This is an optimization exercise on Yosys and OpenROAD, whose aim is small area, not a production implementation. The RTL was checked by simulation tests, not by an equivalence proof against the original design. Not every run is shown, and edits may drop behaviour that the tests do not exercise.

**flow/design.v**
```verilog
module appr_mult_basic_unit (
  input  wire [1:0] iDigit,
  input  wire [7:0] iData,
  input  wire [8:0] iTimes3,
  output wire [8:0] oPartial
);
assign oPartial = (iDigit == 2'd1) ? {1'b0, iData} :
                  (iDigit == 2'd2) ? {iData, 1'b0} :
                  (iDigit == 2'd3) ? iTimes3 : 9'd0;
endmodule
module appr_mult (
  input  wire [7:0] iData,
  output wire [8:0] oTimes3
);
wire [7:0] e;
generate
  genvar i;
  for (i = 0; i < 4; i = i + 1) begin : g
    assign e[2*i]   = iData[2*i] & iData[2*i+1];
    assign e[2*i+1] = 1'b0;
  end
endgenerate
assign oTimes3 = {1'b0, iData} + {iData, 1'b0} - {e, 1'b0};
endmodule
module pe (
  input  wire        iClk,
  input  wire        iClear,      
  input  wire [7:0]  iData,
  input  wire [8:0]  iTimes3,
  input  wire [7:0]  iWeight,
  input  wire [4:0]  iShift,
  output reg  [7:0]  oResult
);
reg  [19:0] acc;
wire [8:0]  partial [0:3];
wire [15:0] product;
generate
  genvar j;
  for (j = 0; j < 4; j = j + 1) begin : digit
    appr_mult_basic_unit u (
      .iDigit(iWeight[2*j+1:2*j]),
      .iData(iData),
      .iTimes3(iTimes3),
      .oPartial(partial[j])
    );
  end
endgenerate
assign product = partial[0] + (partial[1] << 2) + (partial[2] << 4) + (partial[3] << 6);
always @(posedge iClk) begin
  if (iClear) begin
    acc <= 20'd0;
  end else begin
    acc <= acc + {4'd0, product};
  end
end
wire [19:0] shifted = acc >> iShift;
always @(posedge iClk) begin
  if (iClear) begin
    oResult <= shifted[7:0];
  end
end
endmodule
module pe_cube (
  input  wire         iClk,
  input  wire         iRst,
  input  wire         iValid,
  input  wire [31:0]  iDataRam,
  input  wire [31:0]  iWeightRam,
  input  wire [8:0]   iPattern,
  input  wire [1:0]   iPassLeft,
  input  wire         iCap0,
  input  wire [3:0]   iPost,
  output wire [215:0] oResult
);
localparam PATTERN_1 = 3'd0,
           PATTERN_2 = 3'd1,
           PATTERN_3 = 3'd2,
           PATTERN_4 = 3'd3,
           PATTERN_5 = 3'd4;
wire [7:0] d2 = iValid ? iDataRam[31:24] : 8'd0;
wire [4:0] shift_in = iValid ? iWeightRam[28:24] : 5'd0;
reg  [1:0] pass_dly [0:1];
wire [1:0] pass [0:2];
assign pass[0] = iPassLeft;
assign pass[1] = pass_dly[0];
assign pass[2] = pass_dly[1];
always @(posedge iClk) begin
  if (iRst) begin
    pass_dly[0] <= 2'd0;
    pass_dly[1] <= 2'd0;
  end else begin
    pass_dly[0] <= iPassLeft;
    pass_dly[1] <= pass_dly[0];
  end
end
wire [4:0] cap;
assign cap[0] = iCap0;
assign cap[1] = (iPost == 4'd1);
assign cap[2] = (iPost == 4'd2);
assign cap[3] = (iPost == 4'd3);
assign cap[4] = (iPost == 4'd4);
wire [4:0] shift [0:4];
assign shift[0] = iWeightRam[28:24];    
assign shift[1] = iWeightRam[28:24];
assign shift[2] = 5'd0;                 
assign shift[3] = shift_in;
assign shift[4] = shift_in;
reg  [7:0] cache [0:8];
reg  [7:0] dly   [0:8];
wire [7:0] x     [0:8];
wire [8:0] t3    [0:8];
reg  [7:0] w     [0:2][1:6];
generate
  genvar k, a, c;
  for (c = 0; c < 3; c = c + 1) begin : col
    wire [2:0] p  = iPattern[3*c+2:3*c];
    wire [7:0] d1 = iValid ? iDataRam[8*c+7:8*c] : 8'd0;
    assign x[c]   = (p == PATTERN_1 || p == PATTERN_2 || p == PATTERN_3) ? d1 :
                    (p == PATTERN_4 || p == PATTERN_5) ? d2 : 8'd0;
    assign x[3+c] = (p == PATTERN_2 || p == PATTERN_3 || p == PATTERN_4) ? d1 :
                    (p == PATTERN_1 || p == PATTERN_5) ? d2 : 8'd0;
    assign x[6+c] = (p == PATTERN_3 || p == PATTERN_4 || p == PATTERN_5) ? d1 :
                    (p == PATTERN_1 || p == PATTERN_2) ? d2 : 8'd0;
  end
  for (a = 0; a < 3; a = a + 1) begin : arr
    for (c = 0; c < 3; c = c + 1) begin : col
      always @(posedge iClk) begin
        if (c < 2 && pass[a][c % 2]) begin
          cache[3*a+c] <= dly[3*a+(c+1)%3];
        end else begin
          cache[3*a+c] <= x[3*a+c];
        end
        dly[3*a+c] <= cache[3*a+c];
      end
      appr_mult m (.iData(dly[3*a+c]), .oTimes3(t3[3*a+c]));
    end
  end
  for (k = 0; k < 3; k = k + 1) begin : blk
    always @(posedge iClk) begin
      if (iRst) begin
        w[k][1] <= 8'd0;
        w[k][2] <= 8'd0;
        w[k][3] <= 8'd0;
        w[k][4] <= 8'd0;
        w[k][5] <= 8'd0;
        w[k][6] <= 8'd0;
      end else begin
        w[k][1] <= iValid ? iWeightRam[8*k+7:8*k] : 8'd0;
        w[k][2] <= w[k][1];
        w[k][3] <= w[k][2];
        w[k][4] <= w[k][3];
        w[k][5] <= w[k][4];
        w[k][6] <= w[k][5];
      end
    end
    for (a = 0; a < 3; a = a + 1) begin : arr
      for (c = 0; c < 3; c = c + 1) begin : col
        pe u (
          .iClk(iClk),
          .iClear(iRst | cap[a+c]),
          .iData(dly[3*a+c]),
          .iTimes3(t3[3*a+c]),
          .iWeight(w[k][a+c+2]),
          .iShift(shift[a+c]),
          .oResult(oResult[8*(9*k+3*a+c)+7:8*(9*k+3*a+c)])
        );
      end
    end
  end
endgenerate
endmodule
module micro_controller (
    input  wire        iClk,
    input  wire        iRst,
    input  wire        iStart,
    output wire        oReady,
    output wire [10:0] oAddrRd,
    output reg         oDataRdValid,
    output reg  [8:0]  oInputPattern,
    output reg  [1:0]  oPassDataLeft,
    output wire        oCap0,         
    output reg  [3:0]  oPost,         
    output wire        oWriteEn,
    output wire [10:0] oAddrWr
);
localparam PATTERN_1 = 3'd0,
           PATTERN_2 = 3'd1,
           PATTERN_3 = 3'd2,
           PATTERN_4 = 3'd3,
           PATTERN_5 = 3'd4,
           NOT_CARE  = 3'd5;
reg       state;
reg [4:0] counter;
reg [8:0] addr_wr;
wire      finish = (counter == 5'd30);
assign oReady   = ~state;
assign oAddrRd  = {4'd0, counter, 2'd0};
assign oCap0    = finish;
assign oWriteEn = oPost[3] & (|oPost[2:0]);
assign oAddrWr  = {addr_wr, 2'd0};
always @(posedge iClk) begin
    if (iRst) begin
        state        <= 1'b0;
        counter      <= 5'd0;
        oDataRdValid <= 1'b0;
    end else begin
        oDataRdValid <= state;
        if (state) begin
            state   <= ~finish;
            counter <= finish ? 5'd0 : counter + 5'd1;
        end else begin
            state   <= iStart;
        end
    end
end
always @(posedge iClk) begin
    if (iRst) begin
        oPost <= 4'd0;
    end else if (finish) begin
        oPost <= 4'd1;
    end else if (oPost != 4'd0) begin
        oPost <= oPost + 4'd1;
    end
end
always @(posedge iClk) begin
    if (iRst) begin
        addr_wr <= 9'd0;
    end else if (oWriteEn) begin
        addr_wr <= addr_wr + 9'd1;
    end
end
always @(posedge iClk) begin
    if (iRst) begin
        oInputPattern <= 'd0;
    end else begin
        case (counter)
            'd0 : oInputPattern <= {NOT_CARE, NOT_CARE, PATTERN_1};
            'd1 : oInputPattern <= {NOT_CARE, PATTERN_1, PATTERN_2};
            'd2 : oInputPattern <= {PATTERN_1, PATTERN_2, PATTERN_3};
            'd3 : oInputPattern <= {PATTERN_2, PATTERN_3, PATTERN_4};
            'd4 : oInputPattern <= {PATTERN_3, PATTERN_4, PATTERN_5};
            'd5 : oInputPattern <= {PATTERN_4, PATTERN_5, NOT_CARE};
            'd6 : oInputPattern <= {PATTERN_5, NOT_CARE, NOT_CARE};
            'd7, 'd16, 'd25 : oInputPattern <= {PATTERN_3, NOT_CARE, NOT_CARE};
            'd8, 'd17, 'd26 : oInputPattern <= {PATTERN_4, NOT_CARE, NOT_CARE};
            'd9, 'd18, 'd27 : oInputPattern <= {PATTERN_5, NOT_CARE, PATTERN_1};
            'd10, 'd19, 'd28 : oInputPattern <= {PATTERN_3, PATTERN_1, PATTERN_2};
            'd11, 'd20, 'd29 : oInputPattern <= {PATTERN_4, PATTERN_2, PATTERN_3};
            'd12, 'd21, 'd30 : oInputPattern <= {PATTERN_5, PATTERN_3, PATTERN_4};
            'd13, 'd22 : oInputPattern <= {PATTERN_3, PATTERN_4, PATTERN_5};
            'd14, 'd23 : oInputPattern <= {PATTERN_4, PATTERN_5, NOT_CARE};
            'd15, 'd24 : oInputPattern <= {PATTERN_5, NOT_CARE, NOT_CARE};
            default : oInputPattern <= {NOT_CARE, NOT_CARE, NOT_CARE};
        endcase
    end
end
always @(posedge iClk) begin
    if (iRst) begin
        oPassDataLeft <= 'd0;
    end else begin
        case (counter)
            'd3, 'd12, 'd21, 'd30 : oPassDataLeft <= 2'd1;
            'd4, 'd5, 'd6, 'd7, 'd8,
            'd13, 'd14, 'd15, 'd16, 'd17,
            'd22, 'd23, 'd24, 'd25, 'd26 : oPassDataLeft <= 2'd3;
            'd9, 'd18, 'd27 : oPassDataLeft <= 2'd2;
            default : oPassDataLeft <= 2'd0;
        endcase
    end
end
endmodule
module systolic_cube_with_mc #(
    parameter ARRAY_NUM = 3,
    parameter BLOCK_NUM = 3,
    parameter CUBE_NUM  = 3,  
    parameter RAM_DEPTH = 2048
) (
    input  wire                         iClk,
    input  wire                         iRst,
    input  wire                         iStart,
    output wire                         oReady,
    output wire [$clog2(RAM_DEPTH)-1:0] oAddrForDataWeightRam,
    input  wire [31:0]                  iDataFromDataRam,
    input  wire [31:0]                  iWeightFromWeightRam,
    output wire                         oWrEnForResultRam,
    output wire [$clog2(RAM_DEPTH)-1:0] oAddrForResultRam,
    output wire [31:0]                  oDataToResultRam
);
wire         valid;
wire [8:0]   pattern;
wire [1:0]   pass_left;
wire         cap0;
wire [3:0]   post;
wire [215:0] result;
micro_controller micro_controller_i (
    .iClk(iClk),
    .iRst(iRst),
    .iStart(iStart),
    .oReady(oReady),
    .oAddrRd(oAddrForDataWeightRam),
    .oDataRdValid(valid),
    .oInputPattern(pattern),
    .oPassDataLeft(pass_left),
    .oCap0(cap0),
    .oPost(post),
    .oWriteEn(oWrEnForResultRam),
    .oAddrWr(oAddrForResultRam)
);
pe_cube pe_cube_i (
    .iClk(iClk),
    .iRst(iRst),
    .iValid(valid),
    .iDataRam(iDataFromDataRam),
    .iWeightRam(iWeightFromWeightRam),
    .iPattern(pattern),
    .iPassLeft(pass_left),
    .iCap0(cap0),
    .iPost(post),
    .oResult(result)
);
reg [31:0] word;
always @(*) begin
    case (post)
        4'd9  : word = result[31:0];
        4'd10 : word = result[63:32];
        4'd11 : word = result[95:64];
        4'd12 : word = result[127:96];
        4'd13 : word = result[159:128];
        4'd14 : word = result[191:160];
        4'd15 : word = {8'd0, result[215:192]};
        default : word = 32'd0;
    endcase
end
assign oDataToResultRam = word;
endmodule
```
**flow/run.sh**
```bash
#!/bin/bash
# synth_recipe.tcl (not shown) runs the flow's synth.tcl, then flattens the netlist and writes it again
# the make line also repeats each setting of config.mk as NAME=value (left out here)
make -C /OpenROAD-flow-scripts/flow DESIGN_CONFIG=/design/flow/config.mk WORK_HOME=/design/flow/orfs CLKGATE_MAP_FILE= SYNTH_SCRIPT=/design/flow/synth_recipe.tcl finish
```
**flow/config.mk**
```make
export PLATFORM = sky130hd
export DESIGN_NAME = systolic_cube_with_mc
export DESIGN_NICKNAME = systolic_cube_with_mc
export VERILOG_FILES = /design/flow/design.v
export SDC_FILE = /design/flow/constraint.sdc
export NUM_CORES = 4
export LEC_CHECK = 0
export CAP_MARGIN = 20
export CORE_MARGIN = 2
export CORE_UTILIZATION = 45
export SLEW_MARGIN = 20
```
**flow/constraint.sdc**
```tcl
create_clock -name core_clock -period 10.0 [get_ports {iClk}]
set_input_delay 2.0000 -clock core_clock [delete_from_list [all_inputs] [get_ports {iClk}]]
set_output_delay 2.0000 -clock core_clock [all_outputs]
set_load 0.01 [all_outputs]
```
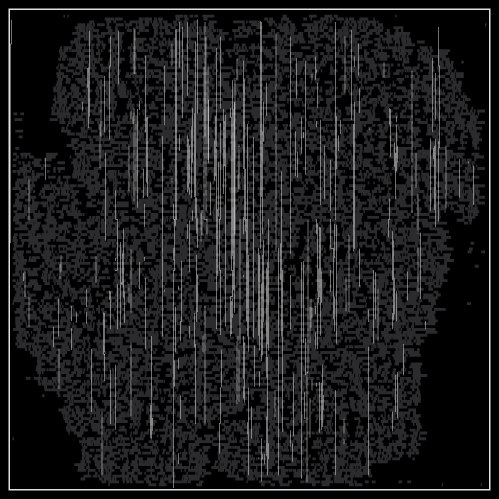
**Above:** run 1 (met4 routing).
- longest straight run: 215 um
- share of all routed wire: 5.1%
- nets with wire on the layer: 218
- wire length on this layer: 17000 um
via count: 81070
drt total wl: 333.4 mm

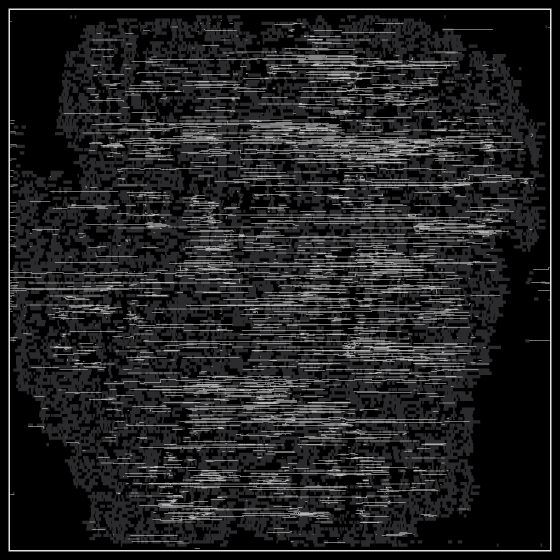
**Above:** run 1 (signal wires on met3).
- wire length on this layer: 34.4 mm
- share of all routed wire: 10%
- nets with wire on the layer: 1125
- main direction: horizontal
- longest straight run: 208 um
grt met3 use: 7.067%

==> reports/metrics.cfg, run 1 <==
[logic_synthesis]
synth_top_area_cell=dfxtp_1
ys_warn_count=12
synth-edff-count=216
async_flop_share_pct=0
ys_top_cells_by_area=dfxtp_1 (17%), ha_1 (13%), fa_1 (11%)
synth_area_um2=90800
avgSynthCellArea_um2=8.431
yosysUniqueCellTypes=90
synth.ff_latch_count=971
ys.flop_type=dfxtp_1
syn_inst=10770
synth-seq-area-share_pct=23.79

[worst_setup_path]
critPathKind=register to register
critPathRequiredTime_ps=10640
crit_fanout=23
crit_arrival_ps=8010
worstSetupStartpointType=register
end_kind=register

[global_routing]
grt_max_degree=102
antenna_found_initial=27
grt-ovfl-total=0
grt_pass1_wl_mm=493.6

[placement]
numPortBuffers=111
gp_congestion=0.9593
post-place-ws_ps=2855
place_area_um2=93680
hpwl_mm=247.0

[min_path]
hold_path.class=register to register

[die]
die_h_um=453.2
row_count=164
num_io_pins=123
die_x_um=453.2
dieArea_um2=205400
core_um2=200100

[route]
ant_nets=0
drtIter0Drc=9063
met2_length_mm=143.1
wl_per_cell_um=25.32
drc_errors=0
firstDrtPassIters=11
highest_layer=met5
wl_met1_mm=138.8

[sta]
fmax_ghz=0.1357
hold_viol=0
fin_ws_ps=2630
hold_slack_ps=326.3
post-route-period-util_pct=73.70
setup_violations=0
max-slew-margin-rel_pct=23.45
setup_tns_ps=0
period_minus_slack_ps=7370
slew_violations=0
clock_skew_ps=59.35
max_slew.worst_pin.slew_ps=1146

[cts]
cts_buffers=118
clock-sinks=971
cts_tree=built
clk_latency_ps=820
post_cts_buffers=0
htree_levels=3
clk_root_buffer_cell=clkbuf_16
post_cts_resize_count=0
cts_hold_buf=0

[final_layout]
design_area_um2=98110
fill_cells=18830
final_cell_mix=nand2_1 (1248), ha_1 (915), inv_1 (778)
fin_nets=11860
area_growth_pct=8.056
seqCellArea_um2=21600
drive_gt1_share_pct=6.643
layout_commonest_cell=nand2_1
multi_input_area_um2=63010

[run]
drv_cap=0

[outcome]
status=finished clean

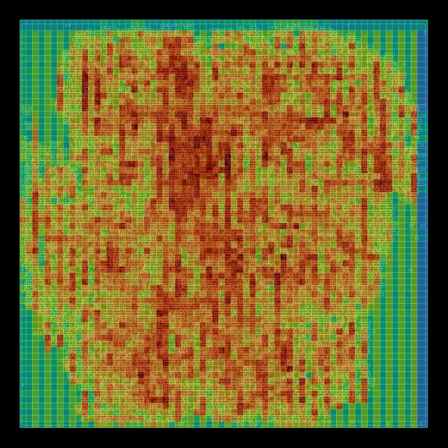
**Above:** run 1 (routing congestion).
end-of-flow core utilization: 49.04%
All-Layer GR Usage: 31.65%

## run 1: registers in the layout, indices dropped and copies added, names as in the netlist
name / count
micro_controller_i.counter: 5
pe_cube_i.w: 144
micro_controller_i.oDataRdValid: 1
pe_cube_i.blk.arr.col.u.oResult: 216
micro_controller_i.oPassDataLeft: 2
micro_controller_i.state: 1
pe_cube_i.blk.arr.col.u.acc: 432
pe_cube_i.pass_dly: 4
pe_cube_i.cache: 72
micro_controller_i.oInputPattern: 9
pe_cube_i.dly: 72
micro_controller_i.addr_wr: 9
micro_controller_i.oPost: 4
## run 1: synthesized netlist by cell type, types with 172 or more instances
cell	count
fa_1	489
nor2b_1	228
a22oi_1	307
edfxtp_1	216
a211oi_1	195
clkbuf_1	670
ha_1	915
nor2_1	700
a31oi_1	174
a22o_1	219
xnor2_1	172
o21ai_0	631
inv_1	782
and2_1	277
a21oi_1	743
nand2_1	1250
dfxtp_1	755
mux2i_1	210
## run 1: final timing paths
check	from	endpoint	slack, ps	cells after the start
max	pe_cube_i.dly[1][1]	pe_cube_i.blk[2].arr[0].col[1].u.acc[17]	2630	25
min	pe_cube_i.cache[2][5]	pe_cube_i.dly[2][5]	330	0
max reg2reg	pe_cube_i.dly[1][1]	pe_cube_i.blk[2].arr[0].col[1].u.acc[17]	2630	25
min reg2reg	pe_cube_i.cache[2][5]	pe_cube_i.dly[2][5]	330	0
## run 1: metal layers
metal  track usage (%)  vias up
met4             14.70       14
li1                  -    37140
met5                 0        -
met2             47.54     3960
met3             7.067      667
met1             43.13    39290
## run 1: area by class of cell
cell class | instances | share of cell area (%)
well taps | 2656 | 3.387
multi-input cells | 8171 | 64.23
repair buffers | 326 | 2.792
flip-flops and latches | 971 | 22.02
inverters | 800 | 3.073
clock inverters | 82 | 1.115
diodes | 18 | 0.04591
clock buffers | 143 | 3.340
## run 1: metrics by stage
| stage | std cells | utilization, % |
|---|---|---|
| after floorplan | 10780 | - |
| after global placement | 12920 | 46.82 |
| after detailed placement | 12920 | 46.83 |
| after CTS | 13150 | 49.01 |
| after global routing | 13150 | 49.02 |
| final | 13170 | 49.04 |
## run 1: kinds of logic after synthesis
kind of cell,after synthesis,synth area share (%)
adder cells (fa/ha/maj),1404,23.39
AO/OA/AOI/OAI,2952,21.08
XOR/XNOR,304,2.932
other,1,0.004130
buffers and inverters,1634,6.977
flip-flops,971,23.79
multiplexers,386,5.949
AND/OR/NAND/NOR,3117,15.88
## run 1: critical path, stage by stage, from the launching register on
cell,delay (ps)
dfxtp_1,310
buf_4,340
clkinv_1,430
ha_1,820
inv_1,100
ha_1,310
nor3b_1,130
o21ai_0,160
nand2b_1,70
a21oi_1,150
o21bai_1,120
xnor2_1,290
buf_4,240
o21ai_0,120
fa_1,450
fa_1,490
inv_1,50
fa_1,480
inv_1,40
ha_1,320
a21o_1,210
a2111oi_0,770
o31a_1,380
o21ai_0,160
xnor2_1,170
nor2_1,50
## Run 2: files that changed since run 1, shown whole
==> flow/design.v <==
module appr_mult_basic_unit (
  input  wire [1:0] iDigit,
  input  wire [7:0] iData,
  input  wire [8:0] iTimes3,
  output wire [8:0] oPartial
);
wire s1 = iDigit[0] & ~iDigit[1];
wire s2 = iDigit[1] & ~iDigit[0];
wire s3 = iDigit[1] & iDigit[0];
assign oPartial[0]   = iDigit[0] & iData[0];
assign oPartial[8:1] = ({8{s1}} & {1'b0, iData[7:1]}) | ({8{s2}} & iData) | ({8{s3}} & iTimes3[8:1]);
endmodule
module appr_mult (
  input  wire [7:0] iData,
  output wire [8:0] oTimes3
);
wire [7:0] e;
generate
  genvar i;
  for (i = 0; i < 4; i = i + 1) begin : g
    assign e[2*i]   = iData[2*i] & iData[2*i+1];
    assign e[2*i+1] = 1'b0;
  end
endgenerate
assign oTimes3 = {1'b0, iData} + {iData, 1'b0} - {e, 1'b0};
endmodule
module pe (
  input  wire        iClk,
  input  wire        iClear,      
  input  wire [7:0]  iData,
  input  wire [8:0]  iTimes3,
  input  wire [7:0]  iWeight,
  input  wire [4:0]  iShift,
  output reg  [7:0]  oResult
);
reg  [19:0] acc;
wire [19:0] accg = iClear ? 20'd0 : acc;
wire [8:0]  p0, p1, p2, p3;
wire [19:0] sum;
appr_mult_basic_unit u0 (.iDigit(iWeight[1:0]), .iData(iData), .iTimes3(iTimes3), .oPartial(p0));
appr_mult_basic_unit u1 (.iDigit(iWeight[3:2]), .iData(iData), .iTimes3(iTimes3), .oPartial(p1));
appr_mult_basic_unit u2 (.iDigit(iWeight[5:4]), .iData(iData), .iTimes3(iTimes3), .oPartial(p2));
appr_mult_basic_unit u3 (.iDigit(iWeight[7:6]), .iData(iData), .iTimes3(iTimes3), .oPartial(p3));
wire s1;
wire c2;
wire s3;
wire c4;
wire s5;
wire c6;
wire s7;
wire c8;
wire s9;
wire c10;
wire s11;
wire c12;
wire s13;
wire c14;
wire s15;
wire c16;
wire s17;
wire c18;
wire s19;
wire c20;
wire s21;
wire c22;
wire s23;
wire c24;
wire s25;
wire c26;
wire s27;
wire c28;
wire s29;
wire c30;
wire s31;
wire c32;
wire s33;
wire c34;
wire s35;
wire c36;
wire s37;
wire c38;
wire s39;
wire c40;
wire s41;
wire c42;
wire s43;
wire c44;
wire s45;
wire c46;
wire s47;
wire c48;
wire s49;
wire c50;
wire s51;
wire c52;
wire s53;
wire c54;
wire s55;
wire c56;
wire s57;
wire c58;
wire s59;
wire c60;
wire s61;
wire c62;
wire s63;
wire c64;
wire s65;
wire c66;
wire s67;
wire c68;
wire s69;
wire c70;
wire s71;
wire c72;
wire s73;
wire c74;
wire s75;
wire c76;
wire s77;
wire c78;
wire s79;
wire c80;
wire s81;
wire c82;
wire s83;
wire c84;
wire s85;
wire c86;
wire s87;
wire c88;
wire s89;
wire c90;
wire s91;
wire c92;
wire s93;
assign s1 = accg[6] ^ p0[6];
assign c2 = accg[6] & p0[6];
assign s3 = accg[7] ^ p0[7] ^ p1[5];
assign c4 = (accg[7] & p0[7]) | (p1[5] & (accg[7] ^ p0[7]));
assign s5 = accg[8] ^ p0[8] ^ p1[6];
assign c6 = (accg[8] & p0[8]) | (p1[6] & (accg[8] ^ p0[8]));
assign s7 = accg[9] ^ p1[7];
assign c8 = accg[9] & p1[7];
assign s9 = accg[10] ^ p1[8];
assign c10 = accg[10] & p1[8];
assign s11 = accg[4] ^ p0[4];
assign c12 = accg[4] & p0[4];
assign s13 = accg[5] ^ p0[5] ^ p1[3];
assign c14 = (accg[5] & p0[5]) | (p1[3] & (accg[5] ^ p0[5]));
assign s15 = p1[4] ^ p2[2] ^ p3[0];
assign c16 = (p1[4] & p2[2]) | (p3[0] & (p1[4] ^ p2[2]));
assign s17 = p2[3] ^ p3[1] ^ c2;
assign c18 = (p2[3] & p3[1]) | (c2 & (p2[3] ^ p3[1]));
assign s19 = p2[4] ^ p3[2] ^ c4;
assign c20 = (p2[4] & p3[2]) | (c4 & (p2[4] ^ p3[2]));
assign s21 = p2[5] ^ p3[3] ^ c6;
assign c22 = (p2[5] & p3[3]) | (c6 & (p2[5] ^ p3[3]));
assign s23 = p2[6] ^ p3[4] ^ c8;
assign c24 = (p2[6] & p3[4]) | (c8 & (p2[6] ^ p3[4]));
assign s25 = accg[11] ^ p2[7] ^ p3[5];
assign c26 = (accg[11] & p2[7]) | (p3[5] & (accg[11] ^ p2[7]));
assign s27 = accg[12] ^ p2[8];
assign c28 = accg[12] & p2[8];
assign s29 = accg[2] ^ p0[2];
assign c30 = accg[2] & p0[2];
assign s31 = accg[3] ^ p0[3] ^ p1[1];
assign c32 = (accg[3] & p0[3]) | (p1[1] & (accg[3] ^ p0[3]));
assign s33 = p1[2] ^ p2[0] ^ s11;
assign c34 = (p1[2] & p2[0]) | (s11 & (p1[2] ^ p2[0]));
assign s35 = p2[1] ^ c12 ^ s13;
assign c36 = (p2[1] & c12) | (s13 & (p2[1] ^ c12));
assign s37 = s1 ^ c14 ^ s15;
assign c38 = (s1 & c14) | (s15 & (s1 ^ c14));
assign s39 = s3 ^ c16 ^ s17;
assign c40 = (s3 & c16) | (s17 & (s3 ^ c16));
assign s41 = s5 ^ c18 ^ s19;
assign c42 = (s5 & c18) | (s19 & (s5 ^ c18));
assign s43 = s7 ^ c20 ^ s21;
assign c44 = (s7 & c20) | (s21 & (s7 ^ c20));
assign s45 = s9 ^ c22 ^ s23;
assign c46 = (s9 & c22) | (s23 & (s9 ^ c22));
assign s47 = c10 ^ c24 ^ s25;
assign c48 = (c10 & c24) | (s25 & (c10 ^ c24));
assign s49 = p3[6] ^ c26 ^ s27;
assign c50 = (p3[6] & c26) | (s27 & (p3[6] ^ c26));
assign s51 = accg[13] ^ p3[7] ^ c28;
assign c52 = (accg[13] & p3[7]) | (c28 & (accg[13] ^ p3[7]));
assign s53 = accg[14] ^ p3[8];
assign c54 = accg[14] & p3[8];
assign s55 = accg[0] ^ p0[0];
assign c56 = accg[0] & p0[0];
assign s57 = accg[1] ^ p0[1] ^ c56;
assign c58 = (accg[1] & p0[1]) | (c56 & (accg[1] ^ p0[1]));
assign s59 = p1[0] ^ s29 ^ c58;
assign c60 = (p1[0] & s29) | (c58 & (p1[0] ^ s29));
assign s61 = c30 ^ s31 ^ c60;
assign c62 = (c30 & s31) | (c60 & (c30 ^ s31));
assign s63 = c32 ^ s33 ^ c62;
assign c64 = (c32 & s33) | (c62 & (c32 ^ s33));
assign s65 = c34 ^ s35 ^ c64;
assign c66 = (c34 & s35) | (c64 & (c34 ^ s35));
assign s67 = c36 ^ s37 ^ c66;
assign c68 = (c36 & s37) | (c66 & (c36 ^ s37));
assign s69 = c38 ^ s39 ^ c68;
assign c70 = (c38 & s39) | (c68 & (c38 ^ s39));
assign s71 = c40 ^ s41 ^ c70;
assign c72 = (c40 & s41) | (c70 & (c40 ^ s41));
assign s73 = c42 ^ s43 ^ c72;
assign c74 = (c42 & s43) | (c72 & (c42 ^ s43));
assign s75 = c44 ^ s45 ^ c74;
assign c76 = (c44 & s45) | (c74 & (c44 ^ s45));
assign s77 = c46 ^ s47 ^ c76;
assign c78 = (c46 & s47) | (c76 & (c46 ^ s47));
assign s79 = c48 ^ s49 ^ c78;
assign c80 = (c48 & s49) | (c78 & (c48 ^ s49));
assign s81 = c50 ^ s51 ^ c80;
assign c82 = (c50 & s51) | (c80 & (c50 ^ s51));
assign s83 = c52 ^ s53 ^ c82;
assign c84 = (c52 & s53) | (c82 & (c52 ^ s53));
assign s85 = accg[15] ^ c54 ^ c84;
assign c86 = (accg[15] & c54) | (c84 & (accg[15] ^ c54));
assign s87 = accg[16] ^ c86;
assign c88 = accg[16] & c86;
assign s89 = accg[17] ^ c88;
assign c90 = accg[17] & c88;
assign s91 = accg[18] ^ c90;
assign c92 = accg[18] & c90;
assign s93 = accg[19] ^ c92;
assign sum = {s93, s91, s89, s87, s85, s83, s81, s79, s77, s75, s73, s71, s69, s67, s65, s63, s61, s59, s57, s55};
always @(posedge iClk) begin
  acc <= sum;
end
wire [19:0] shifted = acc >> iShift;
always @(posedge iClk) begin
  if (iClear) begin
    oResult <= shifted[7:0];
  end
end
endmodule
module pe_cube (
  input  wire         iClk,
  input  wire         iRst,
  input  wire         iValid,
  input  wire [31:0]  iDataRam,
  input  wire [31:0]  iWeightRam,
  input  wire [8:0]   iPattern,
  input  wire [1:0]   iPassLeft,
  input  wire         iHold0,
  input  wire         iCap0,
  input  wire [3:0]   iPost,
  output wire [215:0] oResult
);
localparam PATTERN_1 = 3'd0,
           PATTERN_2 = 3'd1,
           PATTERN_3 = 3'd2,
           PATTERN_4 = 3'd3,
           PATTERN_5 = 3'd4;
wire [7:0] d2 = iValid ? iDataRam[31:24] : 8'd0;
wire [4:0] shift_in = iValid ? iWeightRam[28:24] : 5'd0;
reg  [1:0] pass_dly [0:1];
wire [1:0] pass [0:2];
assign pass[0] = iPassLeft;
assign pass[1] = pass_dly[0];
assign pass[2] = pass_dly[1];
always @(posedge iClk) begin
  if (iRst) begin
    pass_dly[0] <= 2'd0;
    pass_dly[1] <= 2'd0;
  end else begin
    pass_dly[0] <= iPassLeft;
    pass_dly[1] <= pass_dly[0];
  end
end
wire [4:0] cap;
assign cap[0] = iCap0;
assign cap[1] = (iPost == 4'd1);
assign cap[2] = (iPost == 4'd2);
assign cap[3] = (iPost == 4'd3);
assign cap[4] = (iPost == 4'd4);
wire [4:0] hold;
assign hold[0] = iHold0;
assign hold[4:1] = cap[3:0];
wire [4:0] shift [0:4];
assign shift[0] = iWeightRam[28:24];    
assign shift[1] = iWeightRam[28:24];
assign shift[2] = 5'd0;                 
assign shift[3] = shift_in;
assign shift[4] = shift_in;
reg  [7:0] cache [0:8];
reg  [7:0] dly   [0:8];
wire [7:0] x     [0:8];
wire [8:0] t3    [0:8];
reg  [7:0] w     [0:2][1:5];
generate
  genvar k, a, c;
  for (c = 0; c < 3; c = c + 1) begin : col
    wire [2:0] p  = iPattern[3*c+2:3*c];
    wire [7:0] d1 = iValid ? iDataRam[8*c+7:8*c] : 8'd0;
    assign x[c]   = (p == PATTERN_1 || p == PATTERN_2 || p == PATTERN_3) ? d1 :
                    (p == PATTERN_4 || p == PATTERN_5) ? d2 : 8'd0;
    assign x[3+c] = (p == PATTERN_2 || p == PATTERN_3 || p == PATTERN_4) ? d1 :
                    (p == PATTERN_1 || p == PATTERN_5) ? d2 : 8'd0;
    assign x[6+c] = (p == PATTERN_3 || p == PATTERN_4 || p == PATTERN_5) ? d1 :
                    (p == PATTERN_1 || p == PATTERN_2) ? d2 : 8'd0;
  end
  for (a = 0; a < 3; a = a + 1) begin : arr
    for (c = 0; c < 3; c = c + 1) begin : col
      always @(posedge iClk) begin
        if (c < 2 && pass[a][c % 2]) begin
          cache[3*a+c] <= dly[3*a+(c+1)%3];
        end else begin
          cache[3*a+c] <= x[3*a+c];
        end
        dly[3*a+c] <= cache[3*a+c];
      end
      appr_mult m (.iData(cache[3*a+c]), .oTimes3(t3[3*a+c]));
    end
  end
  for (k = 0; k < 3; k = k + 1) begin : blk
    always @(posedge iClk) begin
      if (iRst) begin
        w[k][1] <= 8'd0;
        w[k][2] <= 8'd0;
        w[k][3] <= 8'd0;
        w[k][4] <= 8'd0;
        w[k][5] <= 8'd0;
      end else begin
        w[k][1] <= iValid ? iWeightRam[8*k+7:8*k] : 8'd0;
        w[k][2] <= w[k][1];
        w[k][3] <= w[k][2];
        w[k][4] <= w[k][3];
        w[k][5] <= w[k][4];
      end
    end
    wire [7:0] wd [0:4];
    for (a = 0; a < 5; a = a + 1) begin : tap
      assign wd[a] = (iRst | hold[a]) ? 8'd0 : w[k][a+1];
    end
    for (a = 0; a < 3; a = a + 1) begin : arr
      for (c = 0; c < 3; c = c + 1) begin : col
        pe u (
          .iClk(iClk),
          .iClear(iRst | cap[a+c]),
          .iData(cache[3*a+c]),
          .iTimes3(t3[3*a+c]),
          .iWeight(wd[a+c]),
          .iShift(shift[a+c]),
          .oResult(oResult[8*(9*k+3*a+c)+7:8*(9*k+3*a+c)])
        );
      end
    end
  end
endgenerate
endmodule
module micro_controller (
    input  wire        iClk,
    input  wire        iRst,
    input  wire        iStart,
    output wire        oReady,
    output wire [10:0] oAddrRd,
    output reg         oDataRdValid,
    output reg  [8:0]  oInputPattern,
    output reg  [1:0]  oPassDataLeft,
    output wire        oHold0,        
    output wire        oCap0,         
    output reg  [3:0]  oPost,         
    output wire        oWriteEn,
    output wire [10:0] oAddrWr
);
localparam PATTERN_1 = 3'd0,
           PATTERN_2 = 3'd1,
           PATTERN_3 = 3'd2,
           PATTERN_4 = 3'd3,
           PATTERN_5 = 3'd4,
           NOT_CARE  = 3'd5;
reg       state;
reg [4:0] counter;
reg [8:0] addr_wr;
wire      finish = (counter == 5'd30);
assign oReady   = ~state;
assign oAddrRd  = {4'd0, counter, 2'd0};
assign oCap0    = finish;
assign oHold0   = (counter == 5'd29);
assign oWriteEn = oPost[3] & (|oPost[2:0]);
assign oAddrWr  = {addr_wr, 2'd0};
always @(posedge iClk) begin
    if (iRst) begin
        state        <= 1'b0;
        counter      <= 5'd0;
        oDataRdValid <= 1'b0;
    end else begin
        oDataRdValid <= state;
        if (state) begin
            state   <= ~finish;
            counter <= finish ? 5'd0 : counter + 5'd1;
        end else begin
            state   <= iStart;
        end
    end
end
always @(posedge iClk) begin
    if (iRst) begin
        oPost <= 4'd0;
    end else if (finish) begin
        oPost <= 4'd1;
    end else if (oPost != 4'd0) begin
        oPost <= oPost + 4'd1;
    end
end
always @(posedge iClk) begin
    if (iRst) begin
        addr_wr <= 9'd0;
    end else if (oWriteEn) begin
        addr_wr <= addr_wr + 9'd1;
    end
end
always @(posedge iClk) begin
    if (iRst) begin
        oInputPattern <= 'd0;
    end else begin
        case (counter)
            'd0 : oInputPattern <= {NOT_CARE, NOT_CARE, PATTERN_1};
            'd1 : oInputPattern <= {NOT_CARE, PATTERN_1, PATTERN_2};
            'd2 : oInputPattern <= {PATTERN_1, PATTERN_2, PATTERN_3};
            'd3 : oInputPattern <= {PATTERN_2, PATTERN_3, PATTERN_4};
            'd4 : oInputPattern <= {PATTERN_3, PATTERN_4, PATTERN_5};
            'd5 : oInputPattern <= {PATTERN_4, PATTERN_5, NOT_CARE};
            'd6 : oInputPattern <= {PATTERN_5, NOT_CARE, NOT_CARE};
            'd7, 'd16, 'd25 : oInputPattern <= {PATTERN_3, NOT_CARE, NOT_CARE};
            'd8, 'd17, 'd26 : oInputPattern <= {PATTERN_4, NOT_CARE, NOT_CARE};
            'd9, 'd18, 'd27 : oInputPattern <= {PATTERN_5, NOT_CARE, PATTERN_1};
            'd10, 'd19, 'd28 : oInputPattern <= {PATTERN_3, PATTERN_1, PATTERN_2};
            'd11, 'd20, 'd29 : oInputPattern <= {PATTERN_4, PATTERN_2, PATTERN_3};
            'd12, 'd21, 'd30 : oInputPattern <= {PATTERN_5, PATTERN_3, PATTERN_4};
            'd13, 'd22 : oInputPattern <= {PATTERN_3, PATTERN_4, PATTERN_5};
            'd14, 'd23 : oInputPattern <= {PATTERN_4, PATTERN_5, NOT_CARE};
            'd15, 'd24 : oInputPattern <= {PATTERN_5, NOT_CARE, NOT_CARE};
            default : oInputPattern <= {NOT_CARE, NOT_CARE, NOT_CARE};
        endcase
    end
end
always @(posedge iClk) begin
    if (iRst) begin
        oPassDataLeft <= 'd0;
    end else begin
        case (counter)
            'd3, 'd12, 'd21, 'd30 : oPassDataLeft <= 2'd1;
            'd4, 'd5, 'd6, 'd7, 'd8,
            'd13, 'd14, 'd15, 'd16, 'd17,
            'd22, 'd23, 'd24, 'd25, 'd26 : oPassDataLeft <= 2'd3;
            'd9, 'd18, 'd27 : oPassDataLeft <= 2'd2;
            default : oPassDataLeft <= 2'd0;
        endcase
    end
end
endmodule
module systolic_cube_with_mc #(
    parameter ARRAY_NUM = 3,
    parameter BLOCK_NUM = 3,
    parameter CUBE_NUM  = 3,  
    parameter RAM_DEPTH = 2048
) (
    input  wire                         iClk,
    input  wire                         iRst,
    input  wire                         iStart,
    output wire                         oReady,
    output wire [$clog2(RAM_DEPTH)-1:0] oAddrForDataWeightRam,
    input  wire [31:0]                  iDataFromDataRam,
    input  wire [31:0]                  iWeightFromWeightRam,
    output wire                         oWrEnForResultRam,
    output wire [$clog2(RAM_DEPTH)-1:0] oAddrForResultRam,
    output wire [31:0]                  oDataToResultRam
);
wire         valid;
wire [8:0]   pattern;
wire [1:0]   pass_left;
wire         hold0;
wire         cap0;
wire [3:0]   post;
wire [215:0] result;
micro_controller micro_controller_i (
    .iClk(iClk),
    .iRst(iRst),
    .iStart(iStart),
    .oReady(oReady),
    .oAddrRd(oAddrForDataWeightRam),
    .oDataRdValid(valid),
    .oInputPattern(pattern),
    .oPassDataLeft(pass_left),
    .oHold0(hold0),
    .oCap0(cap0),
    .oPost(post),
    .oWriteEn(oWrEnForResultRam),
    .oAddrWr(oAddrForResultRam)
);
pe_cube pe_cube_i (
    .iClk(iClk),
    .iRst(iRst),
    .iValid(valid),
    .iDataRam(iDataFromDataRam),
    .iWeightRam(iWeightFromWeightRam),
    .iPattern(pattern),
    .iPassLeft(pass_left),
    .iHold0(hold0),
    .iCap0(cap0),
    .iPost(post),
    .oResult(result)
);
reg [31:0] word;
always @(*) begin
    case (post)
        4'd9  : word = result[31:0];
        4'd10 : word = result[63:32];
        4'd11 : word = result[95:64];
        4'd12 : word = result[127:96];
        4'd13 : word = result[159:128];
        4'd14 : word = result[191:160];
        4'd15 : word = {8'd0, result[215:192]};
        default : word = 32'd0;
    endcase
end
assign oDataToResultRam = word;
endmodule
==> flow/config.mk <==
export PLATFORM = sky130hd
export DESIGN_NAME = systolic_cube_with_mc
export DESIGN_NICKNAME = systolic_cube_with_mc
export VERILOG_FILES = /design/flow/design.v
export SDC_FILE = /design/flow/constraint.sdc
export NUM_CORES = 4
export LEC_CHECK = 0
export ABC_AREA = 1
export CAP_MARGIN = 20
export CORE_MARGIN = 2
export CORE_UTILIZATION = 45
export SLEW_MARGIN = 20
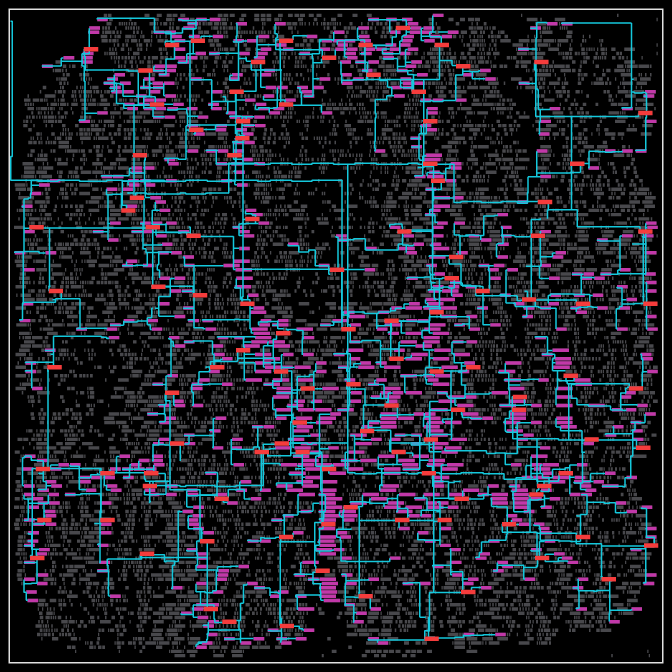
**Above:** run 2 (clock network drawn from the DEF).
- flip-flops: magenta (count 923)
- cells driving clock nets: red (count 111)
- clock wires: cyan (length 14600 um)
- flops lie: all over the die
Clock Skew: 39.99 ps
worst skew pair latency: 780 ps

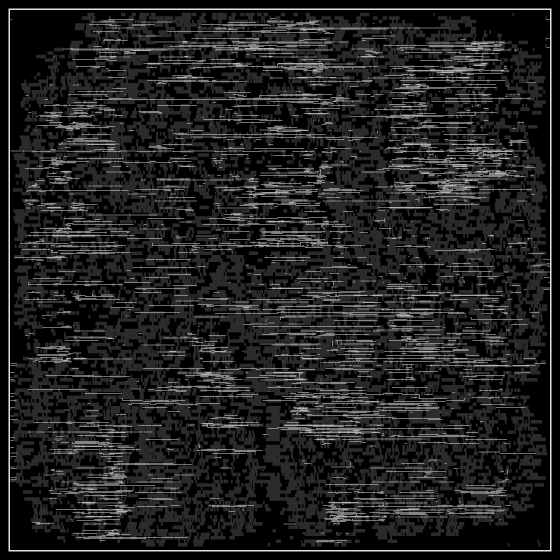
**Above:** run 2 (signal wires on met3).
- wire length on this layer: 28.6 mm
- main direction: horizontal
via count: 72850
drt total wl: 329.9 mm

==> run 2 against run 1 <==
  * First-iteration DRC count is 5.7% lower
  * Utilization is 1.9 points higher
  * Fmax is 23% lower
  * Still clean
  * Global-route usage is 5.6 points higher
  * Final cell count is 3.4% lower
  * Area after synthesis is 15% lower
  * Flip-flop and latch count is 48 lower
  * Via count is 10% lower
  * Critical endpoint is now pe_cube_i.blk[0].arr[2].col[1].u.acc[19]
  * Count of clock-buffer cells in the layout stayed put
  * Highest routed layer unchanged
==> reports/metrics.cfg, run 2 <==
[die]
row_count=152  ; -7.3%
start_util_pct=45.16
die_x_um=418.2  ; -7.7%
die_h_um=418.2  ; -7.7%
core_um2=171000  ; -15%
dieArea_um2=174900  ; -15%

[logic_synthesis]
netlist_top_cells_count=nand2_1 (2075), inv_1 (1786), nor2_1 (789)
synth-edff-count=216  ; unchanged
synth.ff_latch_count=923  ; -4.9%
synth_mux_area_share_pct=0.6482  ; -5.3 points
avgSynthCellArea_um2=7.621  ; -9.6%
async_flop_share_pct=0  ; unchanged
synth_adder_area_share_pct=24.53  ; +1.1 points
synthSimpleGateAreaFrac_pct=18.16  ; +2.3 points
synthXorXnorAreaFrac_pct=0.7940  ; -2.1 points
ys_warn_count=12  ; unchanged
ys_top_cells_by_area=fa_1 (19%), dfxtp_1 (18%), nand2_1 (10%)
synth_area_um2=77210  ; -15%
synth_top_area_cell=fa_1
ys.flop_type=dfxtp_1
synth_top_area_share_pct=19.21
syn_inst=10130  ; -5.9%
synth_top_family_by_area=adder cells
yosysUniqueCellTypes=48  ; -47%
yosysMostFrequentCell=nand2_1
synth-seq-area-share_pct=26.73  ; +2.9 points
synth_compound_area_share_pct=16.73  ; -4.3 points

[final_layout]
final_cell_mix=nand2_1 (2071), inv_1 (1784), nor2_1 (782)
fill_cells=16710  ; -11%
design_area_um2=87030  ; -11%
area_growth_pct=12.72
layout_commonest_cell=nand2_1
top_register=pe_cube_i.blk.arr.col.u.acc
drive_gt1_share_pct=9.627  ; +3.0 points
fin_nets=11520  ; -2.8%
largest_register_ffs=432  ; unchanged
top_regs=pe_cube_i.blk.arr.col.u.acc x432, pe_cube_i.blk.arr.col.u.oResult x216, pe_cube_i.w x120
fin_cells=12730  ; -3.4%

[route]
drc_errors=0  ; unchanged
ant_nets=0  ; unchanged
wl_per_cell_um=25.92  ; +2.4%
firstDrtPassIters=7  ; -4
drtIter0Drc=8549  ; -5.7%
vias_per_cell=5.725

[cts]
clk_pin_slew_worst_paths_ps=70
cts.path.max_buffers=3
cts_tree=built
cts_hold_buf=0  ; unchanged
htree_levels=3  ; unchanged
clk_root_buffer_cell=clkbuf_16
clock-sinks=923  ; -4.9%
post_cts_resize_count=0  ; unchanged
cts_buffers=111  ; -5.9%
post_cts_buffers=0  ; unchanged

[sta]
fmax_ghz=0.1040  ; -23%
max_slew.worst_pin.slew_ps=1374  ; +228.3 ps
slew_violations=0  ; unchanged
hold_viol=0  ; unchanged
max-slew-margin-rel_pct=7.426  ; -16 points
setup_violations=0  ; unchanged
post-route-period-util_pct=96.14  ; +22 points
rsz0062_at_grt=no
period_minus_slack_ps=9614  ; +2244 ps

[global_routing]
grt_pass1_vias=70090
grt-ovfl-total=0  ; unchanged
grt_usage_pct=37.26  ; +5.6 points
antenna_found_initial=19  ; -30%
grt_max_degree=147  ; +44%
grt_pass1_wl_mm=477.0  ; -3.4%

[placement]
place_inst=12510  ; -3.2%
place_area_um2=83200  ; -11%
gp_congestion=1.028  ; +7.1%
hpwl_mm=256.6  ; +3.9%

[outcome]
status=finished clean

[worst_setup_path]
critPathRequiredTime_ps=10660  ; +20 ps
reg2regPathDepth=27  ; +8.0%
worstSetupStartpointType=input pin
worst_r2r_endpoint=pe_cube_i.blk[1].arr[2].col[1].u.acc[19]
crit_fanout=10  ; -57%
cp-startpoint=iRst
crit_arrival_ps=10270  ; +2260 ps
rr_startpoint=micro_controller_i.oPost[0]
crit_end=pe_cube_i.blk[0].arr[2].col[1].u.acc[19]
critPathKind=input pin to register
reg2reg_slack_ps=840  ; -1790 ps
end_kind=register

[run]
drv_cap=0  ; unchanged

[min_path]
hold_path.class=register to register

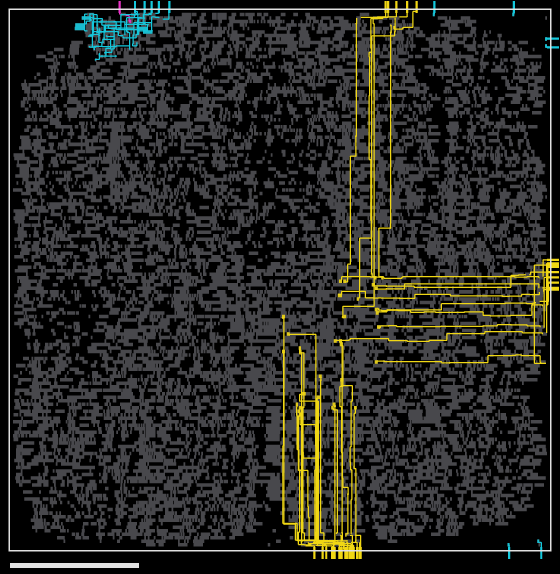
**Above:** run 2 (I/O nets highlighted).
Bar = 100 um.
- oDataToResultRam: yellow (bits 32; direction output; edge 18 bottom, 9 right, 5 top; end cells 32; buffers 32; wire 5610 um)
- iStart: magenta (bits 1; direction input; edge top; end cells 1; buffers 1; wire 11.9 um)
- oAddrForDataWeightRam: cyan (bits 11; direction output; edge 7 top, 2 right, 2 bottom; end cells 11; buffers 9; wire 696 um)
buffers added on ports: 111
Top Ports: 123

## run 2: per-stage QoR
| step | setup TNS, ps | utilization, % | setup slack, ps | hold WS, ps |
|---|---|---|---|---|
| 6_report | 0 | 50.90 | 385.7 | 406.1 |
| 5_1_grt | 0 | 50.90 | 199.4 | 426.4 |
| 4_1_cts | 0 | 50.88 | 439.0 | 403.1 |
| 3_5_place_dp | -8001 | 48.66 | -345.1 | 407.7 |
| 3_3_place_gp | -6081 | 48.66 | -281.3 | 405.1 |
| 2_1_floorplan | -11.63 | - | -11.63 | 325.8 |
## run 2: worst min path at each step
stage | startpoint | to | slack (ps) | cells past startpoint
floorplan | pe_cube_i.cache[1][3] | pe_cube_i.dly[1][3] | 330 | 0
global placement | pe_cube_i.cache[5][5] | pe_cube_i.dly[5][5] | 410 | 0
detailed placement | pe_cube_i.cache[5][5] | pe_cube_i.dly[5][5] | 410 | 0
CTS | pe_cube_i.blk[1].arr[0].col[2].u.acc[2] | pe_cube_i.blk[1].arr[0].col[2].u.oResult[2] | 400 | 0
global route | pe_cube_i.cache[5][5] | pe_cube_i.dly[5][5] | 430 | 0
finish | pe_cube_i.blk[1].arr[0].col[2].u.acc[2] | pe_cube_i.blk[1].arr[0].col[2].u.oResult[2] | 410 | 0
## run 2: final cells by class
type | instances | area [um2] | share of cell area (%)
Clock inverter | 65 | 658.1 | 0.7562
Tap cell | 2233 | 2794 | 3.210
Sequential cell | 923 | 20640 | 23.72
Multi-Input combinational cell | 6771 | 47100 | 54.11
Clock buffer | 143 | 3124 | 3.590
Timing Repair Buffer | 689 | 5589 | 6.422
Antenna cell | 11 | 27.53 | 0.03163
Inverter | 1890 | 7102 | 8.160
## run 2: worst max-delay path, stage by stage
cell,delay (ps)
buf_4,370
buf_4,230
a21oi_4,70
inv_4,210
nor2_1,70
ha_1,210
fa_1,350
inv_1,250
fa_1,240
inv_1,50
fa_1,390
fa_1,400
fa_1,410
fa_1,440
fa_1,400
fa_1,380
fa_1,390
fa_1,380
fa_1,410
fa_1,560
fa_1,470
fa_1,400
fa_1,410
ha_1,210
ha_1,190
ha_1,190
xnor2_1,120
## run 2: layer usage
layer	track usage (%)	wire length [um]	vias to the layer above
met2	56.91	142800	3859
met4	27.52	29920	8
li1	-	-	33180
met5	0	67	-
met1	47.34	128600	34840
met3	6.596	28570	966
## run 2: kinds of logic after synthesis
kind of cell,Yosys count
flops,923
other cells,1
simple gates,3434
xor+xnor,70
compound gates,2140
buf+inv,2445
fa+ha+maj,1069
mux,50
## Run 3: what changed since run 2
--- a/flow/design.v
+++ b/flow/design.v
@@ -279,4 +279,18 @@
 assign cap[3] = (iPost == 4'd3);
 assign cap[4] = (iPost == 4'd4);
+reg  [2:0] since_rst;    
+always @(posedge iClk) begin
+  if (iRst) begin
+    since_rst <= 3'd1;
+  end else if (since_rst != 3'd6) begin
+    since_rst <= since_rst + 3'd1;
+  end
+end
+wire [4:0] young;
+assign young[0] = (since_rst <= 3'd1);
+assign young[1] = (since_rst <= 3'd2);
+assign young[2] = (since_rst <= 3'd3);
+assign young[3] = (since_rst <= 3'd4);
+assign young[4] = (since_rst <= 3'd5);
 wire [4:0] hold;
 assign hold[0] = iHold0;
@@ -320,21 +334,13 @@
   for (k = 0; k < 3; k = k + 1) begin : blk
     always @(posedge iClk) begin
-      if (iRst) begin
-        w[k][1] <= 8'd0;
-        w[k][2] <= 8'd0;
-        w[k][3] <= 8'd0;
-        w[k][4] <= 8'd0;
-        w[k][5] <= 8'd0;
-      end else begin
-        w[k][1] <= iValid ? iWeightRam[8*k+7:8*k] : 8'd0;
-        w[k][2] <= w[k][1];
-        w[k][3] <= w[k][2];
-        w[k][4] <= w[k][3];
-        w[k][5] <= w[k][4];
-      end
+      w[k][1] <= iValid ? iWeightRam[8*k+7:8*k] : 8'd0;
+      w[k][2] <= w[k][1];
+      w[k][3] <= w[k][2];
+      w[k][4] <= w[k][3];
+      w[k][5] <= w[k][4];
     end
     wire [7:0] wd [0:4];
     for (a = 0; a < 5; a = a + 1) begin : tap
-      assign wd[a] = (iRst | hold[a]) ? 8'd0 : w[k][a+1];
+      assign wd[a] = (iRst | hold[a] | young[a]) ? 8'd0 : w[k][a+1];
     end
     for (a = 0; a < 3; a = a + 1) begin : arr
--- a/flow/config.mk
+++ b/flow/config.mk
@@ -10,3 +10,4 @@
 export CORE_MARGIN = 2
 export CORE_UTILIZATION = 45
+export CTS_BUF_LIST = sky130_fd_sc_hd__clkbuf_4
 export SLEW_MARGIN = 20
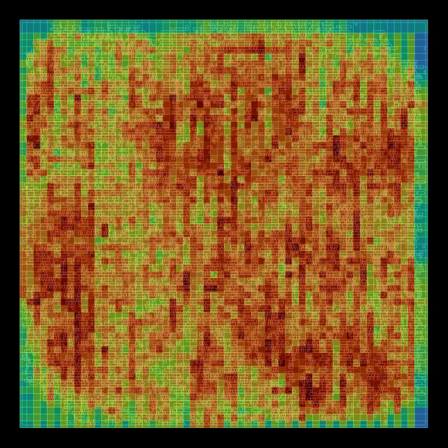
**Above:** run 3 (routing congestion).
Most Crowded Layer GR: met2
post-DR wirelength/cell: 25.99 um
end-of-flow core utilization: 51.52%
met1 global-route usage: 47.15%

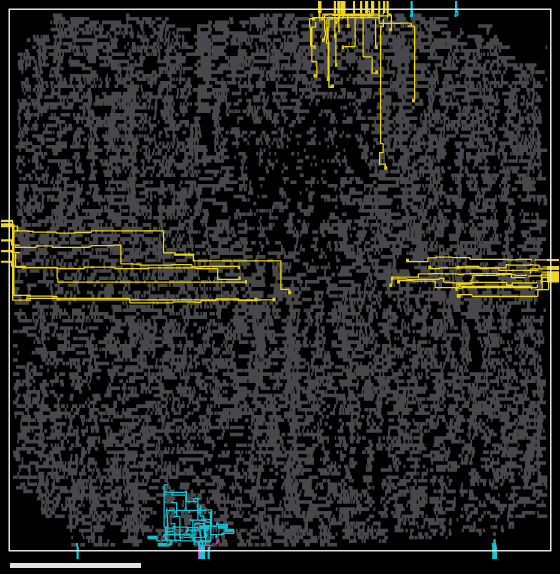
**Above:** run 3 (I/O nets highlighted).
Bar = 100 um.
- oAddrForDataWeightRam: cyan (bits 11; direction output; edge 9 bottom, 2 top; end cells 11; buffers 9; wire 719 um)
- oDataToResultRam: yellow (bits 32; direction output; edge 17 top, 9 right, 6 left; end cells 32; buffers 32; wire 3190 um)
- iStart: magenta (bits 1; direction input; edge bottom; end cells 1; buffers 1; wire 16.2 um)

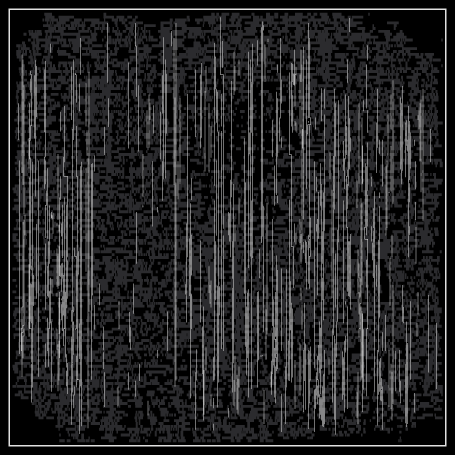
**Above:** run 3 (met4 routing).
- main direction: vertical
- nets with wire on the layer: 345
- share of all routed wire: 8.2%
- longest straight run: 275 um
- wire length on this layer: 26.9 mm
via count: 72990
drt total wl: 329.9 mm

==> run 3 against run 2 <==
  * Critical path depth rose by 5
  * Hold slack worse by 42 ps
  * Routed wire length about the same
  * Non-clock buffer count grew 73
  * Critical path type unchanged
  * Still clean on timing, DRC and antenna
==> reports/metrics.cfg, run 3 <==
[logic_synthesis]
synth_area_um2=75420  ; -2.3%
ys_warn_count=12  ; unchanged
async_flop_share_pct=0  ; unchanged
ys.flop_type=dfxtp_1
avgSynthCellArea_um2=7.754  ; +1.7%
synth_top_area_share_pct=19.70  ; +0.48 points
synth.ff_latch_count=926  ; +0.33%
yosysMostFrequentCell=nand2_1
yosysUniqueCellTypes=50  ; +4.2%
syn_inst=9727  ; -4.0%
ys_top_cells_by_area=fa_1 (20%), dfxtp_1 (19%), nand2_1 (8.8%)
netlist_top_cells_count=nand2_1 (1763), inv_1 (1727), o21ai_0 (814)
synth_top_area_cell=fa_1
synth-seq-area-share_pct=27.45  ; +0.72 points
synth-edff-count=216  ; unchanged

[cts]
cts_hold_buf=0  ; unchanged
post_cts_resize_count=0  ; unchanged
post_cts_buffers=0  ; unchanged
cts_buffers=291  ; +160%
clk_pin_slew_worst_paths_ps=70  ; about the same
cts_tree=built
clk_latency_ps=1430  ; +650 ps
clk_root_buffer_cell=clkbuf_4
htree_levels=5  ; +2
clock-sinks=926  ; +0.33%
cts.path.max_buffers=4  ; +1

[placement]
post-place-ws_ps=-571.0  ; -226.0 ps
hpwl_mm=252.0  ; -1.8%
numPortBuffers=111  ; unchanged
gp_congestion=1.021  ; -0.63%
place_area_um2=82380  ; -0.99%

[sta]
fmax_ghz=0.1081  ; +3.9%
hold_viol=0  ; unchanged
max-slew-margin-rel_pct=12.27  ; +4.8 points
setup_violations=0  ; unchanged
slew_violations=0  ; unchanged
setup_tns_ps=0  ; unchanged
clock_skew_ps=116.3  ; +76.34 ps
rsz0062_at_grt=no
max_slew.worst_pin.slew_ps=1302  ; -71.89 ps
period_minus_slack_ps=9250  ; -364.2 ps
fin_ws_ps=749.9  ; +364.2 ps
post-route-period-util_pct=92.50  ; -3.6 points

[worst_setup_path]
critPathKind=input pin to register
reg2regPathDepth=27  ; unchanged
crit_arrival_ps=10460  ; +190 ps
crit_family=adder cells
crit_top_cell=fa_1
critPathBufInv=8  ; +3
critPathRequiredTime_ps=11210  ; +550 ps
worst_r2r_endpoint=pe_cube_i.blk[2].arr[2].col[2].u.acc[19]
cp_slowest_cell=fa_1
end_kind=register
worstSetupStartpointType=input pin
reg2reg_slack_ps=770  ; -70 ps
max_stage_delay_ps=530  ; -30 ps
rr_startpoint=pe_cube_i.cache[8][4]
crit_fanout=6  ; -4

[die]
row_count=150  ; -1.3%
start_util_pct=45.20  ; about the same
core_um2=166800  ; -2.4%
dieArea_um2=170900  ; -2.3%
die_h_um=413.4  ; -1.2%
num_io_pins=123  ; unchanged
die_x_um=413.4  ; -1.2%

[route]
drtIter0Drc=7901  ; -7.6%
vias_per_cell=5.750  ; +0.43%
firstDrtPassIters=7  ; unchanged
drc_errors=0  ; unchanged
ant_nets=0  ; unchanged

[final_layout]
area_growth_pct=13.97
layout_commonest_cell=nand2_1
largest_register_ffs=432  ; unchanged
top_regs=pe_cube_i.blk.arr.col.u.acc x432, pe_cube_i.blk.arr.col.u.oResult x216, pe_cube_i.w x120
fin_nets=11410  ; -0.96%
final_cell_mix=nand2_1 (1758), inv_1 (1723), o21ai_0 (814)
top_register=pe_cube_i.blk.arr.col.u.acc
drive_gt1_share_pct=11.48  ; +1.9 points
design_area_um2=85950  ; -1.2%

[outcome]
status=finished clean

[min_path]
hold_path.class=register to register
hold_depth=0  ; unchanged
holdCritStartpoint=pe_cube_i.blk[1].arr[2].col[0].u.acc[0]
hold_path_end=pe_cube_i.blk[1].arr[2].col[0].u.oResult[0]

[global_routing]
grt_max_degree=119  ; -19%
grt_pass1_wl_mm=474.8  ; -0.47%
antenna_found_initial=18  ; -1
grt_pass1_vias=71480  ; +2.0%
grt_usage_pct=38.32  ; +1.1 points
grt-ovfl-total=0  ; unchanged

[run]
drv_cap=0  ; unchanged

-- run 3: area by class of cell --
type	count	area, um2
Multi-Input combinational cell	6479	46040
Clock inverter	73	371.6
Timing Repair Buffer	762	6075
Inverter	1810	6812
Clock buffer	419	3146
Fill cell	16350	80890
Antenna cell	22	55.05
Tap cell	2204	2758
Sequential cell	926	20700
-- run 3: kinds of logic after synthesis --
family,after synthesis,synth area share (%)
buffers and inverters,2329,11.68
flip-flops,926,27.45
AO/OA/AOI/OAI,2388,18.95
adder cells (fa/ha/maj),1074,25.20
XOR/XNOR,79,0.9174
multiplexers,50,0.6636
other,1,0.004972
AND/OR/NAND/NOR,2880,15.14
-- run 3: worst max-delay path by stage --
| stage | start | end | slack (ps) | cells past startpoint |
|---|---|---|---|---|
| 3_5_place_dp | iRst | pe_cube_i.blk[2].arr[1].col[2].u.acc[19] | -570 | 35 |
| 3_3_place_gp | iRst | pe_cube_i.blk[1].arr[1].col[0].u.acc[19] | -510 | 31 |
| 2_1_floorplan | iRst | pe_cube_i.blk[0].arr[0].col[1].u.acc[19] | -20 | 27 |
| 4_1_cts | iRst | pe_cube_i.blk[2].arr[1].col[2].u.acc[19] | 870 | 35 |
| 5_1_grt | iRst | pe_cube_i.blk[2].arr[2].col[2].u.acc[19] | 490 | 32 |
| 6_report | iRst | pe_cube_i.blk[2].arr[2].col[2].u.acc[19] | 750 | 32 |
-- run 3: through the flow --
step                      hold slack (ps)  instances
final                               364.6      12700
after global routing                370.7      12680
after CTS                           368.0      12670
after detailed placement            375.9      12180
after global placement              356.4      12180
after floorplan                     325.8       9734
-- run 3: metal layers --
| layer | routed length, um | up-vias | GRT usage, % |
|---|---|---|---|
| met2 | 146200 | 3941 | 59.94 |
| met5 | 49 | - | 0 |
| met4 | 26950 | 8 | 26.73 |
| met3 | 30670 | 1039 | 8.195 |
| li1 | - | 32950 | - |
| met1 | 126000 | 35060 | 47.15 |
## Run 4: what changed since run 3
--- a/flow/design.v
+++ b/flow/design.v
@@ -248,6 +248,5 @@
   input  wire [1:0]   iPassLeft,
   input  wire         iHold0,
-  input  wire         iCap0,
-  input  wire [3:0]   iPost,
+  input  wire [4:0]   iCap,
   output wire [215:0] oResult
 );
@@ -273,10 +272,5 @@
   end
 end
-wire [4:0] cap;
-assign cap[0] = iCap0;
-assign cap[1] = (iPost == 4'd1);
-assign cap[2] = (iPost == 4'd2);
-assign cap[3] = (iPost == 4'd3);
-assign cap[4] = (iPost == 4'd4);
+wire [4:0] cap = iCap;
 reg  [2:0] since_rst;    
 always @(posedge iClk) begin
@@ -287,4 +281,8 @@
   end
 end
+reg rst_q;
+always @(posedge iClk) begin
+  rst_q <= iRst;
+end
 wire [4:0] young;
 assign young[0] = (since_rst <= 3'd1);
@@ -342,5 +340,5 @@
     wire [7:0] wd [0:4];
     for (a = 0; a < 5; a = a + 1) begin : tap
-      assign wd[a] = (iRst | hold[a] | young[a]) ? 8'd0 : w[k][a+1];
+      assign wd[a] = (hold[a] | young[a]) ? 8'd0 : w[k][a+1];
     end
     for (a = 0; a < 3; a = a + 1) begin : arr
@@ -348,5 +346,5 @@
         pe u (
           .iClk(iClk),
-          .iClear(iRst | cap[a+c]),
+          .iClear(rst_q | cap[a+c]),
           .iData(cache[3*a+c]),
           .iTimes3(t3[3*a+c]),
@@ -369,6 +367,6 @@
     output reg  [8:0]  oInputPattern,
     output reg  [1:0]  oPassDataLeft,
-    output wire        oHold0,        
-    output wire        oCap0,         
+    output reg         oHold0,        
+    output reg  [4:0]  oCap,          
     output reg  [3:0]  oPost,         
     output wire        oWriteEn,
@@ -387,6 +385,4 @@
 assign oReady   = ~state;
 assign oAddrRd  = {4'd0, counter, 2'd0};
-assign oCap0    = finish;
-assign oHold0   = (counter == 5'd29);
 assign oWriteEn = oPost[3] & (|oPost[2:0]);
 assign oAddrWr  = {addr_wr, 2'd0};
@@ -408,4 +404,13 @@
 always @(posedge iClk) begin
     if (iRst) begin
+        oHold0 <= 1'b0;
+        oCap   <= 5'd0;
+    end else begin
+        oHold0 <= state & (counter == 5'd28);
+        oCap   <= {oCap[3:0], state & (counter == 5'd29)};
+    end
+end
+always @(posedge iClk) begin
+    if (iRst) begin
         oPost <= 4'd0;
     end else if (finish) begin
@@ -483,5 +488,5 @@
 wire [1:0]   pass_left;
 wire         hold0;
-wire         cap0;
+wire [4:0]   cap;
 wire [3:0]   post;
 wire [215:0] result;
@@ -496,5 +501,5 @@
     .oPassDataLeft(pass_left),
     .oHold0(hold0),
-    .oCap0(cap0),
+    .oCap(cap),
     .oPost(post),
     .oWriteEn(oWrEnForResultRam),
@@ -510,6 +515,5 @@
     .iPassLeft(pass_left),
     .iHold0(hold0),
-    .iCap0(cap0),
-    .iPost(post),
+    .iCap(cap),
     .oResult(result)
 );
--- a/flow/config.mk
+++ b/flow/config.mk
@@ -10,4 +10,3 @@
 export CORE_MARGIN = 2
 export CORE_UTILIZATION = 45
-export CTS_BUF_LIST = sky130_fd_sc_hd__clkbuf_4
 export SLEW_MARGIN = 20
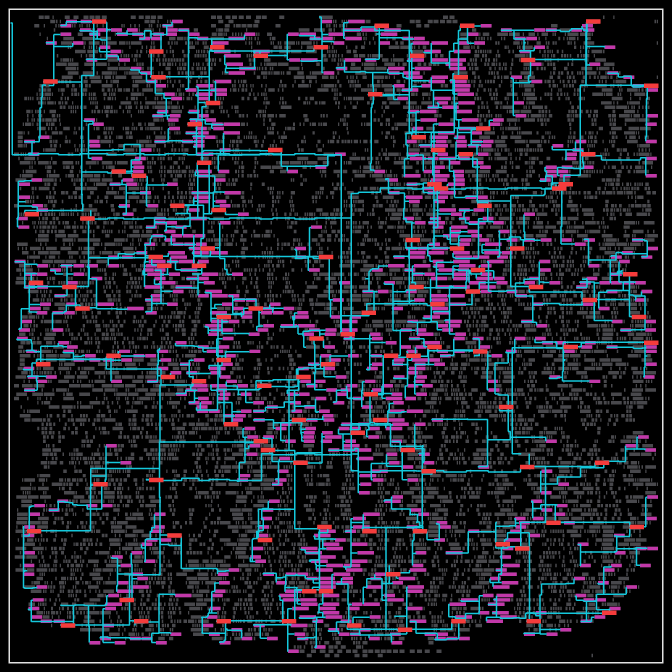
**Above:** run 4 (clock network drawn from the DEF).
- cells driving clock nets: red (count 111)
- flip-flops: magenta (count 933)
- clock wires: cyan (length 14600 um)
- flops lie: all over the die
- routed clock nets: 112
Clock Skew: 45.64 ps

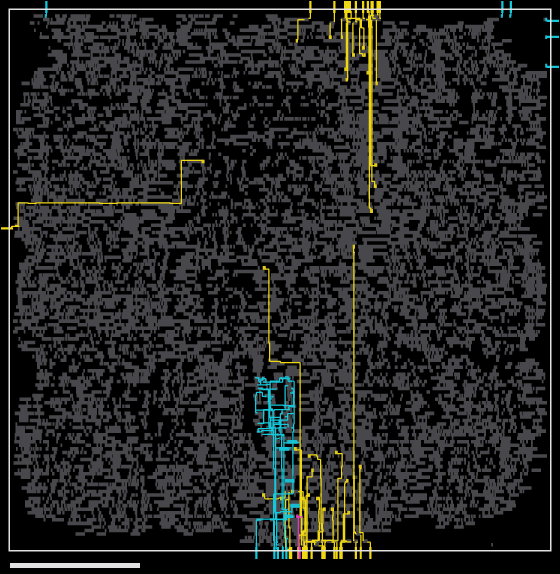
**Above:** run 4 (I/O nets highlighted).
Bar = 100 um.
- oAddrForDataWeightRam: cyan (bits 11; direction output; edge 5 bottom, 3 top, 3 right; end cells 11; buffers 7; wire 1170 um)
- iStart: magenta (bits 1; direction input; edge bottom; end cells 1; buffers 1; wire 31.2 um)
- oDataToResultRam: yellow (bits 32; direction output; edge 18 bottom, 13 top, 1 left; end cells 32; buffers 32; wire 2430 um)

==> run 4 against run 3 <==
  * Still clean
  * Clock skew down 71 ps
  * Synthesized cell count up 0.43%
  * Global-route usage down 2.9 points
  * Critical path depth fell by 5
  * Setup slack better by 40 ps
  * Hold slack gained 6.3 ps
  * Final cell count shrank 5.4%
  * Critical path type is now register to register
==> reports/metrics.cfg, run 4 <==
[outcome]
status=finished clean

[min_path]
hold_path.class=register to register
holdCritStartpoint=pe_cube_i.w[0][6]
hold_path_end=pe_cube_i.w[1][6]

[final_layout]
fin_cells=12010  ; -5.4%
fill_cells=16440  ; +0.55%
drive_gt1_share_pct=5.430  ; -6.1 points
area_growth_pct=9.953
final_cell_mix=nand2_1 (1814), inv_1 (1649), o21ai_0 (896)
design_area_um2=83140  ; -3.3%

[worst_setup_path]
rr_startpoint=pe_cube_i.since_rst[0]
crit_fanout=8  ; +2
reg2reg_slack_ps=790  ; +20 ps
critPathKind=register to register
end_kind=register
crit_arrival_ps=9840  ; -620 ps
critPathRequiredTime_ps=10630  ; -580 ps
worst_r2r_endpoint=pe_cube_i.blk[1].arr[0].col[1].u.acc[19]

[global_routing]
grt_usage_pct=35.41  ; -2.9 points
antenna_found_initial=14  ; -4
grt_pass1_vias=66810  ; -6.5%
grt-ovfl-total=0  ; unchanged
grt_max_degree=170  ; +43%

[die]
die_h_um=413.9  ; +0.13%
core_um2=167000  ; +0.11%
num_io_pins=123  ; unchanged
start_util_pct=45.27  ; +0.067 points
row_count=150  ; unchanged
dieArea_um2=171300  ; +0.26%

[logic_synthesis]
netlist_top_cells_count=nand2_1 (1820), inv_1 (1657), o21ai_0 (896)
synth_top_area_share_pct=19.62  ; -0.078 points
synth_adder_area_share_pct=25.14  ; -0.059 points
synth_mux_area_share_pct=0.6883  ; +0.025 points
synth_area_um2=75620  ; +0.26%
synth_top_area_cell=fa_1
ys_top_cells_by_area=fa_1 (20%), dfxtp_1 (19%), nand2_1 (9.0%)
ys.flop_type=dfxtp_1
yosysUniqueCellTypes=46  ; -8.0%
yosysMostFrequentCell=nand2_1
synth_top_family_by_area=adder cells

[route]
firstDrtPassIters=8  ; +1
drc_errors=0  ; unchanged
wl_per_cell_um=25.52  ; -1.8%
drtIter0Drc=8158  ; +3.3%
ant_nets=0  ; unchanged

[placement]
gp_congestion=1.043  ; +2.1%
hpwl_mm=232.2  ; -7.9%

[cts]
clk_latency_ps=780  ; -650 ps
clk_pin_slew_worst_paths_ps=60  ; about the same
clk_root_buffer_cell=clkbuf_16
cts_tree=built
post_cts_resize_count=0  ; unchanged

[sta]
setup_tns_ps=0  ; unchanged
fmax_ghz=0.1086  ; +0.44%
max_slew.worst_pin.slew_ps=1075  ; -227.4 ps
hold_viol=0  ; unchanged
hold_slack_ps=370.9  ; +6.294 ps
period_minus_slack_ps=9210  ; -40.27 ps
post-route-period-util_pct=92.10  ; -0.40 points

[run]
drv_cap=0  ; unchanged

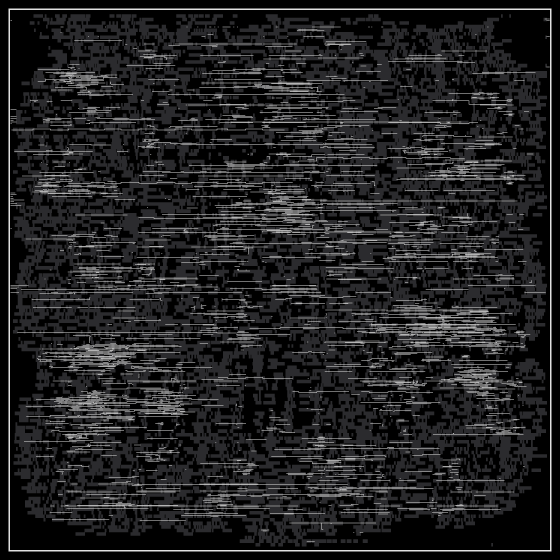
**Above:** run 4 (signal wires on met3).
- main direction: horizontal
- longest straight run: 176 um
- wire length on this layer: 27.7 mm
- share of all routed wire: 9.0%
grt met3 use: 6.916%
via count: 69890
drt total wl: 306.4 mm

## run 4: changes by cell type after synthesis, sizes merged, moves of 51 or more
cell | previous run | this run
a22oi | 144 | 198
inv | 1749 | 1686
nand2 | 1770 | 1821
nand3 | 205 | 256
nor2 | 811 | 733
o21ai | 822 | 914
o221ai | 217 | 152
## run 4: cell type report
| class | count | area (um2) | area share (%) |
|---|---|---|---|
| multi-input combinational | 6589 | 46410 | 55.82 |
| inverter | 1731 | 6511 | 7.831 |
| tap | 2204 | 2758 | 3.317 |
| sequential | 933 | 20840 | 25.07 |
| antenna | 4 | 10.01 | 0.01204 |
| clock buffer | 160 | 3291 | 3.958 |
| clock inverter | 51 | 534.3 | 0.6426 |
| timing repair buffer | 333 | 2781 | 3.345 |
## run 4: per-stage QoR
| step | worst slack [ps] | utilization (%) |
|---|---|---|
| global placement | 943.4 | 47.48 |
| CTS | 908.3 | 49.77 |
| detailed placement | 915.9 | 47.48 |
| finish | 790.2 | 49.78 |
| floorplan | 1128 | - |
| global route | 425.5 | 49.77 |
## run 4: how the worst max path moves through the flow
| stage | slack (ps) | cells past startpoint | endpoint | start |
|---|---|---|---|---|
| 3_3_place_gp | 940 | 29 | pe_cube_i.blk[2].arr[1].col[2].u.acc[19] | pe_cube_i.since_rst[1] |
| 5_1_grt | 430 | 27 | pe_cube_i.blk[1].arr[0].col[1].u.acc[19] | pe_cube_i.since_rst[0] |
| 6_report | 790 | 27 | pe_cube_i.blk[1].arr[0].col[1].u.acc[19] | pe_cube_i.since_rst[0] |
| 3_5_place_dp | 920 | 29 | pe_cube_i.blk[2].arr[1].col[2].u.acc[19] | pe_cube_i.since_rst[0] |
| 4_1_cts | 910 | 29 | pe_cube_i.blk[2].arr[1].col[2].u.acc[19] | pe_cube_i.since_rst[0] |
| 2_1_floorplan | 1130 | 27 | pe_cube_i.blk[0].arr[1].col[2].u.acc[19] | pe_cube_i.rst_q |
## run 4: logic make-up after synthesis
group	after synthesis
other cells	1
compound gates	2444
xor+xnor	72
simple gates	2938
buf+inv	2254
mux	52
flops	933
fa+ha+maj	1075
## run 4: worst max-delay path: stages, from the launching register on
cell,delay [ps]
dfxtp_1,360
inv_1,110
ha_1,260
a211oi_4,650
nand2_1,280
nor2_1,440
inv_1,230
o22ai_1,160
a21oi_1,80
fa_1,520
inv_1,50
fa_1,400
fa_1,400
fa_1,390
fa_1,390
fa_1,390
fa_1,410
fa_1,400
fa_1,390
fa_1,390
fa_1,400
fa_1,400
fa_1,420
fa_1,450
ha_1,220
ha_1,180
ha_1,180
xnor2_1,120
## run 4: per-layer routing
metal  global-route usage, %  share of wire [%]  vias to the layer above  wire [um]
met4                   20.11                6.8                        4      20820
met2                   54.18                 44                     3624     133800
met3                   6.916                9.0                      741      27710
met5                       0             0.0072                        -         22
li1                        -                  -                    31800          -
met1                   46.85                 40                    33710     124000
## Run 5: what changed since run 4
--- a/flow/config.mk
+++ b/flow/config.mk
@@ -10,3 +10,5 @@
 export CORE_MARGIN = 2
 export CORE_UTILIZATION = 45
+export CTS_CLUSTER_DIAMETER = 100
+export CTS_CLUSTER_SIZE = 22
 export SLEW_MARGIN = 20
==> run 5 against run 4 <==
  * Critical endpoint is now pe_cube_i.blk[2].arr[1].col[2].u.acc[19]
  * Critical path depth increased by 2
  * Sequential share of layout area increased by 0.57 points
  * Still clean
  * Critical path type unchanged
  * Synthesized cell count unchanged
==> reports/metrics.cfg, run 5 <==
[global_routing]
grt_pass1_wl_mm=443.9
grt_usage_pct=35.17  ; -0.24 points
grt_pass1_vias=66310  ; -0.74%
antenna_found_initial=10  ; -4
grt-ovfl-total=0  ; unchanged
grt_max_degree=170  ; unchanged

[logic_synthesis]
yosysMostFrequentCell=nand2_1
ys_top_cells_by_area=fa_1 (20%), dfxtp_1 (19%), nand2_1 (9.0%)
avgSynthCellArea_um2=7.741
async_flop_share_pct=0
synth_area_um2=75620  ; unchanged
synth.ff_latch_count=933
synth_top_area_share_pct=19.62  ; unchanged
syn_inst=9769
synth-edff-count=216
yosysUniqueCellTypes=46  ; unchanged
synth-seq-area-share_pct=27.56
synth_top_area_cell=fa_1
ys_warn_count=12
ys.flop_type=dfxtp_1
netlist_top_cells_count=nand2_1 (1820), inv_1 (1657), o21ai_0 (896)

[sta]
fmax_ghz=0.1081  ; -0.46%
post-route-period-util_pct=92.53  ; +0.43 points
slew_violations=0
hold_viol=0  ; unchanged
max_slew.worst_pin.slew_ps=1065  ; -9.791 ps
period_minus_slack_ps=9253  ; +42.76 ps
setup_violations=0
clock_skew_ps=30.06  ; -15.58 ps
setup_tns_ps=0  ; unchanged
rsz0062_at_grt=no
max-slew-margin-rel_pct=29.00

[die]
num_io_pins=123  ; unchanged
die_h_um=413.9  ; unchanged
row_count=150  ; unchanged
start_util_pct=45.27  ; unchanged
die_x_um=413.9
dieArea_um2=171300  ; unchanged
core_um2=167000  ; unchanged

[final_layout]
fill_cells=16640  ; +1.2%
fin_nets=10790
area_growth_pct=7.502
top_register=pe_cube_i.blk.arr.col.u.acc
final_cell_mix=nand2_1 (1814), inv_1 (1649), o21ai_0 (896)
top_regs=pe_cube_i.blk.arr.col.u.acc x432, pe_cube_i.blk.arr.col.u.oResult x216, pe_cube_i.w x120
layout_commonest_cell=nand2_1
drive_gt1_share_pct=4.515  ; -0.91 points
fin_cells=11910  ; -0.83%
largest_register_ffs=432

[worst_setup_path]
end_kind=register
critPathBufInv=4  ; +1
rr_startpoint=pe_cube_i.since_rst[0]
crit_top_cell=fa_1
crit_arrival_ps=9890  ; +50 ps
cp_slowest_cell=fa_1
worstSetupStartpointType=register
reg2regPathDepth=29
max_stage_delay_ps=530  ; -120 ps
worst_r2r_endpoint=pe_cube_i.blk[2].arr[1].col[2].u.acc[19]
critPathRequiredTime_ps=10630  ; about the same
reg2reg_slack_ps=750  ; -40 ps
crit_family=adder cells
critPathKind=register to register
crit_fanout=17  ; +9
cp.depth=29  ; +7.4%

[placement]
hpwl_mm=232.2  ; unchanged
place_inst=11790
gp_congestion=1.043  ; unchanged
numPortBuffers=111

[cts]
cts_hold_buf=0
clk_latency_ps=740  ; -40 ps
post_cts_resize_count=0  ; unchanged
htree_levels=2
clk_root_buffer_cell=clkbuf_16
post_cts_buffers=0
cts.path.max_buffers=3
cts_tree=built
clk_pin_slew_worst_paths_ps=90  ; +30 ps
cts_buffers=60
clock-sinks=933

[route]
drc_errors=0  ; unchanged
ant_nets=0  ; unchanged
drtIter0Drc=8077  ; -0.99%
vias_per_cell=5.860
wl_per_cell_um=25.63  ; +0.44%
firstDrtPassIters=7  ; -1

[run]
drv_cap=0  ; unchanged

[outcome]
status=finished clean

[min_path]
hold_path.class=register to register
holdCritStartpoint=pe_cube_i.w[0][6]
hold_path_end=pe_cube_i.w[1][6]
hold_depth=0

[run 5: cell types whose count changed in the layout (fill, tap and decap cells not counted), sizes merged]
cell,delta
clkbuf,-75
clkinv,-20
inv,+10
clkinvlp,-8
bufinv,-4
diode,-3
[run 5: kinds of logic (layout without fill, tap and decap cells)]
logic type	after synthesis	after routing	share of synthesized area (%)
muxes	52	52	0.6883
and+or+nand+nor	2938	2938	15.53
buffers and inverters	2254	2178	11.29
xor gates and xnor gates	72	72	0.8339
DFF	933	933	27.56
AOI/OAI and AO/OA	2444	2444	18.95
other	1	9	0.004959
adders and majority gates	1075	1075	25.14
[run 5: worst max-delay path by stage]
| stage | start | end | slack [ps] |
|---|---|---|---|
| final | pe_cube_i.since_rst[0] | pe_cube_i.blk[2].arr[1].col[2].u.acc[19] | 750 |
| after global routing | pe_cube_i.since_rst[0] | pe_cube_i.blk[1].arr[0].col[1].u.acc[19] | 430 |
| after CTS | pe_cube_i.since_rst[0] | pe_cube_i.blk[2].arr[1].col[2].u.acc[19] | 900 |
| after detailed placement | pe_cube_i.since_rst[0] | pe_cube_i.blk[2].arr[1].col[2].u.acc[19] | 920 |
| after global placement | pe_cube_i.since_rst[1] | pe_cube_i.blk[2].arr[1].col[2].u.acc[19] | 940 |
| after floorplan | pe_cube_i.rst_q | pe_cube_i.blk[0].arr[1].col[2].u.acc[19] | 1130 |
[run 5: routing by layer]
layer  vias to the layer above  part of all wire (%)  track usage, %  wire length [um]
li1                      31640                     -               -                 -
met2                      3676                    44           54.18            133200
met1                     33700                    40           46.75            122500
met5                         -                 0.016               0                48
met4                         8                   6.9           19.45             20970
met3                       749                   9.3           6.334             28470
[run 5: area by class of cell]
cell class,instances,area [um2],share of cell area (%)
Clock inverter,29,352.8,0.4340
Inverter,1731,6511,8.010
Multi-Input combinational cell,6589,46410,57.10
Timing Repair Buffer,333,2781,3.422
Clock buffer,85,1627,2.001
Sequential cell,933,20840,25.64
Antenna cell,1,2.502,0.003078
Tap cell,2204,2758,3.392
[run 5: through the flow]
| step | cell area [um2] | worst slack (ps) | hold slack, ps | utilization, % |
|---|---|---|---|---|
| floorplan | 75640 | 1128 | 325.8 | - |
| global placement | 79310 | 943.4 | 361.3 | 47.48 |
| detailed placement | 79310 | 915.9 | 368.3 | 47.48 |
| CTS | 81290 | 903.2 | 382.1 | 48.67 |
| global route | 81290 | 429.7 | 395.3 | 48.67 |
| finish | 81290 | 747.4 | 376.3 | 48.67 |
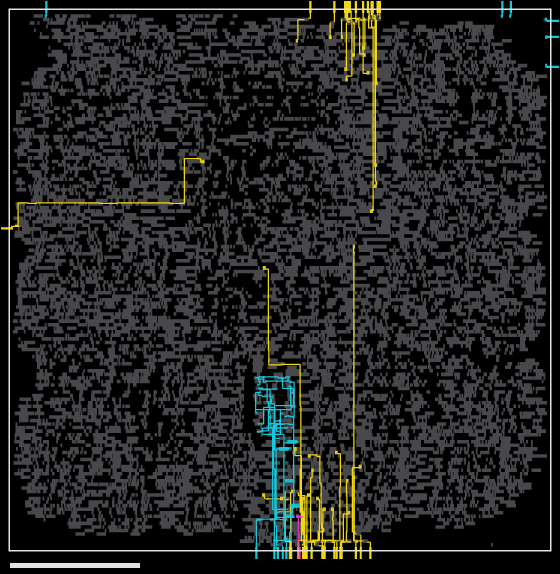
**Above:** run 5 (I/O nets highlighted).
Bar = 100 um.
- iStart: magenta (bits 1; direction input; edge bottom; end cells 1; buffers 1; wire 31.2 um)
- oAddrForDataWeightRam: cyan (bits 11; direction output; edge 5 bottom, 3 top, 3 right; end cells 11; buffers 7; wire 1160 um)
- oDataToResultRam: yellow (bits 32; direction output; edge 18 bottom, 13 top, 1 left; end cells 32; buffers 32; wire 2440 um)

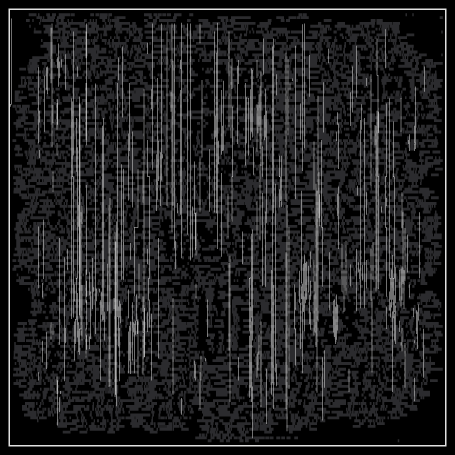
**Above:** run 5 (met4 routing).
- share of all routed wire: 6.9%
- main direction: vertical
via count: 69760
drt total wl: 305.1 mm

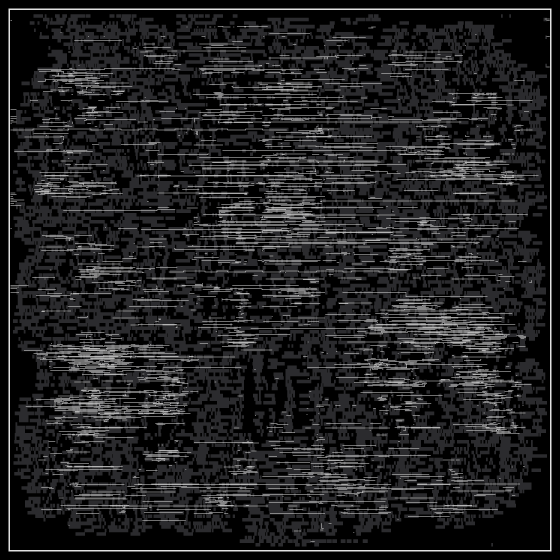
**Above:** run 5 (signal wires on met3).
- main direction: horizontal
- longest straight run: 186 um
- nets with wire on the layer: 1042
- wire length on this layer: 28.5 mm
- share of all routed wire: 9.3%
grt met3 use: 6.334%

## Run 6: what changed since run 5
==> flow/flow/run.sh (new file) <==
#!/bin/bash
# The standard layout (standard.sh), with one change to synthesis: the final
# technology mapping runs ABC with flow/abc_area.script (two rounds of
# choice-based area mapping with don't-care resubstitution, and no buffering
# or sizing, which placement repairs later) instead of ORFS's ABC script.
# Everything else, including the registers, is the standard synthesis.
set -euo pipefail
W=$(pwd)
cat > "$W/synth_abc.tcl" <<EOT
proc abc {args} {
  set i [lsearch -exact \$args -script]
  if { \$i >= 0 } { set args [lreplace \$args [expr {\$i + 1}] [expr {\$i + 1}] {$W/flow/abc_area.script}] }
  yosys abc {*}\$args
}
source {$W/synth_recipe.tcl}
EOT
bash "$W/standard.sh" "SYNTH_SCRIPT=$W/synth_abc.tcl" finish > "$W/standard.log" 2>&1
==> flow/flow/abc_area.script (new file) <==
strash
&get -n
&st
&dch -f
&nf -a -R 1000
&put
mfs2
strash
&get -n
&st
&dch -f
&nf -a -R 1000
&put
topo
==> flow/standard.sh (new file) <==
#!/bin/bash
# synth_recipe.tcl (not shown) runs the flow's synth.tcl, then flattens the netlist and writes it again
# the make line also repeats each setting of config.mk as NAME=value (left out here)
make -C /OpenROAD-flow-scripts/flow DESIGN_CONFIG=/design/flow/config.mk WORK_HOME=/design/flow/orfs CLKGATE_MAP_FILE= SYNTH_SCRIPT=/design/flow/synth_recipe.tcl "${@:-finish}"
--- a/flow/config.mk
+++ b/flow/config.mk
@@ -10,5 +10,3 @@
 export CORE_MARGIN = 2
 export CORE_UTILIZATION = 45
-export CTS_CLUSTER_DIAMETER = 100
-export CTS_CLUSTER_SIZE = 22
 export SLEW_MARGIN = 20
removed: flow/run.sh
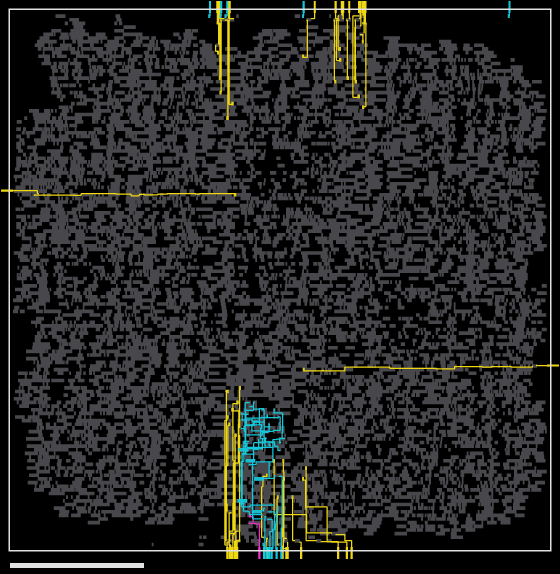
**Above:** run 6 (I/O nets highlighted).
Bar = 100 um.
- oDataToResultRam: yellow (bits 32; direction output; edge 15 top, 15 bottom, 1 right, 1 left; end cells 32; buffers 32; wire 2480 um)
- iStart: magenta (bits 1; direction input; edge bottom; end cells 1; buffers 1; wire 35.6 um)
- oAddrForDataWeightRam: cyan (bits 11; direction output; edge 6 bottom, 5 top; end cells 11; buffers 5; wire 948 um)

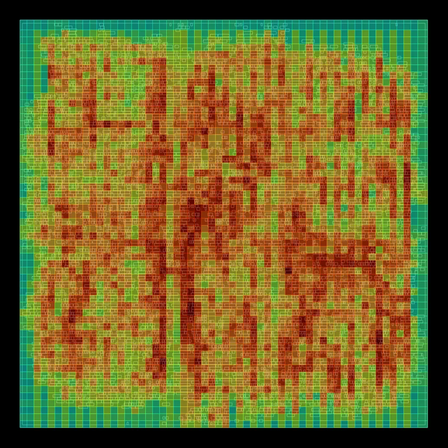
**Above:** run 6 (routing congestion).
grt met3 use: 7.347%
post-DR wirelength/cell: 25.59 um

==> run 6 against run 5 <==
  * Hold slack improved by 20 ps
  * Critical path type unchanged
  * Global-route usage fell by 2.5 points
  * Critical path depth fell by 1
  * Register-to-register slack worse by 50 ps
  * Largest cell class unchanged
  * Final area increased by 0.22%
  * Non-clock buffer count up 24
  * First-iteration DRC count decreased by 9.5%
  * Area after synthesis is 5.2% lower
==> reports/metrics.cfg, run 6 <==
[worst_setup_path]
crit_top_cell=fa_1
worstSetupStartpointType=register
reg2regPathDepth=28  ; -3.4%
cp_slowest_cell=xnor2_1
critPathRequiredTime_ps=10640  ; about the same
end_kind=register
critPathKind=register to register
reg2reg_slack_ps=690  ; -50 ps
crit_end=pe_cube_i.blk[0].arr[1].col[2].u.acc[19]
crit_fanout=11  ; -6
rr_startpoint=pe_cube_i.cache[5][3]
crit_arrival_ps=9950  ; +60 ps
cp-startpoint=pe_cube_i.cache[5][3]
worst_r2r_endpoint=pe_cube_i.blk[0].arr[1].col[2].u.acc[19]
max_stage_delay_ps=760  ; +230 ps

[run]
drv_cap=0  ; unchanged

[route]
drtIter0Drc=7310  ; -9.5%
ant_nets=0  ; unchanged
drc_errors=0  ; unchanged
firstDrtPassIters=9  ; +2
vias_per_cell=6.095  ; +4.0%

[cts]
clk_root_buffer_cell=clkbuf_16
clk_latency_ps=780  ; +40 ps
cts_hold_buf=0  ; unchanged
post_cts_buffers=0  ; unchanged
cts_tree=built
clk_pin_slew_worst_paths_ps=60  ; -30 ps
clock-sinks=933  ; unchanged
post_cts_resize_count=0  ; unchanged
htree_levels=3  ; +1
cts.path.max_buffers=3  ; unchanged
cts_buffers=112  ; +87%

[final_layout]
top_regs=pe_cube_i.blk.arr.col.u.acc x432, pe_cube_i.blk.arr.col.u.oResult x216, pe_cube_i.w x120
fill_cells=14830  ; -11%
utilization_pct=51.50  ; +2.8 points
fin_nets=9392  ; -13%
final_cell_mix=nand2_1 (890), clkinv_1 (878), nor2_1 (794)
largest_register_ffs=432  ; unchanged
top_register=pe_cube_i.blk.arr.col.u.acc
drive_gt1_share_pct=5.868  ; +1.4 points
layout_commonest_cell=nand2_1
area_growth_pct=13.68

[sta]
hold_viol=0  ; unchanged
setup_tns_ps=0  ; unchanged
slew_violations=0  ; unchanged
fmax_ghz=0.1074  ; -0.59%
period_minus_slack_ps=9307  ; +54.68 ps
max_slew.worst_pin.slew_ps=1176  ; +111.2 ps
post-route-period-util_pct=93.07  ; +0.55 points
setup_violations=0  ; unchanged
rsz0062_at_grt=no
clock_skew_ps=36.35  ; +6.292 ps
max-slew-margin-rel_pct=21.34  ; -7.7 points

[global_routing]
antenna_found_initial=20  ; +10
grt_max_degree=138  ; -19%
grt-ovfl-total=0  ; unchanged
grt_usage_pct=32.66  ; -2.5 points
grt_pass1_vias=61980  ; -6.5%
grt_pass1_wl_mm=399.8  ; -9.9%

[logic_synthesis]
ys.flop_type=dfxtp_1
ys_top_cells_by_area=fa_1 (21%), dfxtp_1 (20%), edfxtp_1 (9.1%)
synth_top_area_share_pct=20.70  ; +1.1 points
synth.ff_latch_count=933  ; unchanged
synth-edff-count=216  ; unchanged
synth_top_area_cell=fa_1
synth-seq-area-share_pct=29.08  ; +1.5 points
async_flop_share_pct=0  ; unchanged
ys_warn_count=12  ; unchanged
netlist_top_cells_count=nand2_1 (894), clkinv_1 (880), nor2_1 (802)
yosysMostFrequentCell=nand2_1
syn_inst=7780  ; -20%
yosysUniqueCellTypes=57  ; +24%
synth_area_um2=71660  ; -5.2%
avgSynthCellArea_um2=9.211  ; +19%

[outcome]
status=finished clean

[die]
start_util_pct=45.30  ; about the same
row_count=146  ; -2.7%
die_h_um=403.1  ; -2.6%
dieArea_um2=162500  ; -5.2%
die_x_um=403.1  ; -2.6%
num_io_pins=123  ; unchanged
core_um2=158200  ; -5.3%

[placement]
numPortBuffers=111  ; unchanged
hpwl_mm=197.4  ; -15%
gp_congestion=1.018  ; -2.4%

[min_path]
hold_path.class=register to register

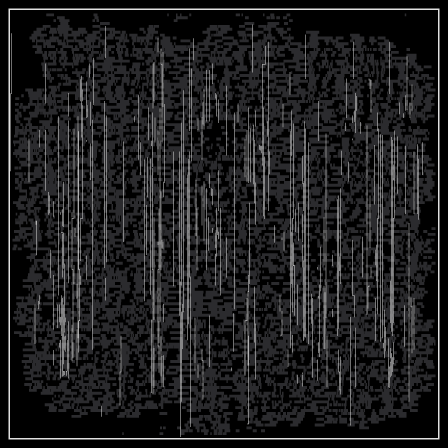
**Above:** run 6 (met4 routing).
- main direction: vertical
- longest straight run: 216 um
- share of all routed wire: 5.8%
- nets with wire on the layer: 211
drt total wl: 266.8 mm
via count: 63550

## run 6: changes by cell type after synthesis, sizes merged, moves of 139 or more
cell    previous run  this run
a221oi            12       266
o21ai            914       581
o22ai            458       185
mux2i             52       208
clkbuf           434         0
o221ai           152         5
nand2           1821       894
nand3            256       117
a21oi            544       366
a22oi            198       337
inv             1686         0
and2               6       336
clkinv            45       880
## run 6: metal layers
layer / routed length [um] / part of all wire [%] / vias to the layer above / GRT usage, %
met2: 116600 / 44 / 3378 / 50.19
met5: 90 / 0.034 / - / 0
met4: 15440 / 5.8 / 16 / 15.89
li1: - / - / 28470 / -
met3: 26420 / 9.9 / 664 / 7.347
met1: 108200 / 41 / 31020 / 43.57
## run 6: worst max-delay path, delay by kind of cell (launching register included)
family,cells,cell delay (ps)
fa+ha+maj,18,6430
xor+xnor,2,880
compound gates,3,610
buf+inv,4,590
flops,1,590
simple gates,1,50
## run 6: layout make-up
| cell class | instances | area [um2] | share of cell area [%] |
|---|---|---|---|
| multi-input cells | 5966 | 47630 | 58.47 |
| flip-flops and latches | 933 | 20840 | 25.59 |
| inverters | 880 | 3304 | 4.056 |
| clock buffers | 141 | 3137 | 3.850 |
| repair buffers | 357 | 3022 | 3.709 |
| well taps | 2072 | 2592 | 3.182 |
| clock inverters | 73 | 924.6 | 1.135 |
| diodes | 5 | 12.51 | 0.01536 |
## run 6: metrics by stage
stage / cells / cell area (um2) / worst slack, ps / hold slack, ps
final: 10430 / 81470 / 692.8 / 396.6
after floorplan: 7787 / 71710 / 19.03 / 356.0
after CTS: 10420 / 81430 / 684.5 / 401.3
after global placement: 10210 / 77370 / 809.3 / 390.7
after global routing: 10420 / 81460 / 245.1 / 409.7
after detailed placement: 10210 / 77370 / 724.6 / 392.2
## run 6: worst min-delay path by stage
stage | startpoint | end | slack, ps | cells past startpoint
after floorplan | pe_cube_i.w[11][2] | pe_cube_i.w[12][2] | 360 | 0
after global routing | pe_cube_i.w[6][6] | pe_cube_i.w[7][6] | 410 | 0
final | pe_cube_i.w[0][1] | pe_cube_i.w[1][1] | 400 | 0
after CTS | pe_cube_i.w[5][7] | pe_cube_i.w[6][7] | 400 | 0
after detailed placement | pe_cube_i.w[5][7] | pe_cube_i.w[6][7] | 390 | 0
after global placement | pe_cube_i.w[5][5] | pe_cube_i.w[6][5] | 390 | 0
## run 6: cells by family (layout without fill, tap and decap cells)
| logic type | count (synthesis) | after routing | synth area share (%) |
|---|---|---|---|
| simple gates | 2323 | 2323 | 14.10 |
| mux | 287 | 287 | 4.304 |
| xor+xnor | 143 | 143 | 1.748 |
| fa+ha+maj | 1075 | 1075 | 26.53 |
| flops | 933 | 933 | 29.08 |
| compound gates | 2130 | 2130 | 19.54 |
| other cells | 1 | 13 | 0.005233 |
| buf+inv | 888 | 1451 | 4.693 |
## Run 7: what changed since run 6
--- a/flow/design.v
+++ b/flow/design.v
@@ -28,4 +28,5 @@
   input  wire        iClk,
   input  wire        iClear,      
+  input  wire        iCapture,    
   input  wire [7:0]  iData,
   input  wire [8:0]  iTimes3,
@@ -234,5 +235,5 @@
 wire [19:0] shifted = acc >> iShift;
 always @(posedge iClk) begin
-  if (iClear) begin
+  if (iCapture) begin
     oResult <= shifted[7:0];
   end
@@ -347,4 +348,5 @@
           .iClk(iClk),
           .iClear(rst_q | cap[a+c]),
+          .iCapture(cap[a+c]),
           .iData(cache[3*a+c]),
           .iTimes3(t3[3*a+c]),
==> flow/flow/run.sh (replaced) <==
#!/bin/bash
# The standard layout (standard.sh), with two changes to synthesis, neither
# of which touches the registers:
#  - Yosys's synth skips its quick ABC pass (synth -noabc), so the full
#    adders that extract_fa finds are the ones the RTL writes, without the
#    inverters the quick mapping leaves around them;
#  - the final technology mapping runs ABC with flow/abc_area.script (two
#    rounds of choice-based area mapping with don't-care resubstitution, and
#    no buffering or sizing, which placement repairs later).
set -euo pipefail
W=$(pwd)
sed 's/yosys synth -nofsm -noshare /yosys synth -nofsm -noshare -noabc /' "$W/synth_recipe.tcl" > "$W/synth_noabc.tcl"
grep -q -- '-noabc' "$W/synth_noabc.tcl"
cat > "$W/synth_abc.tcl" <<EOT
proc abc {args} {
  set i [lsearch -exact \$args -script]
  if { \$i >= 0 } { set args [lreplace \$args [expr {\$i + 1}] [expr {\$i + 1}] {$W/flow/abc_area.script}] }
  yosys abc {*}\$args
}
source {$W/synth_noabc.tcl}
EOT
bash "$W/standard.sh" "SYNTH_SCRIPT=$W/synth_abc.tcl" finish > "$W/standard.log" 2>&1
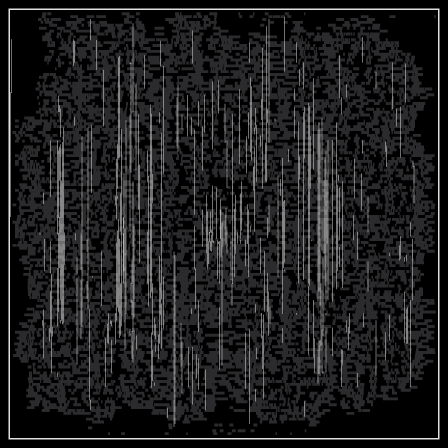
**Above:** run 7 (met4 routing).
- longest straight run: 185 um
- wire length on this layer: 15000 um
- nets with wire on the layer: 204
drt total wl: 272.5 mm
via count: 63640

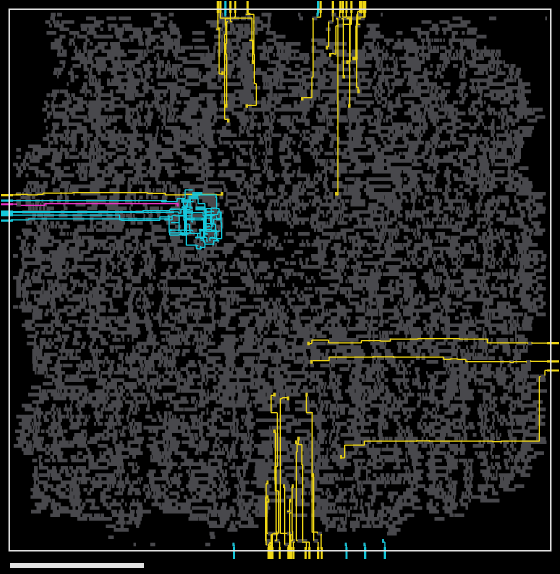
**Above:** run 7 (I/O nets highlighted).
Bar = 100 um.
- iStart: magenta (bits 1; direction input; edge left; end cells 1; buffers 1; wire 123 um)
- oAddrForDataWeightRam: cyan (bits 11; direction output; edge 5 left, 4 bottom, 2 top; end cells 11; buffers 5; wire 1380 um)
- oDataToResultRam: yellow (bits 32; direction output; edge 15 top, 13 bottom, 3 right, 1 left; end cells 32; buffers 32; wire 2670 um)

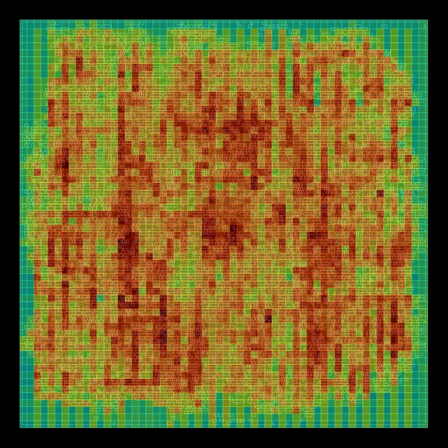
**Above:** run 7 (routing congestion).
global routing usage on met2: 50.57%
post-DR wirelength/cell: 27.03 um
grt met3 use: 7.440%

==> run 7 against run 6 <==
  * Still clean on timing, DRC and antenna
  * Hold slack worse by 20 ps
  * Routed wire length up 2.2%
  * Non-clock buffer count up 25
  * Critical path type unchanged
  * Highest routed layer unchanged
==> reports/metrics.cfg, run 7 <==
[outcome]
status=finished clean

[route]
ant_nets=0  ; unchanged
vias_per_cell=6.312  ; +3.6%
drtIter0Drc=8506  ; +16%
drc_errors=0  ; unchanged
firstDrtPassIters=9  ; unchanged

[sta]
fmax_ghz=0.1034  ; -3.7%
setup_violations=0  ; unchanged
rsz0062_at_grt=no
period_minus_slack_ps=9670  ; +362.5 ps
hold_viol=0  ; unchanged
slew_violations=0  ; unchanged
max-slew-margin-rel_pct=13.85  ; -7.5 points
hold_slack_ps=376.3  ; -20.28 ps
post-route-period-util_pct=96.70  ; +3.6 points

[final_layout]
fill_cells=14690  ; -0.95%
final_cell_mix=nand2_1 (1273), fa_1 (780), dfxtp_1 (713)
top_regs=pe_cube_i.blk.arr.col.u.acc x432, pe_cube_i.blk.arr.col.u.oResult x216, pe_cube_i.w x120
fin_nets=9079  ; -3.3%
layout_commonest_cell=nand2_1
drive_gt1_share_pct=6.536  ; +0.67 points
largest_register_ffs=432  ; unchanged
area_growth_pct=13.87
top_register=pe_cube_i.blk.arr.col.u.acc

[die]
core_um2=157800  ; -0.23%
die_x_um=402.0  ; -0.28%
dieArea_um2=161600  ; -0.55%
row_count=146  ; unchanged
start_util_pct=45.15  ; -0.15 points
die_h_um=402.0  ; -0.28%
num_io_pins=123  ; unchanged

[global_routing]
grt_pass1_wl_mm=403.1  ; +0.83%
grt_pass1_vias=61900  ; -0.14%
grt_max_degree=169  ; +22%
grt-ovfl-total=0  ; unchanged
grt_usage_pct=33.17  ; +0.51 points
antenna_found_initial=17  ; -15%

[min_path]
hold_depth=0  ; unchanged
hold_path_end=pe_cube_i.w[7][4]
holdCritStartpoint=pe_cube_i.w[6][4]
hold_path.class=register to register

[worst_setup_path]
crit_top_cell=fa_1
end_kind=register
reg2regPathDepth=25  ; -11%
worstSetupStartpointType=register
crit_family=adder cells
critPathKind=register to register
critPathRequiredTime_ps=10640  ; about the same
rr_startpoint=pe_cube_i.since_rst[1]
max_stage_delay_ps=860  ; +100 ps
reg2reg_slack_ps=330  ; -360 ps
cp_slowest_cell=o21ai_0

[logic_synthesis]
ys_warn_count=12  ; unchanged
async_flop_share_pct=0  ; unchanged
synth.ff_latch_count=933  ; unchanged
netlist_top_cells_count=nand2_1 (1279), fa_1 (780), dfxtp_1 (717)
ys_top_cells_by_area=fa_1 (22%), dfxtp_1 (20%), edfxtp_1 (9.1%)
avgSynthCellArea_um2=9.616  ; +4.4%
yosysUniqueCellTypes=52  ; -8.8%
synth-seq-area-share_pct=29.24  ; +0.16 points
synth_top_area_cell=fa_1
synth_area_um2=71270  ; -0.56%
synth_top_area_share_pct=21.91  ; +1.2 points
synth-edff-count=216  ; unchanged
syn_inst=7411  ; -4.7%
yosysMostFrequentCell=nand2_1

[cts]
clock-sinks=933  ; unchanged
cts_buffers=110  ; -1.8%
post_cts_buffers=0  ; unchanged
cts.path.max_buffers=3  ; unchanged
clk_latency_ps=770  ; about the same
cts_hold_buf=0  ; unchanged
htree_levels=3  ; unchanged
cts_tree=built
clk_pin_slew_worst_paths_ps=60  ; about the same

[run]
drv_cap=0  ; unchanged

[placement]
gp_congestion=0.9966  ; -2.1%
numPortBuffers=111  ; unchanged
hpwl_mm=199.8  ; +1.2%

## run 7: cell count changes after synthesis, moves of 50 or more
| cell | previous run | this run |
|---|---|---|
| nand2_1 | 894 | 1279 |
| a222oi_1 | 47 | 143 |
| and3_1 | 74 | 129 |
| o22ai_1 | 185 | 135 |
| o21ai_0 | 581 | 503 |
| clkinv_1 | 880 | 293 |
| a221oi_1 | 266 | 40 |
| nor2_1 | 802 | 554 |
| and2_0 | 336 | 438 |
| a22oi_1 | 337 | 574 |
## run 7: worst register-to-register path: stages, from the launching register on
cell and delay (ps):
dfxtp_1 400, o21ai_0 860, nor2_2 300, buf_4 270, and3_1 410, a222oi_1 390, clkinv_1 160, fa_1 430
fa_1 420, fa_1 410, fa_1 410, fa_1 400, fa_1 410, fa_1 440, fa_1 400, fa_1 410
fa_1 400, fa_1 400, fa_1 390, fa_1 400, fa_1 400, fa_1 380, ha_1 190, ha_1 180
ha_1 190, xnor2_1 120
## run 7: how the worst max path moves through the flow
stage                                           from                                       end  slack [ps]  cells after the start
final                         pe_cube_i.since_rst[1]  pe_cube_i.blk[1].arr[2].col[1].u.acc[19]         330                     25
after global routing          pe_cube_i.since_rst[1]  pe_cube_i.blk[1].arr[1].col[2].u.acc[19]         100                     25
after CTS                     pe_cube_i.since_rst[1]  pe_cube_i.blk[1].arr[1].col[2].u.acc[19]         480                     25
after detailed placement      pe_cube_i.since_rst[1]  pe_cube_i.blk[1].arr[1].col[2].u.acc[19]         510                     25
after global placement        pe_cube_i.since_rst[0]  pe_cube_i.blk[1].arr[1].col[2].u.acc[19]         550                     25
after floorplan           micro_controller_i.oCap[3]  pe_cube_i.blk[0].arr[1].col[2].u.acc[19]          70                     21
## run 7: cell type report
class	count	area [um2]	share of cell area, %
Multi-Input combinational cell	6184	49450	60.94
Sequential cell	933	20850	25.69
Timing Repair Buffer	382	3197	3.939
Clock buffer	139	3132	3.859
Tap cell	2072	2592	3.195
Inverter	293	1100	1.355
Clock inverter	71	804.5	0.9914
Antenna cell	9	22.52	0.02775
## run 7: cells by family after synthesis
kind of cell | count (synthesis) | synth area share (%)
adders and majority gates | 1108 | 27.67
and+or+nand+nor | 2549 | 15.77
buffers and inverters | 301 | 1.628
muxes | 276 | 4.286
DFF | 933 | 29.24
AOI/OAI and AO/OA | 2087 | 19.48
other | 1 | 0.005262
xor gates and xnor gates | 156 | 1.917
## run 7: metrics by stage
stage / cells / area (um2) / util [%] / setup slack, ps
global placement: 9863 / 77150 / 48.88 / 551.7
CTS: 10070 / 81090 / 51.38 / 477.8
detailed placement: 9863 / 77160 / 48.88 / 515.0
global route: 10070 / 81130 / 51.40 / 96.70
finish: 10080 / 81150 / 51.42 / 330.3
floorplan: 7418 / 71300 / - / 72.83
## run 7: per-layer routing
layer	share of wire, %	GRT usage (%)
met1	40	44.70
met2	44	50.57
met3	10	7.440
met4	5.5	15.88
met5	0.048	0
## Run 8: what changed since run 7
--- a/flow/design.v
+++ b/flow/design.v
@@ -430,7 +430,5 @@
 end
 always @(posedge iClk) begin
-    if (iRst) begin
-        oInputPattern <= 'd0;
-    end else begin
+    begin
         case (counter)
             'd0 : oInputPattern <= {NOT_CARE, NOT_CARE, PATTERN_1};
@@ -522,13 +520,12 @@
 reg [31:0] word;
 always @(*) begin
-    case (post)
-        4'd9  : word = result[31:0];
-        4'd10 : word = result[63:32];
-        4'd11 : word = result[95:64];
-        4'd12 : word = result[127:96];
-        4'd13 : word = result[159:128];
-        4'd14 : word = result[191:160];
-        4'd15 : word = {8'd0, result[215:192]};
-        default : word = 32'd0;
+    case (post[2:0])
+        3'd2 : word = result[63:32];
+        3'd3 : word = result[95:64];
+        3'd4 : word = result[127:96];
+        3'd5 : word = result[159:128];
+        3'd6 : word = result[191:160];
+        3'd7 : word = {8'd0, result[215:192]};
+        default : word = result[31:0];
     endcase
 end
--- a/flow/config.mk
+++ b/flow/config.mk
@@ -10,3 +10,5 @@
 export CORE_MARGIN = 2
 export CORE_UTILIZATION = 45
+export CTS_CLUSTER_DIAMETER = 100
+export CTS_CLUSTER_SIZE = 22
 export SLEW_MARGIN = 20
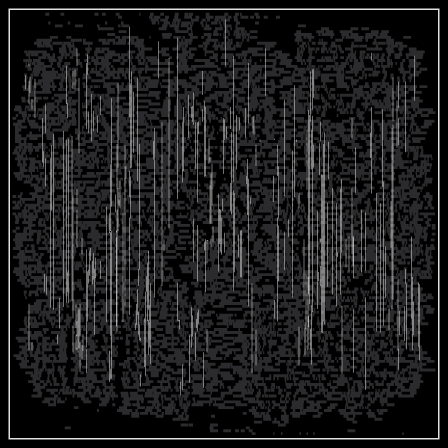
**Above:** run 8 (met4 routing).
- share of all routed wire: 5.1%
- wire length on this layer: 13600 um
drt total wl: 264.8 mm
via count: 62560

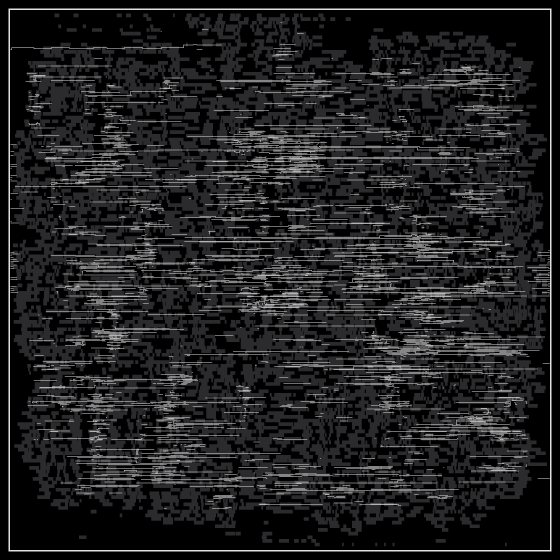
**Above:** run 8 (signal wires on met3).
- wire length on this layer: 26.2 mm
- longest straight run: 158 um
grt met3 use: 6.329%

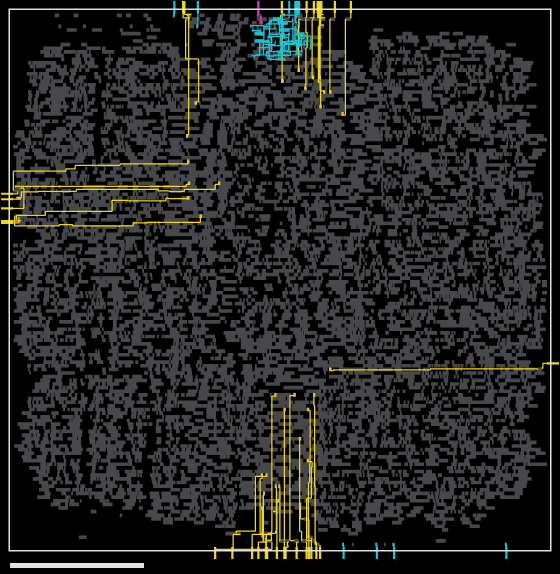
**Above:** run 8 (I/O nets highlighted).
Bar = 100 um.
- iStart: magenta (bits 1; direction input; edge top; end cells 1; buffers 1; wire 9.40 um)
- oDataToResultRam: yellow (bits 32; direction output; edge 15 bottom, 11 top, 5 left, 1 right; end cells 32; buffers 32; wire 2880 um)
- oAddrForDataWeightRam: cyan (bits 11; direction output; edge 7 top, 4 bottom; end cells 11; buffers 5; wire 716 um)

==> run 8 against run 7 <==
  * Still clean on timing, DRC and antenna
  * Register-to-register slack better by 210 ps
  * Global-route usage is 1.0 points lower
  * Utilization is 1.4 points lower
  * Area after synthesis is 0.28% higher
  * Flip-flop and latch count stayed put
  * Final area is 2.6% lower
  * Count of clock-buffer cells in the layout is 59 lower
  * Synthesized cell count is 1.2% higher
  * Critical path depth is 2 higher
  * Highest routed layer unchanged
==> reports/metrics.cfg, run 8 <==
[worst_setup_path]
rr_startpoint=pe_cube_i.since_rst[0]
worstSetupStartpointType=register
cp-startpoint=pe_cube_i.since_rst[0]
crit_arrival_ps=10090
critPathKind=register to register
crit_fanout=16
end_kind=register
critPathRequiredTime_ps=10630  ; about the same

[sta]
max-slew-margin-rel_pct=21.72  ; +7.9 points
slew_violations=0  ; unchanged
max_slew.worst_pin.slew_ps=1170
hold_viol=0  ; unchanged
fin_ws_ps=538.0  ; +207.8 ps
setup_tns_ps=0
clock_skew_ps=29.70
period_minus_slack_ps=9462  ; -207.8 ps
post-route-period-util_pct=94.62  ; -2.1 points
setup_violations=0  ; unchanged
fmax_ghz=0.1057  ; +2.2%
rsz0062_at_grt=no

[cts]
cts_buffers=58  ; -47%
htree_levels=2  ; -1
cts_hold_buf=0  ; unchanged
clk_pin_slew_worst_paths_ps=90  ; +30 ps
clock-sinks=933  ; unchanged
clk_root_buffer_cell=clkbuf_16
cts_tree=built
cts.path.max_buffers=3  ; unchanged
post_cts_resize_count=0
post_cts_buffers=0  ; unchanged
clk_latency_ps=740  ; -30 ps

[logic_synthesis]
avgSynthCellArea_um2=9.526  ; -0.93%
ys_warn_count=12  ; unchanged
ys.flop_type=dfxtp_1
synthSimpleGateAreaFrac_pct=16.71  ; +0.94 points
synth-seq-area-share_pct=29.16  ; -0.082 points
netlist_top_cells_count=nand2_1 (1416), fa_1 (780), dfxtp_1 (717)
synth_top_area_share_pct=21.85  ; -0.062 points
synthXorXnorAreaFrac_pct=1.949  ; +0.031 points
yosysUniqueCellTypes=57  ; +9.6%
synth.ff_latch_count=933  ; unchanged
synth_mux_area_share_pct=4.384  ; +0.098 points
synth_compound_area_share_pct=18.55  ; -0.94 points
synth-edff-count=216  ; unchanged
synth_adder_area_share_pct=27.59  ; -0.078 points
yosysMostFrequentCell=nand2_1
synth_area_um2=71470  ; +0.28%
ys_top_cells_by_area=fa_1 (22%), dfxtp_1 (20%), edfxtp_1 (9.1%)
syn_inst=7502  ; +1.2%
synth_top_area_cell=fa_1
synth_top_family_by_area=adder cells
async_flop_share_pct=0  ; unchanged

[placement]
place_area_um2=77130  ; about the same
numPortBuffers=111  ; unchanged
gp_congestion=0.9755  ; -2.1%
post-place-ws_ps=624.1  ; +109.1 ps
place_inst=9923  ; +0.61%
hpwl_mm=194.1  ; -2.8%

[die]
row_count=146  ; unchanged
die_h_um=402.5  ; +0.14%
core_um2=158000  ; +0.12%
num_io_pins=123  ; unchanged
die_x_um=402.5  ; +0.14%
start_util_pct=45.23  ; +0.075 points
dieArea_um2=162000  ; +0.28%

[final_layout]
largest_register_ffs=432  ; unchanged
layout_commonest_cell=nand2_1
top_register=pe_cube_i.blk.arr.col.u.acc
fin_nets=9087  ; +0.088%
final_cell_mix=nand2_1 (1410), fa_1 (780), dfxtp_1 (713)
design_area_um2=79060  ; -2.6%
drive_gt1_share_pct=4.839  ; -1.7 points
fin_cells=10040  ; -0.48%
area_growth_pct=10.63
fill_cells=14790  ; +0.66%
top_regs=pe_cube_i.blk.arr.col.u.acc x432, pe_cube_i.blk.arr.col.u.oResult x216, pe_cube_i.w x120

[min_path]
hold_path.class=register to register
holdCritStartpoint=pe_cube_i.w[0][3]

[route]
ant_nets=0  ; unchanged
wl_per_cell_um=26.39  ; -2.4%
vias_per_cell=6.234  ; -1.2%
drtIter0Drc=7557  ; -11%
drc_errors=0  ; unchanged
firstDrtPassIters=10  ; +1

[global_routing]
antenna_found_initial=14  ; -3
grt_max_degree=97  ; -43%
grt_usage_pct=32.16  ; -1.0 points
grt_pass1_wl_mm=393.4  ; -2.4%
grt_pass1_vias=61140  ; -1.2%
grt-ovfl-total=0  ; unchanged

[run]
drv_cap=0  ; unchanged

[outcome]
status=finished clean

==> run 8: changes by cell type after synthesis, moves of 9 or more <==
cell,previous run,this run
nand2_1,1279,1416
a32oi_1,19,9
a31oi_1,28,46
o22ai_1,135,108
mux2_1,63,72
a22o_1,83,56
a222oi_1,143,171
o21ai_0,503,474
a22oi_1,574,516
mux2i_1,196,205
xnor2_1,111,122
==> run 8: worst max-delay path: stages, from the launching register on <==
cell	delay, ps
dfxtp_1	470
clkinv_1	150
ha_1	220
nand2b_1	180
a21oi_4	510
nand2_1	130
nor2_1	830
a22oi_1	210
nand2_1	120
ha_1	240
fa_1	410
fa_1	400
fa_1	410
fa_1	390
fa_1	410
fa_1	410
fa_1	400
fa_1	390
fa_1	400
fa_1	400
fa_1	400
fa_1	400
fa_1	400
fa_1	380
ha_1	190
ha_1	180
ha_1	180
xnor2_1	120
==> run 8: final cells by class <==
cell class / instances / area (um2) / share of cell area, %
multi-input combinational: 6270 / 49650 / 62.80
sequential: 933 / 20850 / 26.37
timing repair buffer: 351 / 2949 / 3.730
tap: 2072 / 2592 / 3.279
clock buffer: 80 / 1575 / 1.992
inverter: 298 / 1119 / 1.415
clock inverter: 25 / 310.3 / 0.3925
antenna: 6 / 15.01 / 0.01899
==> run 8: per-stage QoR <==
step	hold slack (ps)	util, %
final	371.2	50.04
after CTS	369.2	50.01
after global placement	358.4	48.81
after detailed placement	356.6	48.81
after global routing	381.9	50.03
after floorplan	330.6	-
==> run 8: cell families (layout without fill, tap and decap cells) <==
kind of cell | after synthesis | after routing
flip-flops | 933 | 933
XOR/XNOR | 159 | 159
other | 1 | 14
multiplexers | 289 | 289
AO/OA/AOI/OAI | 1987 | 1987
buffers and inverters | 306 | 754
AND/OR/NAND/NOR | 2719 | 2719
adder cells (fa/ha/maj) | 1108 | 1108
==> run 8: final timing paths <==
kind,end,slack [ps],cells after the start
setup / recovery,pe_cube_i.blk[0].arr[1].col[0].u.acc[19],540,27
setup reg to reg,pe_cube_i.blk[0].arr[1].col[0].u.acc[19],540,27
hold reg to reg,pe_cube_i.w[1][3],370,0
hold / removal,pe_cube_i.w[1][3],370,0
==> run 8: per-layer routing <==
layer / track usage, % / routed length [um]
met1: 43.50 / 107300
met5: 0 / 41
met3: 6.329 / 26220
met2: 49.94 / 117600
met4: 14.57 / 13560

==> layout pictures side by side <==
Routing congestion.
Plate I
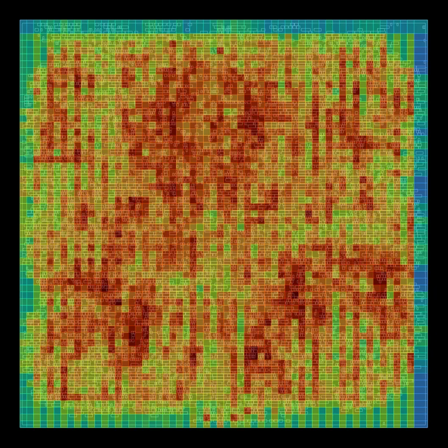
Plate II
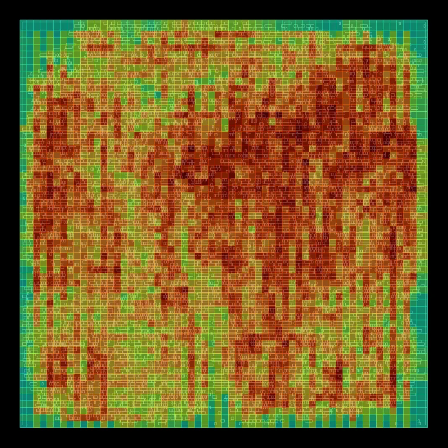
Plate III
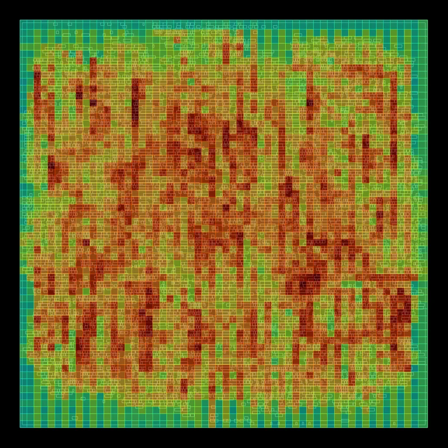
Plate II -> run 2
Plate I -> run 4
Plate III -> run 8


==> screenshots <==
Clock network drawn from the DEF.
shot_01.png
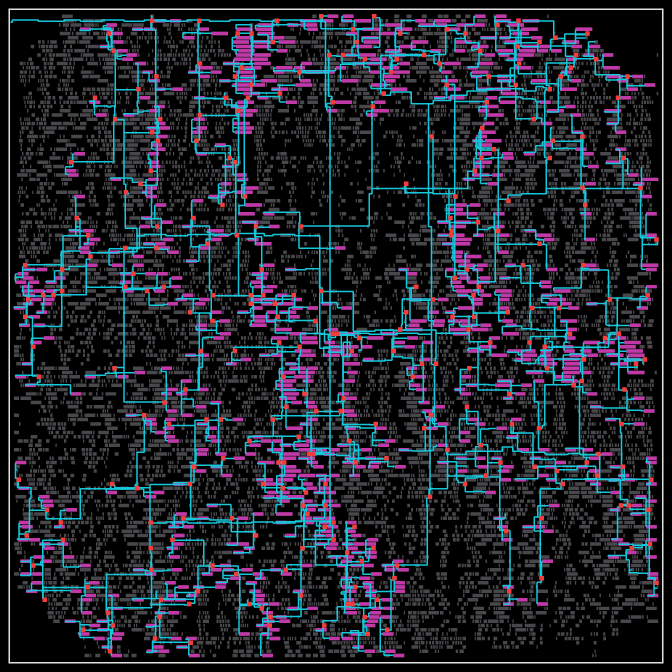
shot_02.png
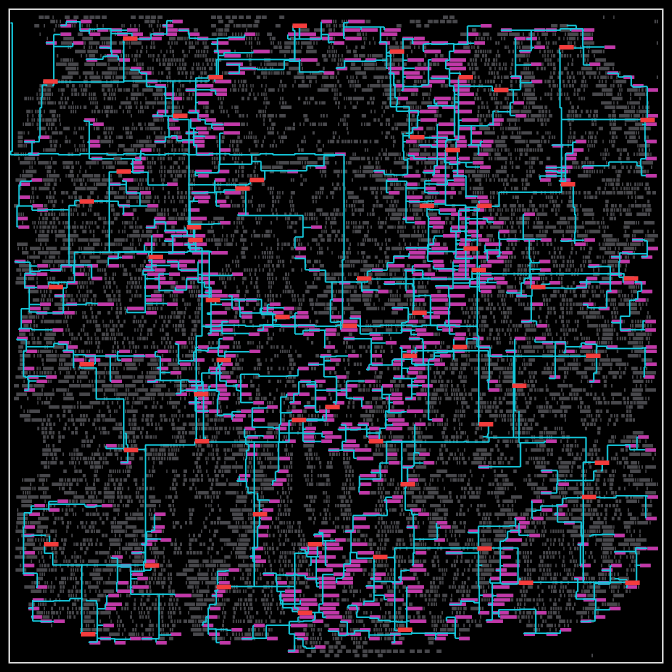
shot_03.png
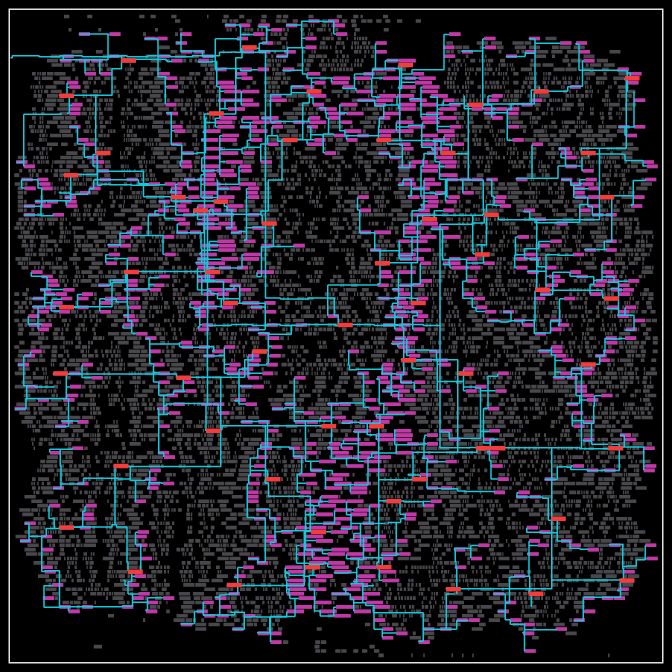
shot_04.png
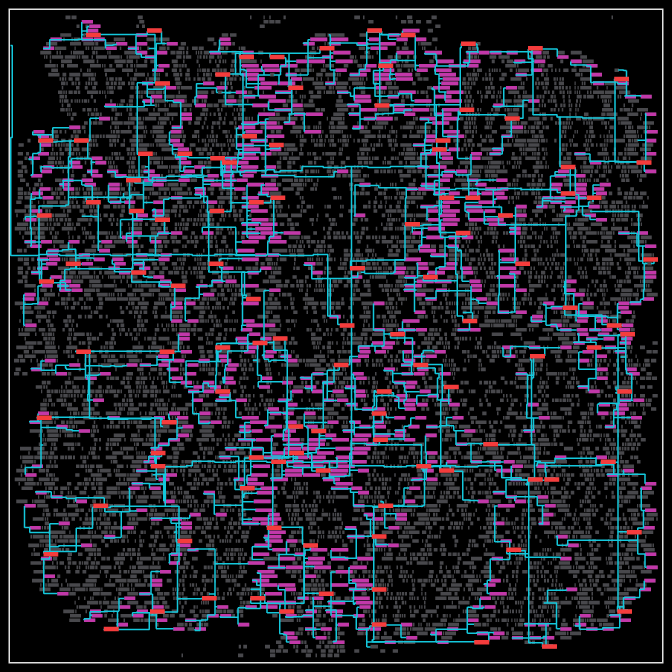
shot_05.png
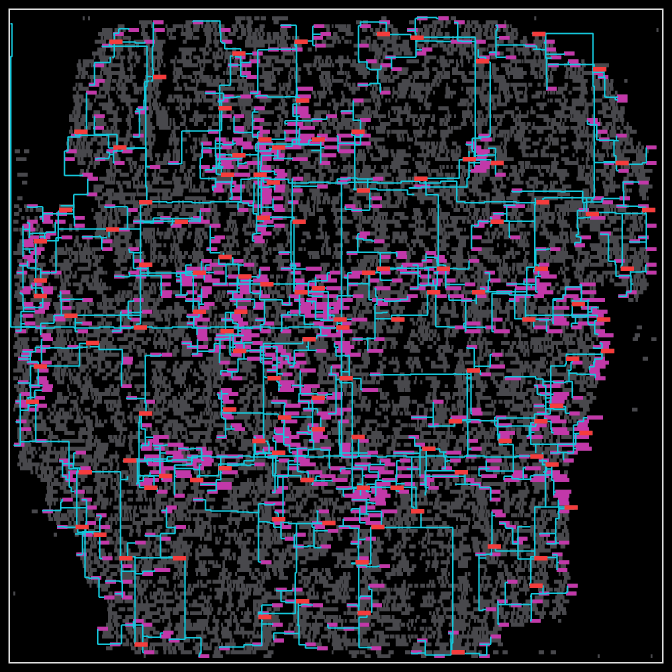
shot_06.png
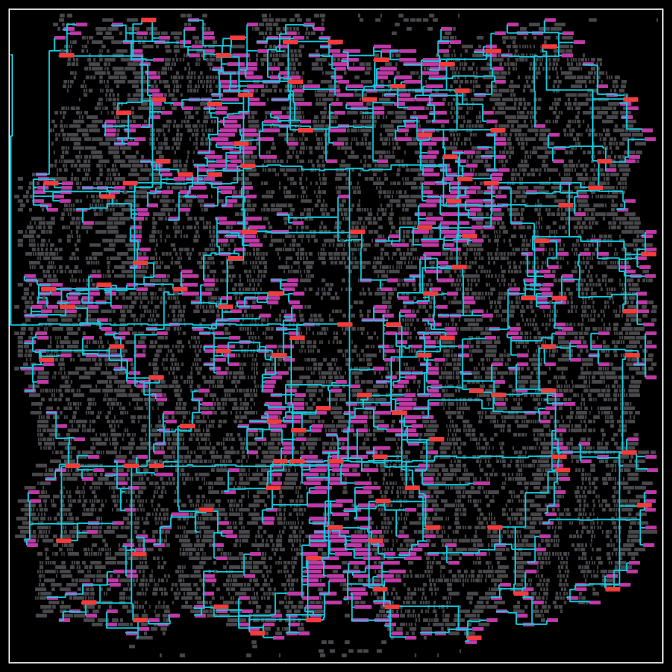
- shot_01.png = run 3
- shot_05.png = run 1
- shot_06.png = run 7
- shot_03.png = run 8
- shot_04.png = run 6
- shot_02.png = run 5

Key to shot_03.png:
- flip-flops: magenta (count 933)
- clock wires: cyan (length 12700 um)
- cells driving clock nets: red (count 58)
- flops lie: all over the die
- routed clock nets: 59

## separate check: timing with driven ports
How much do the figures lean on ideal ports? The routed layouts below were timed once more, with nothing changed but the port constraints. Step 1 assumes that a clkbuf_16 drives the clock port and a buf_2 every other input. Step 2 times the ports against the registers' clock, not the clock port: input delays grow and output delays shrink by t, the midpoint of the rising clock arrivals with the driver on. a / b / c = ideal ports / drivers / drivers and shift; a / b = the first two.
run | t, ns | slack for setup (ns) | worst setup path after step 2
run 1 | 0.876 | 2.630 / 2.630 / 2.630 | register to register
run 2 | 0.843 | 0.386 / 0.450 / -0.393 | input to register
run 3 | 1.450 | 0.750 / 0.768 / -0.665 | input to register
run 4 | 0.849 | 0.790 / 0.790 / 0.790 | register to register
run 5 | 0.819 | 0.747 / 0.747 / 0.747 | register to register
run 6 | 0.837 | 0.693 / 0.693 / 0.693 | register to register
run 7 | 0.833 | 0.330 / 0.330 / 0.330 | register to register
run 8 | 0.810 | 0.538 / 0.538 / 0.538 | register to register
With both steps, setup timing fails in run 2 and run 3, where it was met with ideal ports. The setup slack of run 3, which loses most, moves by +0.018 ns with the drivers and by -1.415 ns with both steps.
